From an optimization exercise on the open Yosys and OpenROAD flow, aimed at small area; shortcuts taken in it are not production practice.
Only simulation tests tie the RTL to the original design; equivalence was not proved.
The series may have gaps, and a smaller design here may also do less where the tests do not look.
Power is estimated from default activity; no workload was simulated.

### flow/flow/run.sh
#!/bin/bash
# The standard layout (standard.sh, every step unchanged), with each
# port's buffer made from the smallest buffer cell (buf_1) instead of the
# default clkdlybuf4s50_1. All of the flow's output goes to standard.log;
# ORFS writes each step's own log under orfs/logs/.
set -e
export BUFFER_PORTS_ARGS="-buffer_cell sky130_fd_sc_hd__buf_1"
bash standard.sh > standard.log 2>&1
### flow/standard.sh
#!/bin/bash
# synth_recipe.tcl (not shown) runs the flow's synth.tcl, then flattens the netlist and writes it again
# the make line also repeats each setting of config.mk as NAME=value (left out here)
make -C /OpenROAD-flow-scripts/flow DESIGN_CONFIG=/design/flow/config.mk WORK_HOME=/design/flow/orfs CLKGATE_MAP_FILE= SYNTH_SCRIPT=/design/flow/synth_recipe.tcl "${@:-finish}"
### flow/config.mk
export PLATFORM = sky130hd
export DESIGN_NAME = Top_Student
export DESIGN_NICKNAME = Top_Student
export VERILOG_FILES = /design/flow/design.v
export SDC_FILE = /design/flow/constraint.sdc
export NUM_CORES = 4
export LEC_CHECK = 0
export CAP_MARGIN = 20
export CORE_MARGIN = 2
export CORE_UTILIZATION = 50
export CTS_BUF_LIST = sky130_fd_sc_hd__clkbuf_8
export CTS_CLUSTER_DIAMETER = 50
export CTS_CLUSTER_SIZE = 18
export PLACE_DENSITY = 0.65
export SLEW_MARGIN = 20
export SYNTH_MEMORY_MAX_BITS = 32768
### flow/constraint.sdc
create_clock -name core_clock -period 12.0 [get_ports {clk}]
set_input_delay 2.4000 -clock core_clock [delete_from_list [all_inputs] [get_ports {clk}]]
set_output_delay 2.4000 -clock core_clock [all_outputs]
set_load 0.01 [all_outputs]
### flow/design.v
module glyph_rom (
    input      [5:0] code,
    input      [2:0] row,
    input      [2:0] col,
    output reg       pix
);
    always @(*) begin
        case ({code, row, col})
            12'd2: pix = 1'b1;
            12'd3: pix = 1'b1;
            12'd4: pix = 1'b1;
            12'd5: pix = 1'b1;
            12'd6: pix = 1'b1;
            12'd9: pix = 1'b1;
            12'd10: pix = 1'b1;
            12'd14: pix = 1'b1;
            12'd15: pix = 1'b1;
            12'd17: pix = 1'b1;
            12'd18: pix = 1'b1;
            12'd19: pix = 1'b1;
            12'd22: pix = 1'b1;
            12'd23: pix = 1'b1;
            12'd25: pix = 1'b1;
            12'd26: pix = 1'b1;
            12'd27: pix = 1'b1;
            12'd28: pix = 1'b1;
            12'd30: pix = 1'b1;
            12'd31: pix = 1'b1;
            12'd33: pix = 1'b1;
            12'd34: pix = 1'b1;
            12'd36: pix = 1'b1;
            12'd37: pix = 1'b1;
            12'd38: pix = 1'b1;
            12'd39: pix = 1'b1;
            12'd41: pix = 1'b1;
            12'd42: pix = 1'b1;
            12'd45: pix = 1'b1;
            12'd46: pix = 1'b1;
            12'd47: pix = 1'b1;
            12'd50: pix = 1'b1;
            12'd51: pix = 1'b1;
            12'd52: pix = 1'b1;
            12'd53: pix = 1'b1;
            12'd54: pix = 1'b1;
            12'd68: pix = 1'b1;
            12'd69: pix = 1'b1;
            12'd76: pix = 1'b1;
            12'd77: pix = 1'b1;
            12'd78: pix = 1'b1;
            12'd84: pix = 1'b1;
            12'd85: pix = 1'b1;
            12'd92: pix = 1'b1;
            12'd93: pix = 1'b1;
            12'd100: pix = 1'b1;
            12'd101: pix = 1'b1;
            12'd108: pix = 1'b1;
            12'd109: pix = 1'b1;
            12'd114: pix = 1'b1;
            12'd115: pix = 1'b1;
            12'd116: pix = 1'b1;
            12'd117: pix = 1'b1;
            12'd118: pix = 1'b1;
            12'd119: pix = 1'b1;
            12'd131: pix = 1'b1;
            12'd132: pix = 1'b1;
            12'd133: pix = 1'b1;
            12'd134: pix = 1'b1;
            12'd138: pix = 1'b1;
            12'd139: pix = 1'b1;
            12'd142: pix = 1'b1;
            12'd143: pix = 1'b1;
            12'd146: pix = 1'b1;
            12'd147: pix = 1'b1;
            12'd155: pix = 1'b1;
            12'd156: pix = 1'b1;
            12'd157: pix = 1'b1;
            12'd165: pix = 1'b1;
            12'd166: pix = 1'b1;
            12'd170: pix = 1'b1;
            12'd171: pix = 1'b1;
            12'd174: pix = 1'b1;
            12'd175: pix = 1'b1;
            12'd178: pix = 1'b1;
            12'd179: pix = 1'b1;
            12'd180: pix = 1'b1;
            12'd181: pix = 1'b1;
            12'd182: pix = 1'b1;
            12'd183: pix = 1'b1;
            12'd195: pix = 1'b1;
            12'd196: pix = 1'b1;
            12'd197: pix = 1'b1;
            12'd198: pix = 1'b1;
            12'd202: pix = 1'b1;
            12'd203: pix = 1'b1;
            12'd206: pix = 1'b1;
            12'd207: pix = 1'b1;
            12'd210: pix = 1'b1;
            12'd211: pix = 1'b1;
            12'd219: pix = 1'b1;
            12'd220: pix = 1'b1;
            12'd221: pix = 1'b1;
            12'd226: pix = 1'b1;
            12'd227: pix = 1'b1;
            12'd234: pix = 1'b1;
            12'd235: pix = 1'b1;
            12'd238: pix = 1'b1;
            12'd239: pix = 1'b1;
            12'd243: pix = 1'b1;
            12'd244: pix = 1'b1;
            12'd245: pix = 1'b1;
            12'd246: pix = 1'b1;
            12'd258: pix = 1'b1;
            12'd259: pix = 1'b1;
            12'd260: pix = 1'b1;
            12'd266: pix = 1'b1;
            12'd267: pix = 1'b1;
            12'd268: pix = 1'b1;
            12'd269: pix = 1'b1;
            12'd274: pix = 1'b1;
            12'd275: pix = 1'b1;
            12'd277: pix = 1'b1;
            12'd278: pix = 1'b1;
            12'd282: pix = 1'b1;
            12'd283: pix = 1'b1;
            12'd286: pix = 1'b1;
            12'd287: pix = 1'b1;
            12'd289: pix = 1'b1;
            12'd290: pix = 1'b1;
            12'd291: pix = 1'b1;
            12'd292: pix = 1'b1;
            12'd293: pix = 1'b1;
            12'd294: pix = 1'b1;
            12'd295: pix = 1'b1;
            12'd298: pix = 1'b1;
            12'd299: pix = 1'b1;
            12'd305: pix = 1'b1;
            12'd306: pix = 1'b1;
            12'd307: pix = 1'b1;
            12'd308: pix = 1'b1;
            12'd322: pix = 1'b1;
            12'd323: pix = 1'b1;
            12'd324: pix = 1'b1;
            12'd325: pix = 1'b1;
            12'd326: pix = 1'b1;
            12'd327: pix = 1'b1;
            12'd334: pix = 1'b1;
            12'd335: pix = 1'b1;
            12'd339: pix = 1'b1;
            12'd340: pix = 1'b1;
            12'd341: pix = 1'b1;
            12'd342: pix = 1'b1;
            12'd343: pix = 1'b1;
            12'd346: pix = 1'b1;
            12'd347: pix = 1'b1;
            12'd354: pix = 1'b1;
            12'd355: pix = 1'b1;
            12'd362: pix = 1'b1;
            12'd363: pix = 1'b1;
            12'd366: pix = 1'b1;
            12'd367: pix = 1'b1;
            12'd371: pix = 1'b1;
            12'd372: pix = 1'b1;
            12'd373: pix = 1'b1;
            12'd374: pix = 1'b1;
            12'd387: pix = 1'b1;
            12'd388: pix = 1'b1;
            12'd389: pix = 1'b1;
            12'd397: pix = 1'b1;
            12'd398: pix = 1'b1;
            12'd406: pix = 1'b1;
            12'd407: pix = 1'b1;
            12'd411: pix = 1'b1;
            12'd412: pix = 1'b1;
            12'd413: pix = 1'b1;
            12'd414: pix = 1'b1;
            12'd415: pix = 1'b1;
            12'd418: pix = 1'b1;
            12'd419: pix = 1'b1;
            12'd422: pix = 1'b1;
            12'd423: pix = 1'b1;
            12'd426: pix = 1'b1;
            12'd427: pix = 1'b1;
            12'd430: pix = 1'b1;
            12'd431: pix = 1'b1;
            12'd435: pix = 1'b1;
            12'd436: pix = 1'b1;
            12'd437: pix = 1'b1;
            12'd438: pix = 1'b1;
            12'd450: pix = 1'b1;
            12'd451: pix = 1'b1;
            12'd452: pix = 1'b1;
            12'd453: pix = 1'b1;
            12'd454: pix = 1'b1;
            12'd455: pix = 1'b1;
            12'd458: pix = 1'b1;
            12'd459: pix = 1'b1;
            12'd462: pix = 1'b1;
            12'd463: pix = 1'b1;
            12'd466: pix = 1'b1;
            12'd467: pix = 1'b1;
            12'd475: pix = 1'b1;
            12'd476: pix = 1'b1;
            12'd484: pix = 1'b1;
            12'd485: pix = 1'b1;
            12'd492: pix = 1'b1;
            12'd493: pix = 1'b1;
            12'd500: pix = 1'b1;
            12'd501: pix = 1'b1;
            12'd515: pix = 1'b1;
            12'd516: pix = 1'b1;
            12'd517: pix = 1'b1;
            12'd518: pix = 1'b1;
            12'd522: pix = 1'b1;
            12'd523: pix = 1'b1;
            12'd526: pix = 1'b1;
            12'd527: pix = 1'b1;
            12'd530: pix = 1'b1;
            12'd531: pix = 1'b1;
            12'd534: pix = 1'b1;
            12'd535: pix = 1'b1;
            12'd539: pix = 1'b1;
            12'd540: pix = 1'b1;
            12'd541: pix = 1'b1;
            12'd542: pix = 1'b1;
            12'd546: pix = 1'b1;
            12'd547: pix = 1'b1;
            12'd550: pix = 1'b1;
            12'd551: pix = 1'b1;
            12'd554: pix = 1'b1;
            12'd555: pix = 1'b1;
            12'd558: pix = 1'b1;
            12'd559: pix = 1'b1;
            12'd563: pix = 1'b1;
            12'd564: pix = 1'b1;
            12'd565: pix = 1'b1;
            12'd566: pix = 1'b1;
            12'd579: pix = 1'b1;
            12'd580: pix = 1'b1;
            12'd581: pix = 1'b1;
            12'd582: pix = 1'b1;
            12'd586: pix = 1'b1;
            12'd587: pix = 1'b1;
            12'd590: pix = 1'b1;
            12'd591: pix = 1'b1;
            12'd594: pix = 1'b1;
            12'd595: pix = 1'b1;
            12'd598: pix = 1'b1;
            12'd599: pix = 1'b1;
            12'd602: pix = 1'b1;
            12'd603: pix = 1'b1;
            12'd604: pix = 1'b1;
            12'd605: pix = 1'b1;
            12'd606: pix = 1'b1;
            12'd610: pix = 1'b1;
            12'd611: pix = 1'b1;
            12'd619: pix = 1'b1;
            12'd620: pix = 1'b1;
            12'd628: pix = 1'b1;
            12'd629: pix = 1'b1;
            12'd630: pix = 1'b1;
            12'd644: pix = 1'b1;
            12'd645: pix = 1'b1;
            12'd652: pix = 1'b1;
            12'd653: pix = 1'b1;
            12'd658: pix = 1'b1;
            12'd659: pix = 1'b1;
            12'd660: pix = 1'b1;
            12'd661: pix = 1'b1;
            12'd662: pix = 1'b1;
            12'd663: pix = 1'b1;
            12'd668: pix = 1'b1;
            12'd669: pix = 1'b1;
            12'd676: pix = 1'b1;
            12'd677: pix = 1'b1;
            12'd706: pix = 1'b1;
            12'd707: pix = 1'b1;
            12'd708: pix = 1'b1;
            12'd709: pix = 1'b1;
            12'd710: pix = 1'b1;
            12'd711: pix = 1'b1;
            12'd769: pix = 1'b1;
            12'd770: pix = 1'b1;
            12'd773: pix = 1'b1;
            12'd774: pix = 1'b1;
            12'd778: pix = 1'b1;
            12'd779: pix = 1'b1;
            12'd780: pix = 1'b1;
            12'd781: pix = 1'b1;
            12'd784: pix = 1'b1;
            12'd785: pix = 1'b1;
            12'd786: pix = 1'b1;
            12'd787: pix = 1'b1;
            12'd788: pix = 1'b1;
            12'd789: pix = 1'b1;
            12'd790: pix = 1'b1;
            12'd791: pix = 1'b1;
            12'd794: pix = 1'b1;
            12'd795: pix = 1'b1;
            12'd796: pix = 1'b1;
            12'd797: pix = 1'b1;
            12'd801: pix = 1'b1;
            12'd802: pix = 1'b1;
            12'd805: pix = 1'b1;
            12'd806: pix = 1'b1;
            12'd833: pix = 1'b1;
            12'd834: pix = 1'b1;
            12'd842: pix = 1'b1;
            12'd843: pix = 1'b1;
            12'd851: pix = 1'b1;
            12'd852: pix = 1'b1;
            12'd860: pix = 1'b1;
            12'd861: pix = 1'b1;
            12'd869: pix = 1'b1;
            12'd870: pix = 1'b1;
            12'd878: pix = 1'b1;
            12'd879: pix = 1'b1;
            12'd887: pix = 1'b1;
            12'd900: pix = 1'b1;
            12'd907: pix = 1'b1;
            12'd908: pix = 1'b1;
            12'd909: pix = 1'b1;
            12'd914: pix = 1'b1;
            12'd915: pix = 1'b1;
            12'd917: pix = 1'b1;
            12'd918: pix = 1'b1;
            12'd921: pix = 1'b1;
            12'd922: pix = 1'b1;
            12'd926: pix = 1'b1;
            12'd927: pix = 1'b1;
            12'd962: pix = 1'b1;
            12'd963: pix = 1'b1;
            12'd964: pix = 1'b1;
            12'd965: pix = 1'b1;
            12'd966: pix = 1'b1;
            12'd974: pix = 1'b1;
            12'd975: pix = 1'b1;
            12'd979: pix = 1'b1;
            12'd980: pix = 1'b1;
            12'd981: pix = 1'b1;
            12'd982: pix = 1'b1;
            12'd986: pix = 1'b1;
            12'd987: pix = 1'b1;
            12'd995: pix = 1'b1;
            12'd996: pix = 1'b1;
            12'd997: pix = 1'b1;
            12'd998: pix = 1'b1;
            12'd999: pix = 1'b1;
            12'd1027: pix = 1'b1;
            12'd1028: pix = 1'b1;
            12'd1029: pix = 1'b1;
            12'd1030: pix = 1'b1;
            12'd1034: pix = 1'b1;
            12'd1035: pix = 1'b1;
            12'd1038: pix = 1'b1;
            12'd1039: pix = 1'b1;
            12'd1046: pix = 1'b1;
            12'd1047: pix = 1'b1;
            12'd1050: pix = 1'b1;
            12'd1051: pix = 1'b1;
            12'd1054: pix = 1'b1;
            12'd1055: pix = 1'b1;
            12'd1059: pix = 1'b1;
            12'd1060: pix = 1'b1;
            12'd1061: pix = 1'b1;
            12'd1062: pix = 1'b1;
            12'd1093: pix = 1'b1;
            12'd1101: pix = 1'b1;
            12'd1102: pix = 1'b1;
            12'd1107: pix = 1'b1;
            12'd1108: pix = 1'b1;
            12'd1109: pix = 1'b1;
            12'd1110: pix = 1'b1;
            12'd1111: pix = 1'b1;
            12'd1117: pix = 1'b1;
            12'd1118: pix = 1'b1;
            12'd1125: pix = 1'b1;
            12'd1126: pix = 1'b1;
            12'd1131: pix = 1'b1;
            12'd1133: pix = 1'b1;
            12'd1134: pix = 1'b1;
            12'd1140: pix = 1'b1;
            12'd1141: pix = 1'b1;
            12'd1157: pix = 1'b1;
            12'd1158: pix = 1'b1;
            12'd1159: pix = 1'b1;
            12'd1165: pix = 1'b1;
            12'd1166: pix = 1'b1;
            12'd1173: pix = 1'b1;
            12'd1174: pix = 1'b1;
            12'd1181: pix = 1'b1;
            12'd1182: pix = 1'b1;
            12'd1189: pix = 1'b1;
            12'd1190: pix = 1'b1;
            12'd1197: pix = 1'b1;
            12'd1198: pix = 1'b1;
            12'd1204: pix = 1'b1;
            12'd1205: pix = 1'b1;
            12'd1206: pix = 1'b1;
            12'd1207: pix = 1'b1;
            12'd1216: pix = 1'b1;
            12'd1217: pix = 1'b1;
            12'd1218: pix = 1'b1;
            12'd1219: pix = 1'b1;
            12'd1226: pix = 1'b1;
            12'd1227: pix = 1'b1;
            12'd1234: pix = 1'b1;
            12'd1235: pix = 1'b1;
            12'd1242: pix = 1'b1;
            12'd1243: pix = 1'b1;
            12'd1250: pix = 1'b1;
            12'd1251: pix = 1'b1;
            12'd1253: pix = 1'b1;
            12'd1254: pix = 1'b1;
            12'd1255: pix = 1'b1;
            12'd1258: pix = 1'b1;
            12'd1259: pix = 1'b1;
            12'd1261: pix = 1'b1;
            12'd1262: pix = 1'b1;
            12'd1266: pix = 1'b1;
            12'd1267: pix = 1'b1;
            12'd1268: pix = 1'b1;
            12'd1269: pix = 1'b1;
            12'd1274: pix = 1'b1;
            12'd1275: pix = 1'b1;
            12'd1276: pix = 1'b1;
            12'd1281: pix = 1'b1;
            12'd1282: pix = 1'b1;
            12'd1283: pix = 1'b1;
            12'd1284: pix = 1'b1;
            12'd1285: pix = 1'b1;
            12'd1286: pix = 1'b1;
            12'd1287: pix = 1'b1;
            12'd1290: pix = 1'b1;
            12'd1291: pix = 1'b1;
            12'd1293: pix = 1'b1;
            12'd1294: pix = 1'b1;
            12'd1298: pix = 1'b1;
            12'd1299: pix = 1'b1;
            12'd1301: pix = 1'b1;
            12'd1302: pix = 1'b1;
            12'd1306: pix = 1'b1;
            12'd1307: pix = 1'b1;
            12'd1309: pix = 1'b1;
            12'd1310: pix = 1'b1;
            12'd1314: pix = 1'b1;
            12'd1315: pix = 1'b1;
            12'd1317: pix = 1'b1;
            12'd1318: pix = 1'b1;
            12'd1322: pix = 1'b1;
            12'd1323: pix = 1'b1;
            12'd1325: pix = 1'b1;
            12'd1326: pix = 1'b1;
            12'd1347: pix = 1'b1;
            12'd1348: pix = 1'b1;
            12'd1349: pix = 1'b1;
            12'd1350: pix = 1'b1;
            12'd1354: pix = 1'b1;
            12'd1355: pix = 1'b1;
            12'd1358: pix = 1'b1;
            12'd1359: pix = 1'b1;
            12'd1362: pix = 1'b1;
            12'd1363: pix = 1'b1;
            12'd1364: pix = 1'b1;
            12'd1365: pix = 1'b1;
            12'd1366: pix = 1'b1;
            12'd1367: pix = 1'b1;
            12'd1374: pix = 1'b1;
            12'd1375: pix = 1'b1;
            12'd1379: pix = 1'b1;
            12'd1380: pix = 1'b1;
            12'd1381: pix = 1'b1;
            12'd1382: pix = 1'b1;
            12'd1414: pix = 1'b1;
            12'd1415: pix = 1'b1;
            12'd1422: pix = 1'b1;
            12'd1423: pix = 1'b1;
            12'd1475: pix = 1'b1;
            12'd1476: pix = 1'b1;
            12'd1477: pix = 1'b1;
            12'd1478: pix = 1'b1;
            12'd1479: pix = 1'b1;
            12'd1482: pix = 1'b1;
            12'd1483: pix = 1'b1;
            12'd1486: pix = 1'b1;
            12'd1487: pix = 1'b1;
            12'd1490: pix = 1'b1;
            12'd1491: pix = 1'b1;
            12'd1494: pix = 1'b1;
            12'd1495: pix = 1'b1;
            12'd1498: pix = 1'b1;
            12'd1499: pix = 1'b1;
            12'd1502: pix = 1'b1;
            12'd1503: pix = 1'b1;
            12'd1506: pix = 1'b1;
            12'd1507: pix = 1'b1;
            12'd1510: pix = 1'b1;
            12'd1511: pix = 1'b1;
            12'd1538: pix = 1'b1;
            12'd1539: pix = 1'b1;
            12'd1540: pix = 1'b1;
            12'd1541: pix = 1'b1;
            12'd1545: pix = 1'b1;
            12'd1546: pix = 1'b1;
            12'd1549: pix = 1'b1;
            12'd1550: pix = 1'b1;
            12'd1558: pix = 1'b1;
            12'd1559: pix = 1'b1;
            12'd1566: pix = 1'b1;
            12'd1567: pix = 1'b1;
            12'd1574: pix = 1'b1;
            12'd1575: pix = 1'b1;
            12'd1577: pix = 1'b1;
            12'd1578: pix = 1'b1;
            12'd1581: pix = 1'b1;
            12'd1582: pix = 1'b1;
            12'd1586: pix = 1'b1;
            12'd1587: pix = 1'b1;
            12'd1588: pix = 1'b1;
            12'd1589: pix = 1'b1;
            12'd1604: pix = 1'b1;
            12'd1605: pix = 1'b1;
            12'd1613: pix = 1'b1;
            12'd1614: pix = 1'b1;
            12'd1622: pix = 1'b1;
            12'd1623: pix = 1'b1;
            12'd1630: pix = 1'b1;
            12'd1631: pix = 1'b1;
            12'd1638: pix = 1'b1;
            12'd1639: pix = 1'b1;
            12'd1645: pix = 1'b1;
            12'd1646: pix = 1'b1;
            12'd1652: pix = 1'b1;
            12'd1653: pix = 1'b1;
            12'd1670: pix = 1'b1;
            12'd1671: pix = 1'b1;
            12'd1677: pix = 1'b1;
            12'd1678: pix = 1'b1;
            12'd1684: pix = 1'b1;
            12'd1685: pix = 1'b1;
            12'd1692: pix = 1'b1;
            12'd1693: pix = 1'b1;
            12'd1700: pix = 1'b1;
            12'd1701: pix = 1'b1;
            12'd1709: pix = 1'b1;
            12'd1710: pix = 1'b1;
            12'd1718: pix = 1'b1;
            12'd1719: pix = 1'b1;
            12'd1731: pix = 1'b1;
            12'd1732: pix = 1'b1;
            12'd1733: pix = 1'b1;
            12'd1734: pix = 1'b1;
            12'd1735: pix = 1'b1;
            12'd1738: pix = 1'b1;
            12'd1739: pix = 1'b1;
            12'd1741: pix = 1'b1;
            12'd1742: pix = 1'b1;
            12'd1745: pix = 1'b1;
            12'd1746: pix = 1'b1;
            12'd1749: pix = 1'b1;
            12'd1750: pix = 1'b1;
            12'd1753: pix = 1'b1;
            12'd1754: pix = 1'b1;
            12'd1757: pix = 1'b1;
            12'd1758: pix = 1'b1;
            12'd1761: pix = 1'b1;
            12'd1762: pix = 1'b1;
            12'd1765: pix = 1'b1;
            12'd1766: pix = 1'b1;
            12'd1770: pix = 1'b1;
            12'd1771: pix = 1'b1;
            12'd1773: pix = 1'b1;
            12'd1774: pix = 1'b1;
            12'd1779: pix = 1'b1;
            12'd1780: pix = 1'b1;
            12'd1781: pix = 1'b1;
            12'd1782: pix = 1'b1;
            12'd1783: pix = 1'b1;
            12'd1797: pix = 1'b1;
            12'd1798: pix = 1'b1;
            12'd1804: pix = 1'b1;
            12'd1805: pix = 1'b1;
            12'd1806: pix = 1'b1;
            12'd1807: pix = 1'b1;
            12'd1812: pix = 1'b1;
            12'd1813: pix = 1'b1;
            12'd1814: pix = 1'b1;
            12'd1815: pix = 1'b1;
            12'd1821: pix = 1'b1;
            12'd1822: pix = 1'b1;
            12'd1829: pix = 1'b1;
            12'd1830: pix = 1'b1;
            12'd1845: pix = 1'b1;
            12'd1846: pix = 1'b1;
            12'd1861: pix = 1'b1;
            12'd1862: pix = 1'b1;
            12'd1877: pix = 1'b1;
            12'd1878: pix = 1'b1;
            12'd1879: pix = 1'b1;
            12'd1885: pix = 1'b1;
            12'd1886: pix = 1'b1;
            12'd1893: pix = 1'b1;
            12'd1894: pix = 1'b1;
            12'd1901: pix = 1'b1;
            12'd1902: pix = 1'b1;
            12'd1908: pix = 1'b1;
            12'd1909: pix = 1'b1;
            12'd1910: pix = 1'b1;
            12'd1911: pix = 1'b1;
            12'd1923: pix = 1'b1;
            12'd1924: pix = 1'b1;
            12'd1925: pix = 1'b1;
            12'd1926: pix = 1'b1;
            12'd1930: pix = 1'b1;
            12'd1931: pix = 1'b1;
            12'd1934: pix = 1'b1;
            12'd1935: pix = 1'b1;
            12'd1938: pix = 1'b1;
            12'd1939: pix = 1'b1;
            12'd1942: pix = 1'b1;
            12'd1943: pix = 1'b1;
            12'd1946: pix = 1'b1;
            12'd1947: pix = 1'b1;
            12'd1950: pix = 1'b1;
            12'd1951: pix = 1'b1;
            12'd1955: pix = 1'b1;
            12'd1956: pix = 1'b1;
            12'd1957: pix = 1'b1;
            12'd1958: pix = 1'b1;
            12'd1987: pix = 1'b1;
            12'd1988: pix = 1'b1;
            12'd1989: pix = 1'b1;
            12'd1990: pix = 1'b1;
            12'd1994: pix = 1'b1;
            12'd1995: pix = 1'b1;
            12'd2002: pix = 1'b1;
            12'd2003: pix = 1'b1;
            12'd2004: pix = 1'b1;
            12'd2005: pix = 1'b1;
            12'd2006: pix = 1'b1;
            12'd2010: pix = 1'b1;
            12'd2011: pix = 1'b1;
            12'd2014: pix = 1'b1;
            12'd2015: pix = 1'b1;
            12'd2017: pix = 1'b1;
            12'd2018: pix = 1'b1;
            12'd2020: pix = 1'b1;
            12'd2021: pix = 1'b1;
            12'd2022: pix = 1'b1;
            12'd2050: pix = 1'b1;
            12'd2051: pix = 1'b1;
            12'd2052: pix = 1'b1;
            12'd2053: pix = 1'b1;
            12'd2054: pix = 1'b1;
            12'd2055: pix = 1'b1;
            12'd2074: pix = 1'b1;
            12'd2075: pix = 1'b1;
            12'd2076: pix = 1'b1;
            12'd2077: pix = 1'b1;
            12'd2078: pix = 1'b1;
            12'd2079: pix = 1'b1;
            12'd2113: pix = 1'b1;
            12'd2114: pix = 1'b1;
            12'd2115: pix = 1'b1;
            12'd2116: pix = 1'b1;
            12'd2117: pix = 1'b1;
            12'd2118: pix = 1'b1;
            12'd2119: pix = 1'b1;
            12'd2121: pix = 1'b1;
            12'd2125: pix = 1'b1;
            12'd2126: pix = 1'b1;
            12'd2131: pix = 1'b1;
            12'd2133: pix = 1'b1;
            12'd2134: pix = 1'b1;
            12'd2139: pix = 1'b1;
            12'd2140: pix = 1'b1;
            12'd2141: pix = 1'b1;
            12'd2142: pix = 1'b1;
            12'd2147: pix = 1'b1;
            12'd2149: pix = 1'b1;
            12'd2150: pix = 1'b1;
            12'd2153: pix = 1'b1;
            12'd2157: pix = 1'b1;
            12'd2158: pix = 1'b1;
            12'd2161: pix = 1'b1;
            12'd2162: pix = 1'b1;
            12'd2163: pix = 1'b1;
            12'd2164: pix = 1'b1;
            12'd2165: pix = 1'b1;
            12'd2166: pix = 1'b1;
            12'd2167: pix = 1'b1;
            12'd2180: pix = 1'b1;
            12'd2181: pix = 1'b1;
            12'd2187: pix = 1'b1;
            12'd2188: pix = 1'b1;
            12'd2189: pix = 1'b1;
            12'd2190: pix = 1'b1;
            12'd2194: pix = 1'b1;
            12'd2195: pix = 1'b1;
            12'd2198: pix = 1'b1;
            12'd2199: pix = 1'b1;
            12'd2202: pix = 1'b1;
            12'd2203: pix = 1'b1;
            12'd2206: pix = 1'b1;
            12'd2207: pix = 1'b1;
            12'd2210: pix = 1'b1;
            12'd2211: pix = 1'b1;
            12'd2212: pix = 1'b1;
            12'd2213: pix = 1'b1;
            12'd2214: pix = 1'b1;
            12'd2215: pix = 1'b1;
            12'd2218: pix = 1'b1;
            12'd2219: pix = 1'b1;
            12'd2222: pix = 1'b1;
            12'd2223: pix = 1'b1;
            12'd2226: pix = 1'b1;
            12'd2227: pix = 1'b1;
            12'd2230: pix = 1'b1;
            12'd2231: pix = 1'b1;
            12'd2244: pix = 1'b1;
            12'd2245: pix = 1'b1;
            12'd2246: pix = 1'b1;
            12'd2247: pix = 1'b1;
            12'd2253: pix = 1'b1;
            12'd2254: pix = 1'b1;
            12'd2261: pix = 1'b1;
            12'd2262: pix = 1'b1;
            12'd2269: pix = 1'b1;
            12'd2270: pix = 1'b1;
            12'd2273: pix = 1'b1;
            12'd2277: pix = 1'b1;
            12'd2278: pix = 1'b1;
            12'd2281: pix = 1'b1;
            12'd2282: pix = 1'b1;
            12'd2285: pix = 1'b1;
            12'd2286: pix = 1'b1;
            12'd2289: pix = 1'b1;
            12'd2290: pix = 1'b1;
            12'd2291: pix = 1'b1;
            12'd2292: pix = 1'b1;
            12'd2293: pix = 1'b1;
            12'd2294: pix = 1'b1;
            12'd2295: pix = 1'b1;
            12'd2306: pix = 1'b1;
            12'd2307: pix = 1'b1;
            12'd2310: pix = 1'b1;
            12'd2311: pix = 1'b1;
            12'd2314: pix = 1'b1;
            12'd2315: pix = 1'b1;
            12'd2318: pix = 1'b1;
            12'd2319: pix = 1'b1;
            12'd2322: pix = 1'b1;
            12'd2323: pix = 1'b1;
            12'd2326: pix = 1'b1;
            12'd2327: pix = 1'b1;
            12'd2330: pix = 1'b1;
            12'd2331: pix = 1'b1;
            12'd2334: pix = 1'b1;
            12'd2335: pix = 1'b1;
            12'd2338: pix = 1'b1;
            12'd2339: pix = 1'b1;
            12'd2342: pix = 1'b1;
            12'd2343: pix = 1'b1;
            12'd2346: pix = 1'b1;
            12'd2347: pix = 1'b1;
            12'd2350: pix = 1'b1;
            12'd2351: pix = 1'b1;
            12'd2354: pix = 1'b1;
            12'd2355: pix = 1'b1;
            12'd2356: pix = 1'b1;
            12'd2357: pix = 1'b1;
            12'd2358: pix = 1'b1;
            12'd2359: pix = 1'b1;
            12'd2370: pix = 1'b1;
            12'd2371: pix = 1'b1;
            12'd2372: pix = 1'b1;
            12'd2373: pix = 1'b1;
            12'd2374: pix = 1'b1;
            12'd2375: pix = 1'b1;
            12'd2378: pix = 1'b1;
            12'd2380: pix = 1'b1;
            12'd2381: pix = 1'b1;
            12'd2383: pix = 1'b1;
            12'd2388: pix = 1'b1;
            12'd2389: pix = 1'b1;
            12'd2396: pix = 1'b1;
            12'd2397: pix = 1'b1;
            12'd2404: pix = 1'b1;
            12'd2405: pix = 1'b1;
            12'd2412: pix = 1'b1;
            12'd2413: pix = 1'b1;
            12'd2419: pix = 1'b1;
            12'd2420: pix = 1'b1;
            12'd2421: pix = 1'b1;
            12'd2422: pix = 1'b1;
            12'd2435: pix = 1'b1;
            12'd2436: pix = 1'b1;
            12'd2437: pix = 1'b1;
            12'd2442: pix = 1'b1;
            12'd2443: pix = 1'b1;
            12'd2445: pix = 1'b1;
            12'd2446: pix = 1'b1;
            12'd2449: pix = 1'b1;
            12'd2450: pix = 1'b1;
            12'd2454: pix = 1'b1;
            12'd2455: pix = 1'b1;
            12'd2457: pix = 1'b1;
            12'd2458: pix = 1'b1;
            12'd2462: pix = 1'b1;
            12'd2463: pix = 1'b1;
            12'd2465: pix = 1'b1;
            12'd2466: pix = 1'b1;
            12'd2470: pix = 1'b1;
            12'd2471: pix = 1'b1;
            12'd2474: pix = 1'b1;
            12'd2475: pix = 1'b1;
            12'd2477: pix = 1'b1;
            12'd2478: pix = 1'b1;
            12'd2483: pix = 1'b1;
            12'd2484: pix = 1'b1;
            12'd2485: pix = 1'b1;
            12'd2498: pix = 1'b1;
            12'd2499: pix = 1'b1;
            12'd2500: pix = 1'b1;
            12'd2501: pix = 1'b1;
            12'd2502: pix = 1'b1;
            12'd2503: pix = 1'b1;
            12'd2505: pix = 1'b1;
            12'd2506: pix = 1'b1;
            12'd2509: pix = 1'b1;
            12'd2510: pix = 1'b1;
            12'd2513: pix = 1'b1;
            12'd2514: pix = 1'b1;
            12'd2517: pix = 1'b1;
            12'd2518: pix = 1'b1;
            12'd2522: pix = 1'b1;
            12'd2523: pix = 1'b1;
            12'd2524: pix = 1'b1;
            12'd2525: pix = 1'b1;
            12'd2526: pix = 1'b1;
            12'd2530: pix = 1'b1;
            12'd2531: pix = 1'b1;
            12'd2533: pix = 1'b1;
            12'd2534: pix = 1'b1;
            12'd2537: pix = 1'b1;
            12'd2538: pix = 1'b1;
            12'd2541: pix = 1'b1;
            12'd2542: pix = 1'b1;
            12'd2545: pix = 1'b1;
            12'd2546: pix = 1'b1;
            12'd2549: pix = 1'b1;
            12'd2550: pix = 1'b1;
            12'd2551: pix = 1'b1;
            12'd2562: pix = 1'b1;
            12'd2563: pix = 1'b1;
            12'd2564: pix = 1'b1;
            12'd2565: pix = 1'b1;
            12'd2569: pix = 1'b1;
            12'd2570: pix = 1'b1;
            12'd2573: pix = 1'b1;
            12'd2574: pix = 1'b1;
            12'd2582: pix = 1'b1;
            12'd2583: pix = 1'b1;
            12'd2590: pix = 1'b1;
            12'd2591: pix = 1'b1;
            12'd2593: pix = 1'b1;
            12'd2594: pix = 1'b1;
            12'd2595: pix = 1'b1;
            12'd2598: pix = 1'b1;
            12'd2599: pix = 1'b1;
            12'd2601: pix = 1'b1;
            12'd2602: pix = 1'b1;
            12'd2605: pix = 1'b1;
            12'd2606: pix = 1'b1;
            12'd2609: pix = 1'b1;
            12'd2610: pix = 1'b1;
            12'd2611: pix = 1'b1;
            12'd2612: pix = 1'b1;
            12'd2613: pix = 1'b1;
            12'd2626: pix = 1'b1;
            12'd2627: pix = 1'b1;
            12'd2628: pix = 1'b1;
            12'd2629: pix = 1'b1;
            12'd2630: pix = 1'b1;
            12'd2631: pix = 1'b1;
            12'd2633: pix = 1'b1;
            12'd2634: pix = 1'b1;
            12'd2637: pix = 1'b1;
            12'd2638: pix = 1'b1;
            12'd2641: pix = 1'b1;
            12'd2642: pix = 1'b1;
            12'd2645: pix = 1'b1;
            12'd2646: pix = 1'b1;
            12'd2650: pix = 1'b1;
            12'd2651: pix = 1'b1;
            12'd2652: pix = 1'b1;
            12'd2653: pix = 1'b1;
            12'd2654: pix = 1'b1;
            12'd2661: pix = 1'b1;
            12'd2662: pix = 1'b1;
            12'd2669: pix = 1'b1;
            12'd2670: pix = 1'b1;
            12'd2676: pix = 1'b1;
            12'd2677: pix = 1'b1;
            12'd2678: pix = 1'b1;
            12'd2679: pix = 1'b1;
            12'd2690: pix = 1'b1;
            12'd2691: pix = 1'b1;
            12'd2694: pix = 1'b1;
            12'd2695: pix = 1'b1;
            12'd2698: pix = 1'b1;
            12'd2699: pix = 1'b1;
            12'd2702: pix = 1'b1;
            12'd2703: pix = 1'b1;
            12'd2706: pix = 1'b1;
            12'd2707: pix = 1'b1;
            12'd2710: pix = 1'b1;
            12'd2711: pix = 1'b1;
            12'd2714: pix = 1'b1;
            12'd2715: pix = 1'b1;
            12'd2716: pix = 1'b1;
            12'd2717: pix = 1'b1;
            12'd2718: pix = 1'b1;
            12'd2719: pix = 1'b1;
            12'd2722: pix = 1'b1;
            12'd2723: pix = 1'b1;
            12'd2726: pix = 1'b1;
            12'd2727: pix = 1'b1;
            12'd2730: pix = 1'b1;
            12'd2731: pix = 1'b1;
            12'd2734: pix = 1'b1;
            12'd2735: pix = 1'b1;
            12'd2738: pix = 1'b1;
            12'd2739: pix = 1'b1;
            12'd2742: pix = 1'b1;
            12'd2743: pix = 1'b1;
            12'd2759: pix = 1'b1;
            12'd2765: pix = 1'b1;
            12'd2766: pix = 1'b1;
            12'd2767: pix = 1'b1;
            12'd2771: pix = 1'b1;
            12'd2772: pix = 1'b1;
            12'd2773: pix = 1'b1;
            12'd2774: pix = 1'b1;
            12'd2775: pix = 1'b1;
            12'd2777: pix = 1'b1;
            12'd2778: pix = 1'b1;
            12'd2779: pix = 1'b1;
            12'd2780: pix = 1'b1;
            12'd2781: pix = 1'b1;
            12'd2782: pix = 1'b1;
            12'd2783: pix = 1'b1;
            12'd2787: pix = 1'b1;
            12'd2788: pix = 1'b1;
            12'd2789: pix = 1'b1;
            12'd2790: pix = 1'b1;
            12'd2791: pix = 1'b1;
            12'd2797: pix = 1'b1;
            12'd2798: pix = 1'b1;
            12'd2799: pix = 1'b1;
            12'd2807: pix = 1'b1;
            default: pix = 1'b0;
        endcase
    end
endmodule
`timescale 1ns / 1ps
module Top_Student (
    input clk,
    input [4:0] btn,
    input [15:0] sw,
    output [7:0] JB,
    output VGA_Hsync,
    output VGA_Vsync,
    output [11:0] VGA_RGB,
    output [13:0] led,
    output [7:0] seg,
    output [3:0] an,
    output reg [1:0] current_main_mode
);
    wire reset = ~sw[15];
    localparam [5:0] CH_EQ = 6'd32, CH_E = 6'd33, CH_A = 6'd34, CH_L = 6'd35,
                     CH_U = 6'd36, CH_T = 6'd37, CH_O = 6'd38, CH_R = 6'd39,
                     CH_G = 6'd40, CH_P = 6'd41, CH_H = 6'd42, CH_ARROW = 6'd43,
                     CH_BLANK = 6'd63;
    reg [1:0] ph;
    reg [9:0] hc, vc;
    reg       hs_r, vs_r;
    always @(posedge clk or posedge reset) begin
        if (reset) begin
            ph   <= 2'd0;
            hc   <= 10'd0;
            vc   <= 10'd0;
            hs_r <= 1'b0;
            vs_r <= 1'b0;
        end else begin
            ph <= ph + 2'd1;
            if (ph == 2'd0) begin
                if (hc == 10'd799) begin
                    hc <= 10'd0;
                    vc <= (vc == 10'd524) ? 10'd0 : vc + 10'd1;
                end else begin
                    hc <= hc + 10'd1;
                end
            end
            hs_r <= (hc >= 10'd656) && (hc <= 10'd751);
            vs_r <= (vc >= 10'd513) && (vc <= 10'd514);
        end
    end
    wire ph0 = (ph == 2'd0);
    wire ph1 = (ph == 2'd1);
    wire ph2 = (ph == 2'd2);
    wire ph3 = (ph == 2'd3);
    assign VGA_Hsync = hs_r;
    assign VGA_Vsync = vs_r;
    wire video_on = (hc < 10'd640) && (vc < 10'd480);
    reg [4:0] bsync, bout, bprev;
    reg [9:0] bcnt [0:4];
    integer i;
    always @(posedge clk) begin
        bprev <= bout;
        if (reset) begin
            bsync <= 5'd0;
            bout  <= 5'd0;
            for (i = 0; i < 5; i = i + 1)
                bcnt[i] <= 10'd940;
        end else begin
            bsync <= btn;
            for (i = 0; i < 5; i = i + 1) begin
                bout[i] <= (bcnt[i] == 10'd940) & bsync[i];
                if (bcnt[i] == 10'd940) begin
                    if (bsync[i])
                        bcnt[i] <= 10'd1;
                end else if (~bsync[i]) begin
                    bcnt[i] <= {bcnt[i][8:0], bcnt[i][9] ^ bcnt[i][6]};
                end
            end
        end
    end
    reg req, tgt, sel;
    wire welcome = (current_main_mode == 2'b01);
    always @(posedge clk or posedge reset) begin
        if (reset)
            current_main_mode <= 2'b00;
        else if (current_main_mode == 2'b00)
            current_main_mode <= 2'b01;
        else if (welcome && req)
            current_main_mode <= {1'b1, tgt};
    end
    always @(posedge clk) begin
        if (welcome && bout[0])
            tgt <= sel;
        if (reset) begin
            req <= 1'b0;
            sel <= 1'b0;
        end else begin
            req <= welcome & (req | bout[0]);
            if (welcome) begin
                if (bout[4])
                    sel <= 1'b1;
                else if (bout[1])
                    sel <= 1'b0;
            end
        end
    end
    reg [19:0] blink;
    reg        vis;
    always @(posedge clk) begin
        if (reset) begin
            blink <= 20'd1;
            vis   <= 1'b1;
        end else if (blink == 20'd564798) begin
            blink <= 20'd1;
            vis   <= 1'b1;
        end else begin
            blink <= {blink[18:0], blink[19] ^ blink[16]};
            if (blink == 20'd964510)
                vis <= 1'b0;
        end
    end
    reg       kpage;
    reg [1:0] srow;
    reg [2:0] scol;
    reg [4:0] klen;
    reg [4:0] kcode;
    reg       kvalid;
    reg [4:0] kring [0:9];           
    wire       en = current_main_mode[1];
    wire [4:0] pr = en ? bprev : 5'd0;    
    reg [4:0] kc;
    always @(*) begin
        kc = 5'd0;
        if (!kpage) begin
            case ({srow, scol})
                5'b00_000: kc = 5'd7;
                5'b00_001: kc = 5'd8;
                5'b00_010: kc = 5'd9;
                5'b00_011: kc = 5'd13;
                5'b00_100: kc = 5'd24;
                5'b01_000: kc = 5'd4;
                5'b01_001: kc = 5'd5;
                5'b01_010: kc = 5'd6;
                5'b01_011: kc = 5'd12;
                5'b01_100: kc = 5'd27;
                5'b10_000: kc = 5'd1;
                5'b10_001: kc = 5'd2;
                5'b10_010: kc = 5'd3;
                5'b10_011: kc = 5'd11;
                5'b10_100: kc = 5'd10;
                5'b11_000: kc = 5'd0;
                5'b11_001: kc = 5'd22;
                5'b11_010: kc = 5'd14;
                5'b11_011: kc = 5'd19;
                5'b11_100: kc = 5'd23;
                default:   kc = 5'd0;
            endcase
        end else begin
            case ({srow, scol[1:0]})
                4'b00_00: kc = 5'd15;
                4'b00_01: kc = 5'd16;
                4'b00_10: kc = 5'd17;
                4'b01_00: kc = 5'd25;
                4'b01_01: kc = 5'd26;
                4'b01_10: kc = 5'd28;
                4'b10_00: kc = 5'd18;
                4'b10_01: kc = 5'd20;
                4'b10_10: kc = 5'd21;
                default:  kc = 5'd0;
            endcase
        end
    end
    function [1:0] nchars;           
        input [4:0] k;
        nchars = (k == 5'd15 || k == 5'd16 || k == 5'd17) ? 2'd2 :
                 (k == 5'd18) ? 2'd1 : 2'd0;
    endfunction
    function [4:0] char1;
        input [4:0] k;
        char1 = (k == 5'd15) ? 5'd29 : (k == 5'd16) ? 5'd30 :
                (k == 5'd17) ? 5'd31 : 5'd23;
    endfunction
    function [4:0] char2;
        input [4:0] k;
        char2 = (k == 5'd16) ? 5'd15 : 5'd23;
    endfunction
    function [19:0] lanes;
        input [4:0] k;
        input [1:0] b;
        reg [4:0] s0, s1, s2;
        begin
            s0 = k; s1 = char1(k); s2 = char2(k);
            case (b)
                2'd0: lanes = {5'd0, s2, s1, s0};
                2'd1: lanes = {s2, s1, s0, 5'd0};
                2'd2: lanes = {s1, s0, 5'd0, s2};
                default: lanes = {s0, 5'd0, s2, s1};
            endcase
        end
    endfunction
    wire [1:0] kn = nchars(kc);
    wire k_is_op = (kc == 5'd10) || (kc == 5'd11) || (kc == 5'd12) || (kc == 5'd13);
    wire k_ctrl = (kc == 5'd23) || (kc == 5'd24) || (kc == 5'd27) || k_is_op;
    wire k_fits = (kn == 2'd2) ? (klen < 5'd29) : (kn == 2'd1) ? (klen < 5'd30) : (klen < 5'd31);
    wire centre = pr[0] & ~pr[1] & ~pr[2] & ~pr[3] & ~pr[4];
    wire kvalid_next = centre;
    wire k_op_wr = centre & k_is_op & (klen != 5'd0);
    wire k_app = centre & ~k_ctrl & k_fits;
    always @(posedge clk) begin
        if (reset) begin
            kpage  <= 1'b0;
            srow   <= 2'd0;
            scol   <= 3'd0;
            klen   <= 5'd0;
            kcode  <= 5'd0;
            kvalid <= 1'b0;
        end else begin
            kvalid <= 1'b0;
            if (pr[1]) begin                                   
                if (srow != 2'd0) srow <= srow - 2'd1;
            end else if (pr[4]) begin                          
                if (!kpage) begin
                    if (srow != 2'd3) srow <= srow + 2'd1;
                end else begin
                    if (srow < 2'd2) srow <= srow + 2'd1;
                end
            end else if (pr[2]) begin                          
                if (scol == 3'd0 && kpage) begin
                    kpage <= 1'b0;
                    srow  <= 2'd0;
                    scol  <= 3'd4;
                end else if (scol != 3'd0) begin
                    scol <= scol - 3'd1;
                end
            end else if (pr[3]) begin                          
                if (!kpage) begin
                    if (scol == 3'd4) begin
                        kpage <= 1'b1;
                        srow  <= 2'd0;
                        scol  <= 3'd0;
                    end else begin
                        scol <= scol + 3'd1;
                    end
                end else begin
                    if (scol < 3'd2) scol <= scol + 3'd1;
                end
            end else if (pr[0]) begin                          
                kvalid <= 1'b1;
                kcode  <= kc;
                if (kc == 5'd24)
                    klen <= 5'd0;
                else if (kc == 5'd27) begin
                    if (klen != 5'd0) klen <= klen - 5'd1;
                end else if (k_is_op) begin
                    if (klen != 5'd0) klen <= 5'd1;
                end else if (kc == 5'd23)
                    klen <= 5'd0;
                else if (k_fits)
                    klen <= klen + {3'd0, kn} + 5'd1;
            end
        end
    end
    reg       kv_d;                  
    reg [6:0] len;
    reg       complete;
    wire [1:0] kn_s = nchars(kcode);
    wire       s_fits = (kn_s == 2'd2) ? (len < 7'd62) : (kn_s == 2'd1) ? (len < 7'd63) : (len < 7'd64);
    wire       s_ctrl = (kcode == 5'd23) || (kcode == 5'd24) || (kcode == 5'd27);
    wire       s_app = kv_d & ~s_ctrl & s_fits;
    reg [5:0] rr;
    reg [4:0] ring [0:63];
    reg       pv, kpv;
    reg [1:0] plife;
    wire      pend_end = (plife == 2'd3) && (rr == 6'd63);
    always @(posedge clk) begin
        if (kvalid_next)
            plife <= 2'd0;
        else if (rr == 6'd63 && plife != 2'd3)
            plife <= plife + 2'd1;
        if (reset) begin
            pv  <= 1'b0;
            kpv <= 1'b0;
        end else begin
            if (s_app)
                pv <= 1'b1;
            else if (pend_end)
                pv <= 1'b0;
            if (k_op_wr | k_app)
                kpv <= 1'b1;
            else if (pend_end)
                kpv <= 1'b0;
        end
    end
    function [4:0] echar;
        input [4:0] k;
        input [1:0] e;
        echar = (e == 2'd2) ? k :
                (e == 2'd1) ? ((nchars(k) == 2'd2) ? char1(k) : k) :
                (nchars(k) == 2'd0) ? k : (k == 5'd16) ? 5'd15 : 5'd23;
    endfunction
    wire [5:0] w_e = len[5:0] + rr;                     
    wire       ring_wr = pv && (w_e <= {4'd0, kn_s});
    always @(posedge clk) begin
        rr <= rr + 6'd1;
        for (i = 63; i > 0; i = i - 1)
            ring[i] <= ring[i - 1];
        ring[0] <= ring_wr ? echar(kcode, w_e[1:0]) : ring[63];
    end
    reg [3:0] kr;
    wire k_opk = (kcode == 5'd10) || (kcode == 5'd11) || (kcode == 5'd12) || (kcode == 5'd13);
    wire [1:0] kn_k = k_opk ? 2'd0 : nchars(kcode);
    wire [3:0] kw_l = 4'd9 - kr;                         
    wire [4:0] kw_e = klen - 5'd1 - {1'b0, kw_l};
    wire       kring_wr = kpv && (kw_e <= {3'd0, kn_k});
    always @(posedge clk) begin
        kr <= (kr == 4'd9) ? 4'd0 : kr + 4'd1;
        for (i = 9; i > 0; i = i - 1)
            kring[i] <= kring[i - 1];
        kring[0] <= kring_wr ? echar(kcode, kw_e[1:0]) : kring[9];
    end
    wire [9:0] tx = hc - 10'd69;
    wire [5:0] ci = tx[8:3];
    wire [5:0] cn = ci + 6'd1;
    wire       cap = (~rr[4:0] == cn[4:0]);
    wire [4:0] capv = (~rr[5] == cn[5]) ? ring[63] : ring[31];
    reg  [4:0] nxt, cur;
    always @(posedge clk) begin
        if (cap)
            nxt <= capv;
        if (ph0 && tx[2:0] == 3'd7)
            cur <= cap ? capv : nxt;
    end
    wire [5:0] r_e = len[5:0] - 6'd1 - ci;
    wire [4:0] sval = (pv && r_e <= {4'd0, kn_s}) ? echar(kcode, r_e[1:0]) : cur;
    always @(posedge clk) begin
        if (reset) begin
            kv_d     <= 1'b0;
            len      <= 7'd0;
            complete <= 1'b0;
        end else begin
            kv_d <= kvalid;
            if (kv_d) begin
                if (kcode == 5'd24) begin
                    len      <= 7'd0;
                    complete <= 1'b0;
                end else if (kcode == 5'd27) begin
                    if (len != 7'd0) len <= len - 7'd1;
                    complete <= 1'b0;
                end else if (kcode == 5'd23) begin
                    complete <= 1'b1;
                end else if (s_fits) begin
                    len      <= len + {5'd0, kn_s} + 7'd1;
                    complete <= 1'b0;
                end
            end
        end
    end
    assign led = {current_main_mode, len[6:1], kvalid, kcode};
    assign seg = 8'b11111111;
    assign an  = 4'b1111;
    reg [4:0] st;
    reg [5:0] bc;            
    reg [9:0] dly;           
    reg       pix;
    reg [3:0] flo;           
    reg [6:0] fx, fy;
    reg [3:0] u9, s9;        
    reg       obit;          
    wire fbegin  = (flo == 4'd0) && (fx == 7'd0) && (fy == 7'd0);
    wire sending = (st == 5'd31);
    wire [4:0] nst = (st == 5'd30) ? (fbegin ? 5'd31 : 5'd30) :
                     (st == 5'd31) ? ((fx == 7'd95 && fy == 7'd63) ? 5'd27 : 5'd31) :
                     st + 5'd1;
    wire busy = (bc != 6'd63);
    reg [5:0] nbits;         
    reg [9:0] ndly;
    always @(*) begin
        case (nst)
            5'd1, 5'd2:  begin nbits = 6'd63;  ndly = 10'd658;  end
            5'd4, 5'd8, 5'd23:
                         begin nbits = 6'd7;  ndly = 10'd838;  end
            5'd24:       begin nbits = 6'd39; ndly = 10'd838;  end
            5'd25:       begin nbits = 6'd63;  ndly = 10'd1005; end
            5'd26:       begin nbits = 6'd7;  ndly = 10'd1;    end
            5'd27:       begin nbits = 6'd63;  ndly = 10'd838;  end
            5'd28, 5'd29:begin nbits = 6'd23; ndly = 10'd838;  end
            5'd30:       begin nbits = 6'd63;  ndly = 10'd652;  end
            5'd31:       begin nbits = 6'd15; ndly = 10'd652;  end
            5'd0:        begin nbits = 6'd63;  ndly = 10'd1005; end
            default:     begin nbits = 6'd15; ndly = 10'd838;  end
        endcase
    end
    always @(posedge clk) begin
        if (reset) begin
            st  <= 5'd0;
            bc  <= 6'd63;
            dly <= 10'd652;
            flo <= 4'd0;
            fx  <= 7'd0;
            fy  <= 7'd0;
            u9  <= 4'd7;
            s9  <= 4'd0;
        end else if (ph3) begin
            if (fy == 7'd67 && fx == 7'd78 && flo == 4'd5) begin
                flo <= 4'd0;
                fx  <= 7'd0;
                fy  <= 7'd0;
                u9  <= 4'd7;
                s9  <= 4'd0;
            end else begin
                flo <= flo + 4'd1;
                if (flo == 4'd15) begin
                    if (fx == 7'd95) begin
                        fx <= 7'd0;
                        fy <= fy + 7'd1;
                        u9 <= 4'd7;
                        s9 <= 4'd0;
                    end else begin
                        fx <= fx + 7'd1;
                        if (u9 == 4'd8) begin
                            u9 <= 4'd0;
                            s9 <= s9 + 4'd1;
                        end else begin
                            u9 <= u9 + 4'd1;
                        end
                    end
                end
            end
            if (busy && bc != 6'd0) begin
                bc <= bc - 6'd1;
            end else if (dly != 10'd652) begin
                bc  <= 6'd63;
                dly <= {dly[8:0], dly[9] ^ dly[6]};
            end else begin
                st  <= nst;
                bc  <= nbits;
                dly <= ndly;
            end
        end
    end
    always @(posedge clk) begin
        if (ph3 && !(busy && bc != 6'd0) && dly == 10'd652)
            pix <= current_main_mode[1] & obit;
    end
    reg [39:0] word;
    always @(*) begin
        case (st)
            5'd3:  word = 40'hFD12;
            5'd4:  word = 40'hAE;
            5'd5:  word = 40'hA072;
            5'd6:  word = 40'hA100;
            5'd7:  word = 40'hA200;
            5'd8:  word = 40'hA4;
            5'd9:  word = 40'hA83F;
            5'd10: word = 40'hAD8E;
            5'd11: word = 40'hB00B;
            5'd12: word = 40'hB131;
            5'd13: word = 40'hB3F0;
            5'd14: word = 40'h8A64;
            5'd15: word = 40'h8B78;
            5'd16: word = 40'h8C64;
            5'd17: word = 40'hBB3A;
            5'd18: word = 40'hBE3E;
            5'd19: word = 40'h8706;
            5'd20: word = 40'h8191;
            5'd21: word = 40'h8250;
            5'd22: word = 40'h837D;
            5'd23: word = 40'h25;
            5'd24: word = 40'h2500005F3F;
            5'd26: word = 40'hAF;
            5'd28: word = 40'h15005F;
            5'd29: word = 40'h75003F;
            5'd31: word = {40{pix}};
            default: word = 40'h0;
        endcase
    end
    assign JB[0] = ~busy;
    assign JB[1] = busy & word[bc];
    assign JB[2] = 1'b0;
    assign JB[3] = ph[1] | ~busy;
    assign JB[4] = sending;
    assign JB[5] = (st != 5'd1);
    assign JB[6] = (st >= 5'd25);
    oled_power_enable oled_power_enable_inst (
        .reset(reset),
        .pmoden(JB[7])
    );
    wire [6:0] ox = sending ? fx : 7'd0;
    wire [5:0] oy = sending ? fy[5:0] : 6'd0;
    reg       d_in_input, d_in_kp, d_cursor, d_selcell;
    reg [3:0] d_idx;
    reg [2:0] d_fcol, d_frow;
    reg [5:0] d_label;
    reg [1:0] d_r;
    reg [2:0] d_c;
    reg [2:0] d_bx;
    reg [5:0] d_by;
    reg [6:0] d_x0;
    reg [4:0] d_w;
    reg [6:0] d_dx;
    reg [5:0] d_dy;
    always @(*) begin
        d_in_input = 1'b0;
        d_in_kp    = 1'b0;
        d_cursor   = 1'b0;
        d_idx      = 4'd0;
        d_fcol     = 3'd0;
        d_frow     = 3'd0;
        d_label    = CH_BLANK;
        d_r        = 2'd0;
        d_c        = 3'd0;
        d_x0       = 7'd0;
        d_w        = 5'd0;
        d_by       = 6'd0;
        d_dx       = 7'd0;
        d_dy       = 6'd0;
        if (oy <= 6'd7) begin
            d_frow     = oy[2:0];
            d_fcol     = u9[2:0];
            d_idx      = s9 - 4'd1;
            d_in_input = sending && (u9 != 4'd8) && (s9 != 4'd0) && (s9 <= 4'd10) && ({1'b0, s9} <= klen);
            d_cursor   = sending && vis && (u9 == 4'd0) && ({1'b0, s9} == klen + 5'd1);
        end else if (oy >= 6'd12) begin
            if (!kpage) begin
                if (ox < 7'd95) begin
                    if      (oy < 6'd25) begin d_r = 2'd0; d_by = 6'd14; end
                    else if (oy < 6'd38) begin d_r = 2'd1; d_by = 6'd27; end
                    else if (oy < 6'd51) begin d_r = 2'd2; d_by = 6'd40; end
                    else                 begin d_r = 2'd3; d_by = 6'd53; end
                    if      (ox < 7'd19) begin d_c = 3'd0; d_x0 = 7'd5;  end
                    else if (ox < 7'd38) begin d_c = 3'd1; d_x0 = 7'd24; end
                    else if (ox < 7'd57) begin d_c = 3'd2; d_x0 = 7'd43; end
                    else if (ox < 7'd76) begin d_c = 3'd3; d_x0 = 7'd62; end
                    else                 begin d_c = 3'd4; d_x0 = 7'd81; end
                    d_dx = ox - d_x0;
                    d_dy = oy - d_by;
                    if (ox >= d_x0 && d_dx < 7'd8 && oy >= d_by && d_dy < 6'd8) begin
                        d_in_kp = 1'b1;
                        d_fcol  = d_dx[2:0];
                        d_frow  = d_dy[2:0];
                    end
                    case ({d_r, d_c})
                        5'b00_000: d_label = 6'd7;
                        5'b00_001: d_label = 6'd8;
                        5'b00_010: d_label = 6'd9;
                        5'b00_011: d_label = 6'd13;
                        5'b00_100: d_label = 6'd24;
                        5'b01_000: d_label = 6'd4;
                        5'b01_001: d_label = 6'd5;
                        5'b01_010: d_label = 6'd6;
                        5'b01_011: d_label = 6'd12;
                        5'b01_100: d_label = 6'd27;
                        5'b10_000: d_label = 6'd1;
                        5'b10_001: d_label = 6'd2;
                        5'b10_010: d_label = 6'd3;
                        5'b10_011: d_label = 6'd11;
                        5'b10_100: d_label = 6'd10;
                        5'b11_000: d_label = 6'd0;
                        5'b11_001: d_label = 6'd22;
                        5'b11_010: d_label = 6'd14;
                        5'b11_011: d_label = 6'd19;
                        5'b11_100: d_label = CH_EQ;
                        default:   d_label = CH_BLANK;
                    endcase
                end
            end else begin
                if      (oy < 6'd29) begin d_r = 2'd0; d_by = 6'd16; end
                else if (oy < 6'd46) begin d_r = 2'd1; d_by = 6'd33; end
                else                 begin d_r = 2'd2; d_by = 6'd50; end
                if      (ox < 7'd32) d_c = 3'd0;
                else if (ox < 7'd64) d_c = 3'd1;
                else                 d_c = 3'd2;
                case ({d_r, d_c[1:0]})
                    4'b00_00, 4'b00_01, 4'b00_10: d_w = 5'd24;
                    4'b10_00:                     d_w = 5'd16;
                    default:                      d_w = 5'd8;
                endcase
                d_x0 = {d_c[1:0], 5'd0} + ((d_w == 5'd24) ? 7'd4 : (d_w == 5'd16) ? 7'd8 : 7'd12);
                d_dx = ox - d_x0;
                d_dy = oy - d_by;
                if (ox >= d_x0 && d_dx < {2'b00, d_w} && oy >= d_by && d_dy < 6'd8) begin
                    d_in_kp = 1'b1;
                    d_fcol  = d_dx[2:0];
                    d_frow  = d_dy[2:0];
                end
                case ({d_r, d_c[1:0], d_dx[4:3]})
                    6'b00_00_00: d_label = 6'd15;
                    6'b00_00_01: d_label = 6'd29;
                    6'b00_00_10: d_label = 6'd23;
                    6'b00_01_00: d_label = 6'd16;
                    6'b00_01_01: d_label = 6'd30;
                    6'b00_01_10: d_label = 6'd15;
                    6'b00_10_00: d_label = 6'd17;
                    6'b00_10_01: d_label = 6'd31;
                    6'b00_10_10: d_label = 6'd23;
                    6'b01_00_00: d_label = 6'd25;
                    6'b01_01_00: d_label = 6'd26;
                    6'b01_10_00: d_label = 6'd28;
                    6'b10_00_00: d_label = 6'd18;
                    6'b10_00_01: d_label = 6'd23;
                    6'b10_01_00: d_label = 6'd20;
                    6'b10_10_00: d_label = 6'd21;
                    default:     d_label = CH_BLANK;
                endcase
            end
        end
        d_selcell = d_in_kp && (d_r == srow) && (d_c == scol);
    end
    reg       a_buf;
    reg [5:0] a_code;
    reg [2:0] a_row;
    always @(posedge clk) begin
        if (ph1) begin
            a_buf  <= d_in_input;
            a_code <= d_in_input ? {2'b00, d_idx} : d_in_kp ? d_label : CH_BLANK;
            a_row  <= d_frow;
        end else if (ph2 && a_buf) begin
            a_code <= {1'b0, kval};
        end
    end
    wire [3:0] kt = (u9 == 4'd8) ? s9 : s9 - 4'd1;
    reg  [4:0] kcap;
    always @(posedge clk)
        if (kw_l == kt)
            kcap <= kring[9];
    wire [4:0] kr_e = klen - 5'd1 - {1'b0, a_code[3:0]};
    wire [4:0] kval = (kpv && kr_e <= {3'd0, kn_k}) ? echar(kcode, kr_e[1:0]) : kcap;
    wire       t_before_len = (tx[9:3] < len);
    wire [5:0] calc_code = t_before_len ? {1'b0, sval} : CH_BLANK;
    wire [2:0] calc_row = vc[2:0] - 3'd1;
    wire yb1 = (vc >= 10'd208) && (vc < 10'd216);
    wire yb2 = (vc >= 10'd224) && (vc < 10'd232);
    wire yb3 = (vc >= 10'd272) && (vc < 10'd280);
    wire yb4 = (vc >= 10'd308) && (vc < 10'd316);
    wire wr1 = yb1 && (hc >= 10'd296) && (hc < 10'd344);
    wire wr2 = yb2 && (hc >= 10'd280) && (hc < 10'd360);
    wire wa3 = yb3 && (hc >= 10'd272) && (hc < 10'd280);
    wire wr3 = yb3 && (hc >= 10'd280) && (hc < 10'd360);
    wire wa4 = yb4 && (hc >= 10'd284) && (hc < 10'd292);
    wire wr4 = yb4 && (hc >= 10'd292) && (hc < 10'd348);
    wire wtext = wr1 | wr2 | wr3 | wr4;
    wire wreg_s  = wtext | (~sel & wa3)   | (sel & wa4);
    wire [9:0] w1x = hc - 10'd296;
    wire [9:0] w2x = hc - 10'd280;
    wire [9:0] w4x = hc - 10'd292;
    reg [5:0] wel_code;
    always @(*) begin
        wel_code = CH_BLANK;
        if (wr1) begin
            case (w1x[5:3])
                3'd0, 3'd1: wel_code = CH_E;
                3'd2, 3'd4: wel_code = 6'd2;
                3'd3:       wel_code = 6'd0;
                default:    wel_code = 6'd6;
            endcase
        end else if (wr2 | wr3) begin
            case (w2x[6:3])
                4'd0, 4'd3: wel_code = 6'd24;
                4'd1, 4'd6: wel_code = CH_A;
                4'd2, 4'd5: wel_code = CH_L;
                4'd4:       wel_code = CH_U;
                4'd7:       wel_code = CH_T;
                4'd8:       wel_code = CH_O;
                default:    wel_code = CH_R;
            endcase
        end else if ((~sel & wa3) | (sel & wa4)) begin
            wel_code = CH_ARROW;
        end else if (wr4) begin
            case (w4x[5:3])
                3'd0:       wel_code = CH_G;
                3'd1, 3'd6: wel_code = CH_R;
                3'd2:       wel_code = CH_A;
                3'd3:       wel_code = CH_P;
                3'd4:       wel_code = CH_H;
                default:    wel_code = CH_E;
            endcase
        end
    end
    wire [2:0] wel_row = yb4 ? (vc[2:0] ^ 3'd4) : vc[2:0];
    wire [2:0] wcol_next = (hc[2:0] + 3'd1) ^ (yb4 ? 3'd4 : 3'd0);
    wire [2:0] wel_bit = 3'd0 - wcol_next;
    wire [5:0] r_code = ph1 ? calc_code : ph3 ? a_code : wel_code;
    wire [2:0] r_row  = ph1 ? calc_row  : ph3 ? a_row  : wel_row;
    wire [2:0] r_bit  = ph1 ? (3'd7 - tx[2:0]) : ph3 ? (3'd7 - d_fcol) : wel_bit;
    wire r_pix;
    glyph_rom glyph_rom_inst (
        .code(r_code),
        .row(r_row),
        .col(r_bit),
        .pix(r_pix)
    );
    reg t_pix;         
    reg w_pix;
    always @(posedge clk) begin
        if (ph1) t_pix <= r_pix;
        if (ph2)
            w_pix <= r_pix;
        if (ph3) obit <= d_cursor | (d_in_input & r_pix) | (d_in_kp & (d_selcell ^ r_pix));
    end
    reg w_on;
    always @(posedge clk)
        w_on <= wreg_s & w_pix;
    localparam [2:0] C_BLACK = 3'd0, C_WHITE = 3'd1, C_RED = 3'd2,
                     C_GREEN = 3'd3, C_GRAY = 3'd4, C_LBLUE = 3'd5;
    wire rows_txt = (vc >= 10'd41) && (vc < 10'd49);
    wire render   = rows_txt && t_before_len;
    wire cur_here = vis && complete && rows_txt && (tx[2:0] == 3'd0) && (tx[9:3] == len);
    wire in_xbox  = (hc >= 10'd61) && (hc <= 10'd581);
    wire in_box   = in_xbox && (vc >= 10'd25) && (vc <= 10'd65);
    wire border   = (vc == 10'd25) || (vc == 10'd65) || (hc == 10'd61) || (hc == 10'd581);
    wire in_graph = in_xbox && (vc >= 10'd75) && (vc <= 10'd470);
    reg [2:0] col_next;
    always @(*) begin
        case (current_main_mode)
            2'b00: col_next = C_BLACK;
            2'b01: col_next = w_on ? C_WHITE : C_BLACK;
            2'b10: col_next = render ? (t_pix ? C_WHITE : C_BLACK) :
                              cur_here ? (len[6] ? C_RED : C_GREEN) :
                              in_box ? (border ? C_WHITE : C_BLACK) : C_GRAY;
            default: col_next = render ? (t_pix ? C_WHITE : C_BLACK) :
                                in_box ? (border ? C_WHITE : C_BLACK) :
                                in_graph ? C_LBLUE : C_GRAY;
        endcase
    end
    reg [2:0] col1;
    always @(posedge clk) begin
        if (reset) col1 <= C_BLACK;
        else col1 <= col_next;
    end
    reg [2:0] col2;
    always @(posedge clk or posedge reset) begin
        if (reset) col2 <= C_BLACK;
        else if (ph0) col2 <= col1;
    end
    reg [11:0] rgb;
    always @(*) begin
        case (col2)
            C_WHITE: rgb = 12'hFFF;
            C_RED:   rgb = 12'hF00;
            C_GREEN: rgb = 12'h0F0;
            C_GRAY:  rgb = 12'h888;
            C_LBLUE: rgb = 12'hCCF;
            default: rgb = 12'h000;
        endcase
    end
    assign VGA_RGB = video_on ? rgb : 12'h000;
endmodule
module oled_power_enable (
    input  reset,
    output pmoden
);
    assign pmoden = !reset;
endmodule
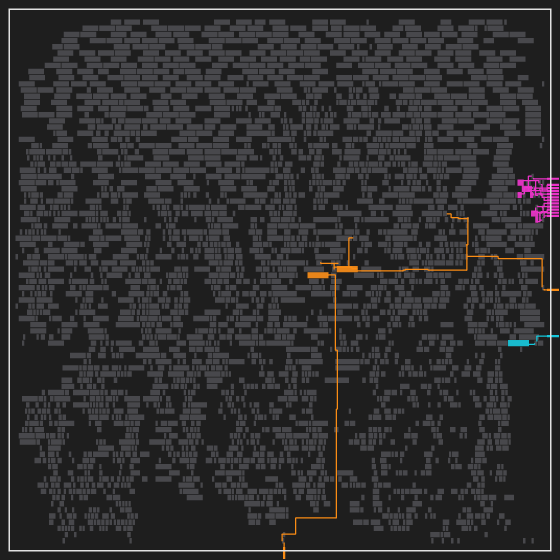
*I/O nets highlighted, run 1*
| colour | port | direction | edge | end cells | wire |
|---|---|---|---|---|---|
| orange | current_main_mode | output | 1 right, 1 bottom | 2 | 320 um |
| magenta | VGA_RGB | output | right | 8 | 120 um |
| cyan | VGA_Vsync | output | right | 1 | 11.1 um |
Ports: 72
Port-buffer cells: 43

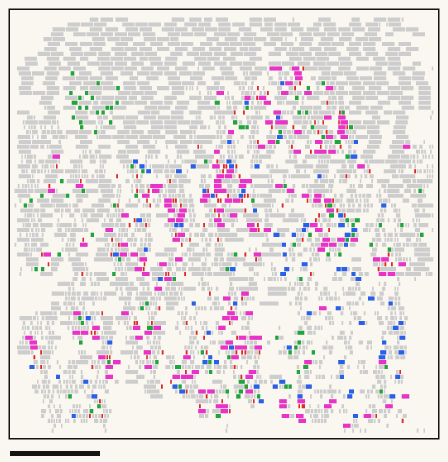
*Logic cells by family, run 1*
Scale bar: 50 um.
| colour | family | cells |
|---|---|---|
| green | and/or cells | 114 |
| blue | non-inverting ao/oa cells | 89 |
| magenta | fa/ha/maj cells | 163 |
| red | inv cells | 145 |
most common cell after layout, fill and taps aside: dfxtp_1
fraction of area in multi-input gates: 0.466

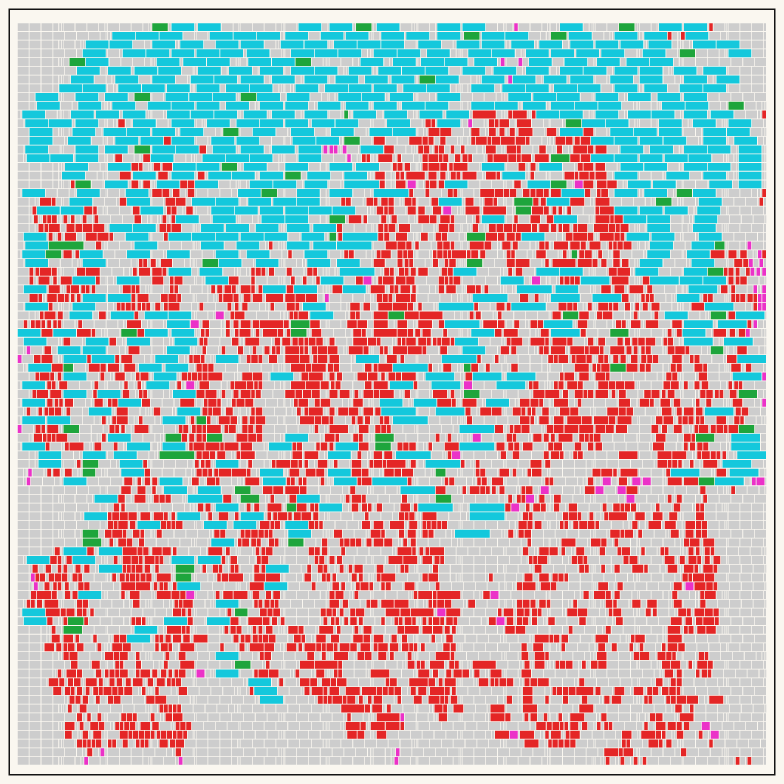
*Cells coloured by class, run 1*
Fill, decap, tap and diode cells in grey.
| colour | class | cells | share of their area |
|---|---|---|---|
| red | remaining logic cells | 2259 | 50% |
| green | clock drivers and dummy loads | 76 | 3.7% |
| cyan | sequential cells | 608 | 45% |
| magenta | remaining buffers and delay cells | 72 | 1.4% |
cell area after layout: 28900 um2
num rows: 85
sequential cell area share: 0.435
Core ar.: 53900 um2
post-layout util: 0.536

## run 1: final timing paths
path	endpoint	depth (start not counted)	slack, ps
worst max-delay path	obit	33	2730
worst min-delay path	ring[42][1]	0	330
worst max register to register	obit	33	2730
worst min register to register	ring[42][1]	0	330
max in group asynchronous	hc[0]	2	9220
min in group asynchronous	hc[8]	1	1690
## run 1: area by class of cell
| type | count | share of cell area |
|---|---|---|
| repair buffers | 72 | 0.0133 |
| multi-input cells | 2114 | 0.466 |
| clock buffers | 50 | 0.0238 |
| clock inverters | 26 | 0.0123 |
| flip-flops and latches | 608 | 0.435 |
| well taps | 696 | 0.0302 |
| inverters | 145 | 0.0189 |
## run 1: power groups by stage
stage	sequential (uW)	combinational, uW	clock (uW)
floorplan	2160	206	0
global placement	2170	240	0
detailed placement	2170	250	0
CTS	2130	252	1230
global route	2130	285	1300
finish	2130	251	1190
## run 1: flip-flops by register name, indices dropped and copies added, names as in the netlist, 5 cells and up
signal	count
kcode	5
bc	6
kcap	5
dly	10
fx	7
kring	50
cur	5
ring	320
rr	6
nxt	5
hc	10
bsync	5
vc	10
klen	5
bcnt	50
st	5
a_code	6
blink	20
bprev	5
len	7
bout	5
fy	7
## run 1: cell usage in the layout, fill, tap and decap left out, types with 30 or more instances in the layout
| cell type | n |
|---|---|
| nand3_1 | 86 |
| mux2i_1 | 43 |
| clkbuf_8 | 50 |
| nand2b_1 | 30 |
| nor3_1 | 65 |
| a31oi_1 | 36 |
| a21oi_1 | 207 |
| nand2_1 | 313 |
| ha_1 | 150 |
| nor2_1 | 307 |
| o21ai_0 | 155 |
| xnor2_1 | 65 |
| nand4_1 | 38 |
| inv_1 | 137 |
| buf_1 | 42 |
| dfxtp_1 | 554 |
| and2_1 | 49 |
| a211oi_1 | 35 |
| o211ai_1 | 45 |
| xor2_1 | 44 |
## run 1: stage by stage
stage          setup WS [ps]  area, um2  hold slack, ps   util  total power (uW)
2_1_floorplan           5080      27400             310      -              2360
3_3_place_gp            2940      27800             310  0.516              2410
3_5_place_dp            2990      27800             312  0.516              2420
4_1_cts                 2920      28900             326  0.535              3610
5_1_grt                 2140      28900             334  0.536              3720
6_report                2730      28900             325  0.536              3560
## run 1: worst max-delay path, delay by kind of cell, from the launching register on
kind                     cells  cell delay (ps)
buffers and inverters        5             1310
AO/OA/AOI/OAI               13             3420
flip-flops                   1              440
adder cells (fa/ha/maj)      4             1840
AND/OR/NAND/NOR             11             1950
## run 1: per-layer routing
metal	up-vias	track usage	wire, um
li1	10560	-	-
met1	10462	0.327	31200
met2	760	0.377	30500
met3	157	0.0330	4090
met4	0	0.0854	2000
met5	-	0	0
## run 1: kinds of logic (layout without fill, tap and decap cells)
kind of cell               after synthesis  in the layout  share of synthesized area
adders and majority gates              163            163                     0.0770
and+or+nand+nor                       1040           1040                      0.180
xor gates and xnor gates               109            109                     0.0349
buffers and inverters                  332            293                     0.0511
DFF                                    608            608                      0.459
muxes                                   50             50                     0.0186
AOI/OAI and AO/OA                      739            739                      0.179
other                                    2             13                   0.000275
==> results.py, run 1 <==
metrics = {
    "clocking": {
        "cts_resized": 0,
        "cts_tree": "yes",
        "cts_setup_buffers": 0,
        "clk_pin_slew_ps": 100,
        "clock_latency_ps": 660,
    },
    "cells_and_area": {
        "layout.nets": 3173,
        "fill_cells": 4905,
    },
    "timing": {
        "setup_viol": 0,
        "period_needed_ps": 9270,
        "fin_skew_ps": 28.5,
        "maxSlewViolCount": 0,
    },
    "power_and_ir_drop": {
        "p_int_uw": 2660,
        "pwr-share-seq": 0.596,
        "ir_drop_v": 0.000174,
        "p_switching_uw": 907,
    },
    "placement": {
        "dp_hpwl_um": 48100,
    },
    "status": {
        "outcome": "no timing/DRC/antenna violations",
    },
    "logic_synthesis": {
        "ys_seq_area_frac": 0.459,
        "synth_most_common_cell": "dfxtp_1",
        "yosysTopAreaCell": "dfxtp_1",
        "synth_edf_count": 25,
        "synthTopCellsByArea": "dfxtp_1 (41%), ha_1 (6.9%), nand2_1 (4.3%)",
        "yosys_warnings": 5,
        "synth_top_area_share": 0.405,
    },
    "grt": {
        "grt_antenna_before_repair": 0,
        "overflow": 0,
        "grt_pass1_vias": 20843,
    },
    "route": {
        "drt_iter0_markers": 1831,
        "wl_um": 67800,
        "drc": 0,
    },
    "hold_path": {
        "hp-class": "reg2reg",
    },
}
### Placement density heat map, run 1

The die is cut into 24 by 24 equal tiles; dark blue is low, red is high, 0 to 100% covered.
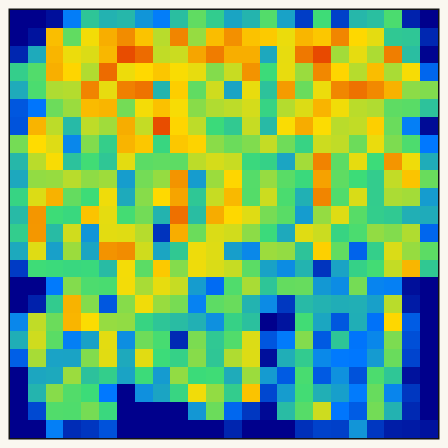

==> run 2: changes to the inputs <==
--- a/flow/config.mk
+++ b/flow/config.mk
@@ -9,7 +9,6 @@
 export CORE_MARGIN = 2
 export CORE_UTILIZATION = 50
-export CTS_BUF_LIST = sky130_fd_sc_hd__clkbuf_8
-export CTS_CLUSTER_DIAMETER = 50
-export CTS_CLUSTER_SIZE = 18
+export CTS_CLUSTER_DIAMETER = 80
+export CTS_CLUSTER_SIZE = 30
 export PLACE_DENSITY = 0.65
 export SLEW_MARGIN = 20
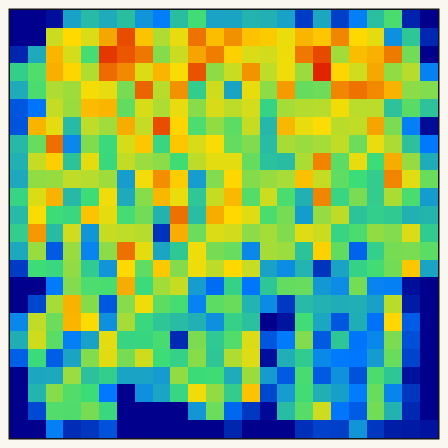
*Placement density heat map, run 2*
The die is cut into 24 by 24 equal tiles; dark blue is low, red is high, 0 to 100% covered.
emptiest ninth of the die: bottom right
densest ninth of the die: top middle
fullest tile: 96%
tiles over 75% full: 14%
Starting Density: 0.507
post-layout util: 0.534

==> results.py, run 2 <==
metrics = {
    "status": {
        "outcome": "no timing/DRC/antenna violations",
    },
    "cells_and_area": {
        "largest_registers": "ring (320), bcnt (50), kring (50)",
        "design_area_um2": 28800,
    },
    "clocking": {
        "clk_pin_slew_ps": 110,
        "cts_setup_buffers": 0,
        "cts_resized": 0,
    },
    "grt": {
        "overflow": 0,
    },
    "route": {
        "met1_length_um": 31300,
        "dr_wl_met2_um": 30300,
        "wl_met3_um": 3970,
        "drt_iter0_markers": 1815,
        "top_layer": "met4",
    },
    "worst_setup_path": {
        "rrSetupSlack_ps": 2760,
        "reg2reg_depth": 32,
        "cp_num_buf_inv": 7,
        "crit_family": "compound AO/OA/AOI/OAI gates",
    },
    "die": {
        "io_pins": 72,
    },
    "hold_path": {
        "hold_end": "ring[56][4]",
        "holdPathStages": 0,
    },
    "logic_synthesis": {
        "synthTopCellsByArea": "dfxtp_1 (41%), ha_1 (6.9%), nand2_1 (4.3%)",
        "synth_most_common_cell": "dfxtp_1",
        "synth_edf_count": 25,
        "synth_top_family_by_area": "simple AND/OR/NAND/NOR gates",
        "synth_top_area_share": 0.405,
    },
    "timing": {
        "setup_viol": 0,
        "period_needed_ps": 9240,
        "fin_skew_ps": 37.4,
        "finalWorstSetupSlack_ps": 2760,
    },
    "placement": {
        "dpl-instance-area_um2": 27800,
    },
    "power_and_ir_drop": {
        "ir_drop_v": 0.000106,
    },
}
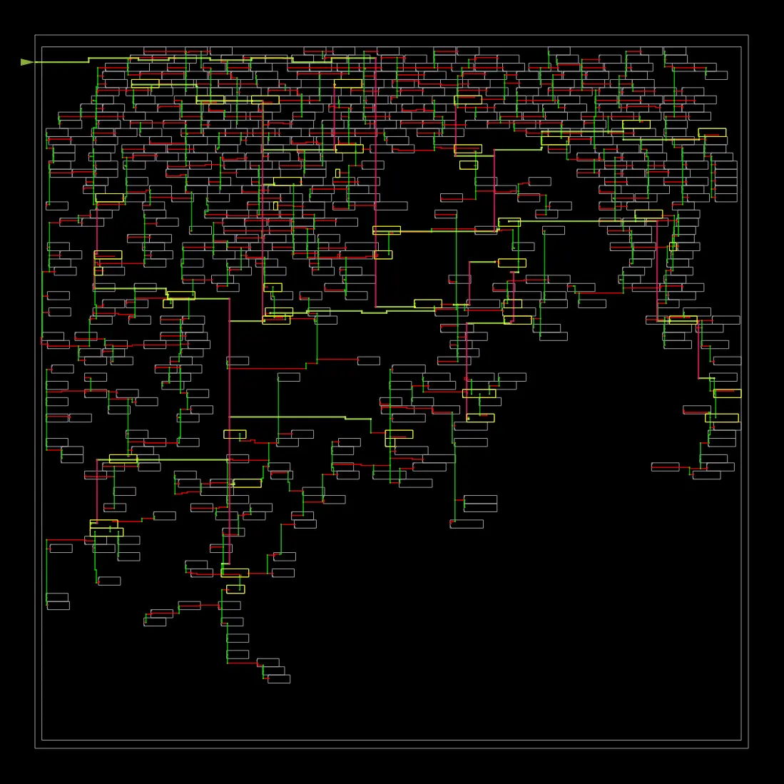
*Clock routing, run 2*
FFs & Latches: 608
P_clk: 1160 uW
worst skew pair latency: 620 ps
Clock Buffer Count: 31
Clock Sink Count: 608

-- run 2: cell types whose count changed in the layout (fill, tap and decap cells not counted), moves of 2 or more --
cell	previous run	this run
bufinv_16	2	0
clkbuf_1	0	2
clkbuf_16	0	29
clkbuf_8	50	0
clkinv_16	0	3
clkinv_8	8	2
inv_16	0	2
inv_6	4	0
inv_8	3	0
-- run 2: worst max path at each step --
stage | start | endpoint | slack, ps | cells after the start
2_1_floorplan | st[0] | obit | 5080 | 36
3_3_place_gp | st[0] | obit | 2940 | 32
3_5_place_dp | st[0] | obit | 2990 | 33
4_1_cts | st[0] | obit | 2940 | 33
5_1_grt | st[0] | obit | 2160 | 32
6_report | st[0] | obit | 2760 | 32
-- run 2: metal layers --
metal  up-vias  global-route usage
li1      10511                   -
met1     10362               0.328
met2       734               0.378
met3       125              0.0287
met4         0              0.0678
met5         -                   0
-- run 2: where the power goes --
group,switching [uW],internal [uW],leakage [uW]
Clock,675,481,0.000462
Combinational,151,100,0.00587
Sequential,43.2,2080,0.00513
-- run 2: kinds of logic after synthesis --
logic type	after synthesis
buffers and inverters	332
AOI/OAI and AO/OA	739
muxes	50
DFF	608
xor gates and xnor gates	109
adders and majority gates	163
and+or+nand+nor	1040
other	2
-- run 2: per-stage QoR --
| step | hold WS (ps) | instances | util |
|---|---|---|---|
| finish | 331 | 3680 | 0.534 |
| global route | 333 | 3680 | 0.534 |
| CTS | 318 | 3680 | 0.534 |
| floorplan | 310 | 3054 | - |
| detailed placement | 312 | 3635 | 0.516 |
| global placement | 310 | 3635 | 0.516 |
-- run 2: final cells by class --
cell class	count	area share
Multi-Input combinational cell	2114	0.467
Sequential cell	608	0.436
Tap cell	696	0.0302
Clock buffer	31	0.0254
Inverter	145	0.0190
Timing Repair Buffer	72	0.0133
Clock inverter	14	0.00842
==> run 3: changes to the inputs <==
--- a/flow/config.mk
+++ b/flow/config.mk
@@ -9,4 +9,5 @@
 export CORE_MARGIN = 2
 export CORE_UTILIZATION = 50
+export CTS_BUF_LIST = sky130_fd_sc_hd__clkbuf_8 sky130_fd_sc_hd__clkbuf_16
 export CTS_CLUSTER_DIAMETER = 80
 export CTS_CLUSTER_SIZE = 30
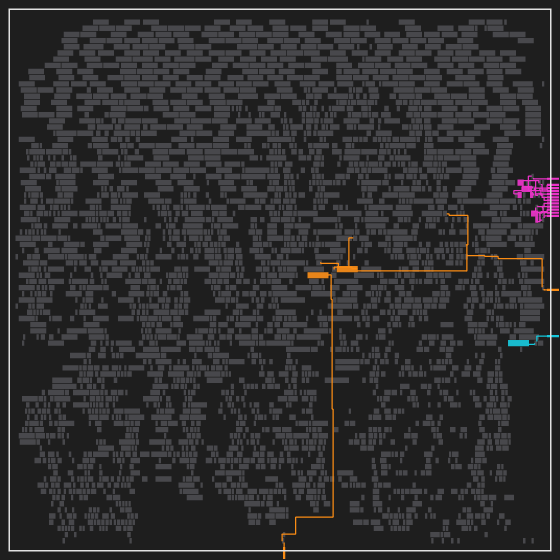
*I/O nets highlighted, run 3*

==> results.py, run 3 <==
metrics = {
    "status": {
        "outcome": "no timing/DRC/antenna violations",
    },
    "worst_setup_path": {
        "rrSetupSlack_ps": 2760,
        "startpoint": "st[0]",
        "reg2reg_depth": 32,
    },
    "clocking": {
        "cts_resized": 0,
        "clock_sinks": 608,
        "cts_setup_buffers": 0,
        "htree_num_levels": 1,
        "clock_latency_ps": 620,
        "cts_tree": "yes",
        "clk_pin_slew_ps": 110,
    },
    "power_and_ir_drop": {
        "total_power_uw": 3530,
        "ir_drop_v": 0.000106,
    },
    "logic_synthesis": {
        "yosysTopAreaCell": "dfxtp_1",
        "ys_seq_area_frac": 0.459,
        "syn_area_per_cell_um2": 8.99,
        "synth_edf_count": 25,
        "synth_top_area_share": 0.405,
        "synth_most_common_cell": "dfxtp_1",
        "yosys_warnings": 5,
        "synthTopCellsByArea": "dfxtp_1 (41%), ha_1 (6.9%), nand2_1 (4.3%)",
    },
    "die": {
        "start_util": 0.507,
        "placementRows": 85,
        "io_pins": 72,
        "core_area_um2": 53900,
    },
    "grt": {
        "grt_antenna_before_repair": 0,
        "grt_pass1_vias": 20551,
        "overflow": 0,
    },
    "timing": {
        "maxSlewViolCount": 0,
        "period_needed_ps": 9240,
        "hold_viol_final": 0,
        "finalWorstSetupSlack_ps": 2760,
        "setup_viol": 0,
    },
    "cells_and_area": {
        "regMostFlops": "ring",
        "largest_reg_flops": 320,
        "largest_registers": "ring (320), bcnt (50), kring (50)",
        "layout_common_cells": "dfxtp_1 (554), nand2_1 (313), nor2_1 (307)",
        "antenna_cells": 0,
        "layout.nets": 3152,
        "final_common_cell": "dfxtp_1",
    },
    "placement": {
        "gp_congestion": 0.932,
        "dpl-instance-area_um2": 27800,
        "dp_hpwl_um": 48100,
        "place_ws_ps": 2990,
        "portBuffers": 43,
    },
    "hold_path": {
        "hp-class": "reg2reg",
        "holdPathStages": 0,
    },
    "route": {
        "drt_iter0_markers": 1815,
        "drc": 0,
    },
}
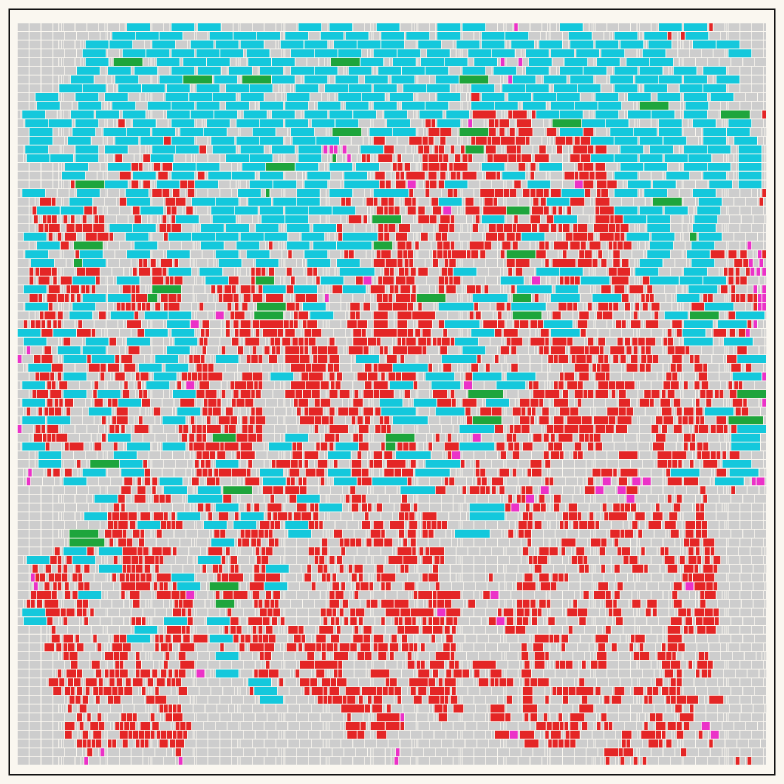
*Cells coloured by class, run 3*
Fill, decap, tap and diode cells in grey.
sequential cell area share: 0.436
cell area after layout: 28800 um2

==> run 3: cell counts after synthesis <==
No cell type changed its count.
==> run 3: worst max-delay path, delay by kind of cell, from the launching register on <==
family / cells / cell delay (ps)
AOI/OAI and AO/OA: 13 / 3720
adders and majority gates: 5 / 1920
buffers and inverters: 7 / 1250
and+or+nand+nor: 6 / 1150
DFF: 1 / 450
xor gates and xnor gates: 1 / 440
==> run 3: worst paths after layout <==
path,endpoint
worst max-delay path,obit
worst min-delay path,ring[56][4]
worst max register to register,obit
worst min register to register,ring[56][4]
max in group asynchronous,ph[1]
min in group asynchronous,hc[9]
==> run 3: layer usage <==
metal	share of wire	up-vias	track usage
met3	0.060	125	0.0287
met1	0.46	10370	0.328
li1	-	10510	-
met5	0	-	0
met2	0.45	743	0.378
met4	0.026	0	0.0678
==> run 3: final cells by class <==
| class | instances | area, um2 |
|---|---|---|
| fill | 4919 | 25100 |
| clock inverter | 16 | 250 |
| inverter | 145 | 547 |
| multi-input combinational | 2114 | 13500 |
| timing repair buffer | 72 | 383 |
| tap | 696 | 871 |
| sequential | 608 | 12600 |
| clock buffer | 29 | 726 |
==> run 3: cells by family (layout without fill, tap and decap cells) <==
group,Yosys count,after routing,synth area share
xor+xnor,109,109,0.0349
compound gates,739,739,0.179
buf+inv,332,262,0.0511
simple gates,1040,1040,0.180
flops,608,608,0.459
mux,50,50,0.0186
other cells,2,13,0.000275
fa+ha+maj,163,163,0.0770
==> run 3: stage by stage <==
step                      hold slack, ps   util  cells
after global placement               310  0.516   3635
final                                330  0.534   3680
after floorplan                      310      -   3054
after detailed placement             312  0.516   3635
after CTS                            318  0.534   3680
after global routing                 333  0.534   3680
==> run 3: power by group <==
| group | total [uW] | switching, uW | internal, uW |
|---|---|---|---|
| Sequential | 2130 | 43.2 | 2080 |
| Clock | 1160 | 676 | 480 |
| Combinational | 251 | 151 | 100 |
| Total | 3530 | 870 | 2660 |
### Clock routing, run 3

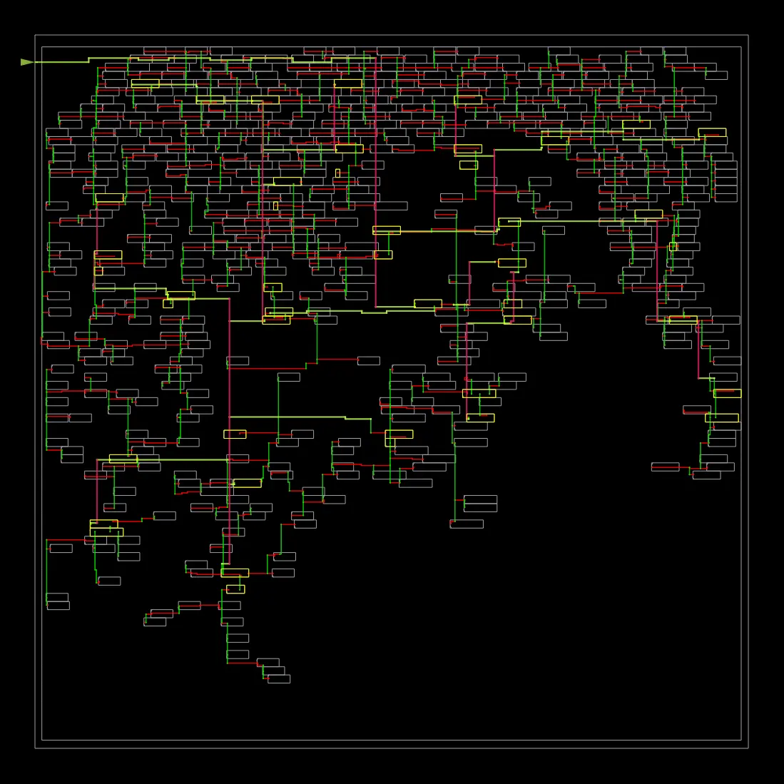

==> run 4: changes to the inputs <==
==> flow/config.mk (replaced) <==
export PLATFORM = sky130hd
export DESIGN_NAME = Top_Student
export DESIGN_NICKNAME = Top_Student
export VERILOG_FILES = /design/flow/design.v
export SDC_FILE = /design/flow/constraint.sdc
export NUM_CORES = 4
export LEC_CHECK = 0
export CAP_MARGIN = 0
export CORE_MARGIN = 2
export CORE_UTILIZATION = 50
export CTS_CLUSTER_DIAMETER = 80
export CTS_CLUSTER_SIZE = 30
export PLACE_DENSITY = 0.65
export SLEW_MARGIN = 0
export SYNTH_MEMORY_MAX_BITS = 32768
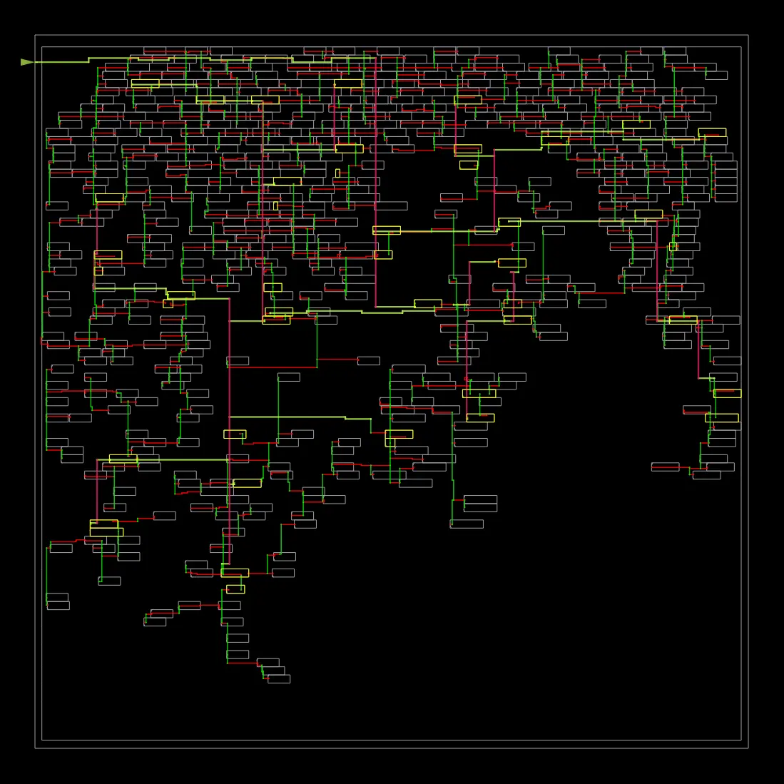
*Clock routing, run 4*
Layout Skew: 38.4 ps
CTS Buf Count: 29

==> results.py, run 4 <==
metrics = {
    "grt": {
        "grt_antenna_before_repair": 0,
        "overflow": 0,
    },
    "die": {
        "io_pins": 72,
        "core_area_um2": 53900,
        "start_util": 0.507,
        "placementRows": 85,
    },
    "placement": {
        "portBuffers": 43,
        "dp_hpwl_um": 48100,
        "gp_congestion": 0.932,
        "dp.cells": 3635,
        "place_ws_ps": 2990,
    },
    "cells_and_area": {
        "layout_common_cells": "dfxtp_1 (554), nand2_1 (313), nor2_1 (307)",
        "final_common_cell": "dfxtp_1",
        "largest_reg_flops": 320,
    },
    "logic_synthesis": {
        "synth_most_common_cell": "dfxtp_1",
        "synthTopCellsByArea": "dfxtp_1 (41%), ha_1 (6.9%), nand2_1 (4.3%)",
        "yosysTopAreaCell": "dfxtp_1",
        "synth_compound_area_frac": 0.179,
        "ys_seq_area_frac": 0.459,
        "synth_top_family_by_area": "simple AND/OR/NAND/NOR gates",
    },
    "power_and_ir_drop": {
        "total_power_uw": 3530,
        "ir_drop_v": 0.000106,
    },
    "status": {
        "outcome": "no timing/DRC/antenna violations",
    },
    "clocking": {
        "cts_tree": "yes",
        "clock_sinks": 608,
    },
    "route": {
        "drt_iter0_markers": 1846,
        "drc": 0,
    },
    "timing": {
        "finalWorstSetupSlack_ps": 2750,
        "setup_viol": 0,
    },
}
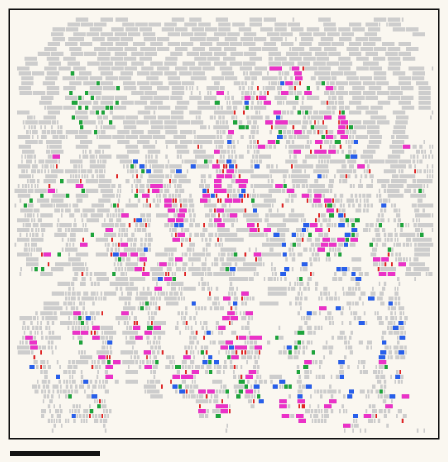
*Logic cells by family, run 4*
Scale bar: 50 um.
fraction of area in multi-input gates: 0.467
Final Instance Count excl. Fillers: 3680

run 4: stage by stage:
| stage | utilization | hold WS, ps |
|---|---|---|
| 2_1_floorplan | - | 310 |
| 3_3_place_gp | 0.516 | 310 |
| 3_5_place_dp | 0.516 | 312 |
| 4_1_cts | 0.534 | 318 |
| 5_1_grt | 0.534 | 333 |
| 6_report | 0.534 | 331 |
run 4: logic make-up after synthesis:
kind of cell             after synthesis
XOR/XNOR                             109
adder cells (fa/ha/maj)              163
multiplexers                          50
other                                  2
AND/OR/NAND/NOR                     1040
buffers and inverters                332
flip-flops                           608
AO/OA/AOI/OAI                        739
run 4: final cells by class:
cell class	count	area (um2)	share of cell area
clock inverter	14	243	0.00843
clock buffer	31	733	0.0255
inverter	145	547	0.0190
multi-input combinational	2114	13500	0.467
sequential	608	12600	0.436
tap	696	871	0.0302
timing repair buffer	72	383	0.0133
run 4: routing by layer:
layer / GRT usage / vias up / routed length, um
met1: 0.328 / 10369 / 31000
li1: - / 10514 / -
met4: 0.0678 / 0 / 1680
met3: 0.0287 / 126 / 4110
met2: 0.378 / 765 / 30500
met5: 0 / - / 0
run 4: path summary, 6_finish.rpt:
path	start	to	slack, ps	cells past startpoint
hold / removal	kring[4][2]	kring[5][2]	330	0
max in group asynchronous	sw[15]	ph[1]	9130	2
hold reg to reg	kring[4][2]	kring[5][2]	330	0
min in group asynchronous	sw[15]	hc[9]	1750	1
setup / recovery	st[0]	obit	2750	34
setup reg to reg	st[0]	obit	2750	34
run 4: power by group:
| group | internal (uW) | total, uW | switching (uW) |
|---|---|---|---|
| Clock | 481 | 1160 | 674 |
| Combinational | 100 | 251 | 151 |
| Sequential | 2080 | 2130 | 43.2 |
| Total | 2660 | 3530 | 868 |
run 4: critical path: cells and delay by family, from the launching register on:
| family | cells | cell delay (ps) |
|---|---|---|
| AO/OA/AOI/OAI | 11 | 2520 |
| XOR/XNOR | 1 | 440 |
| adder cells (fa/ha/maj) | 5 | 1920 |
| buffers and inverters | 7 | 1280 |
| flip-flops | 1 | 450 |
| AND/OR/NAND/NOR | 10 | 2370 |
### Cells coloured by class, run 4

Fill, decap, tap and diode cells in grey.
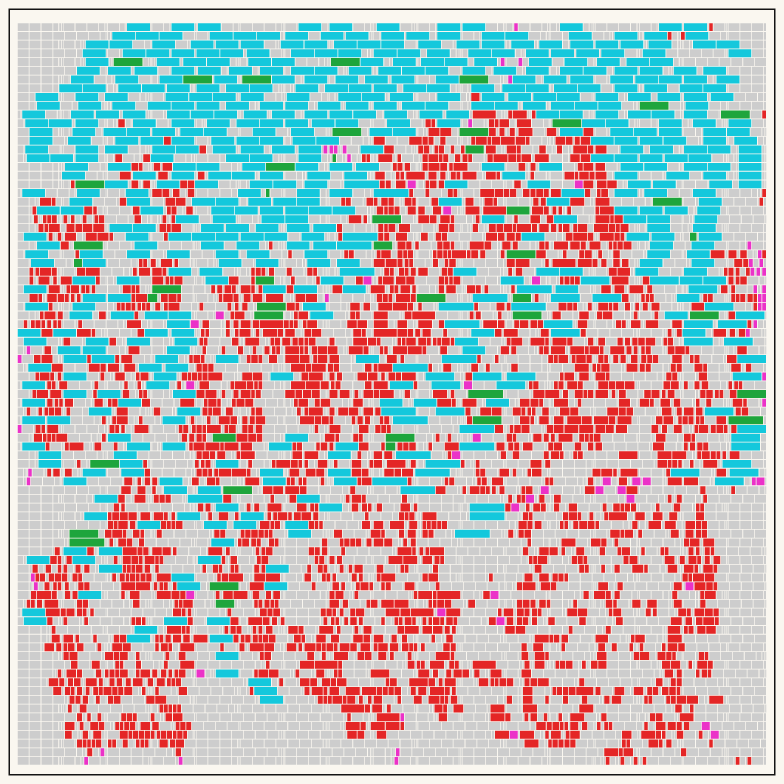

==> run 5: changes to the inputs <==
--- a/flow/config.mk
+++ b/flow/config.mk
@@ -6,10 +6,10 @@
 export NUM_CORES = 4
 export LEC_CHECK = 0
-export CAP_MARGIN = 0
+export CAP_MARGIN = 20
 export CORE_MARGIN = 2
-export CORE_UTILIZATION = 50
+export CORE_UTILIZATION = 65
 export CTS_CLUSTER_DIAMETER = 80
 export CTS_CLUSTER_SIZE = 30
-export PLACE_DENSITY = 0.65
-export SLEW_MARGIN = 0
+export PLACE_DENSITY = 0.8
+export SLEW_MARGIN = 20
 export SYNTH_MEMORY_MAX_BITS = 32768
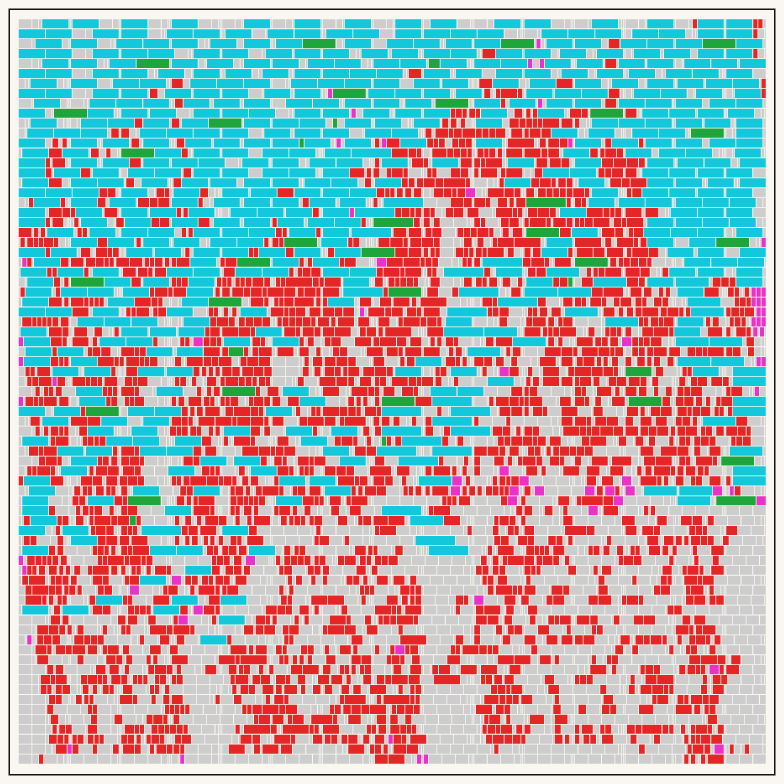
*Cells coloured by class, run 5*
Fill, decap, tap and diode cells in grey.
| colour | class | cells | share of their area |
|---|---|---|---|
| red | remaining logic cells | 2259 | 50% |
| magenta | remaining buffers and delay cells | 71 | 1.4% |
| cyan | sequential cells | 608 | 45% |
| green | clock drivers and dummy loads | 37 | 2.9% |
sequential cell area share: 0.442
post-layout util: 0.681
num rows: 75

==> results.py, run 5 <==
metrics = {
    "power_and_ir_drop": {
        "p_int_uw": 2600,
        "pwr-share-comb": 0.076,
        "pwr-share-clk": 0.305,
        "total_power_uw": 3440,
        "p_switching_uw": 836,
        "ir_drop_v": 0.000167,
        "switching_share": 0.243,
        "leakagePower_uw": 0.0114,
        "pwr-share-seq": 0.618,
    },
    "worst_setup_path": {
        "slowest_stage": "ha_1",
        "path_class": "reg2reg",
    },
    "clocking": {
        "cts_resized": 0,
        "cts_setup_buffers": 0,
        "htree_num_levels": 1,
        "clock_sinks": 608,
    },
    "cells_and_area": {
        "design_area_um2": 28400,
        "layout_common_cells": "dfxtp_1 (554), nand2_1 (313), nor2_1 (307)",
        "regMostFlops": "ring",
        "largest_registers": "ring (320), bcnt (50), kring (50)",
        "antenna_cells": 0,
        "final_cell_count_no_fill": 3514,
        "fill_cells": 3174,
        "layout.nets": 3148,
        "largest_reg_flops": 320,
        "final_common_cell": "dfxtp_1",
    },
    "die": {
        "start_util": 0.655,
        "io_pins": 72,
        "die_w_um": 209,
        "core_area_um2": 41800,
    },
    "timing": {
        "maxSlewViolCount": 0,
        "hold_viol_final": 0,
        "setup_viol": 0,
        "period_needed_ps": 9350,
    },
    "logic_synthesis": {
        "synth_most_common_cell": "dfxtp_1",
        "synthSimpleGateAreaFrac": 0.180,
        "synth_top_family_by_area": "simple AND/OR/NAND/NOR gates",
        "synth_top_area_share": 0.405,
        "synthTopCellsByArea": "dfxtp_1 (41%), ha_1 (6.9%), nand2_1 (4.3%)",
        "synth_compound_area_frac": 0.179,
        "yosys.area_share.adder": 0.0770,
        "yosys_warnings": 5,
        "synth_seq_cells": 608,
        "synthMuxAreaShare": 0.0186,
        "synth_xor_area_frac": 0.0349,
        "ys_seq_area_frac": 0.459,
        "yosysTopAreaCell": "dfxtp_1",
        "synth_edf_count": 25,
    },
    "route": {
        "viasPerCell": 6.32,
        "drt_iter0_markers": 2224,
        "drc": 0,
        "wl_um": 70300,
    },
    "grt": {
        "grt_antenna_before_repair": 1,
        "overflow": 0,
        "grt_pass1_vias": 21375,
    },
    "status": {
        "outcome": "no timing/DRC/antenna violations",
    },
    "placement": {
        "gp_congestion": 0.963,
        "portBuffers": 43,
        "dp.cells": 3477,
        "dp_hpwl_um": 49000,
    },
    "hold_path": {
        "hp-class": "reg2reg",
    },
}
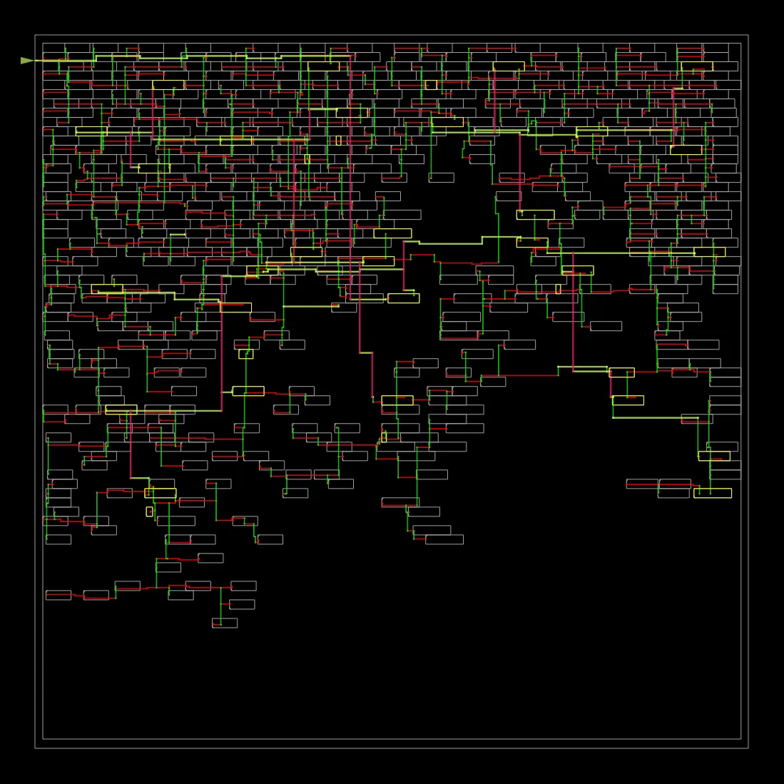
*Clock routing, run 5*
CTS Buf Count: 26
Clock Buffer Count: 29
Layout Skew: 39.5 ps
worst skew pair latency: 610 ps

==> run 5: critical path, delay by kind of cell (launching register included) <==
kind	cells	cell delay, ps
XOR/XNOR	1	460
AND/OR/NAND/NOR	10	2350
buffers and inverters	7	1240
AO/OA/AOI/OAI	11	2410
adder cells (fa/ha/maj)	5	2110
flip-flops	1	470
==> run 5: logic make-up after synthesis <==
group	count (synthesis)
and+or+nand+nor	1040
AOI/OAI and AO/OA	739
DFF	608
buffers and inverters	332
adders and majority gates	163
xor gates and xnor gates	109
muxes	50
other	2
==> run 5: cell type report <==
cell class / count / area [um2] / area share
Clock buffer: 29 / 662 / 0.0233
Tap cell: 539 / 674 / 0.0237
Sequential cell: 608 / 12600 / 0.442
Multi-Input combinational cell: 2114 / 13500 / 0.474
Clock inverter: 8 / 139 / 0.00488
Inverter: 145 / 547 / 0.0192
Timing Repair Buffer: 71 / 375 / 0.0132
==> run 5: worst paths after layout <==
kind                                  start           to  slack, ps  cells after the start
worst max-delay path                  st[0]         obit       2650                     34
worst min-delay path            ring[41][0]  ring[42][0]        320                      0
worst max register to register        st[0]         obit       2650                     34
worst min register to register  ring[41][0]  ring[42][0]        320                      0
max in group asynchronous            sw[15]        vc[1]       9230                      2
min in group asynchronous            sw[15]      col2[1]       1750                      1
==> run 5: per-layer routing <==
| layer | GRT usage | wire (um) | share of wire | vias up |
|---|---|---|---|---|
| met5 | 0 | 12 | 0.00017 | - |
| met4 | 0.0887 | 1770 | 0.025 | 2 |
| met3 | 0.0358 | 4620 | 0.066 | 168 |
| met2 | 0.541 | 33900 | 0.48 | 923 |
| met1 | 0.422 | 30100 | 0.43 | 10617 |
| li1 | - | - | - | 10504 |
==> run 5: power groups by stage <==
stage / logic (uW) / clock network, uW / registers (uW)
2_1_floorplan: 206 / 0 / 2160
5_1_grt: 296 / 1130 / 2130
4_1_cts: 260 / 1060 / 2130
3_5_place_dp: 256 / 0 / 2170
6_report: 262 / 1050 / 2130
3_3_place_gp: 241 / 0 / 2170
==> run 5: metrics by stage <==
step                hold WS, ps  worst slack, ps
detailed placement          312             2920
global route                332             2240
CTS                         321             2880
finish                      324             2650
floorplan                   310             5080
global placement            310             3060

[afterwards: timing with drivers on the ports]
In the flow no input, the clock included, has a driving cell. The finished layouts below were timed again as built, in two steps.
Step 1, drivers: a clkbuf_16 drives clk and a buf_2 each remaining input, both assumed.
Step 2 also shifts input and output timing later by t, the mid clock arrival at the registers, as if the neighbouring blocks saw the same clock.
Three values: ideal, step 1, step 2; two values: the first two.
| run | shift t [ns] | slack for setup (ns) | latest minus earliest clock arrival (ns) | pins driven straight from the clock port |
|---|---|---|---|---|
| run 1 | 0.706 | 2.727 / 2.727 / 2.727 | 0.047 / 0.047 | 1 |
| run 2 | 0.654 | 2.755 / 2.755 / 2.755 | 0.038 / 0.038 | 1 |
| run 3 | 0.655 | 2.755 / 2.755 / 2.755 | 0.038 / 0.039 | 1 |
| run 4 | 0.653 | 2.747 / 2.747 / 2.747 | 0.040 / 0.039 | 1 |
| run 5 | 0.640 | 2.653 / 2.653 / 2.653 | 0.040 / 0.040 | 1 |
After both steps every run listed still meets setup and hold.
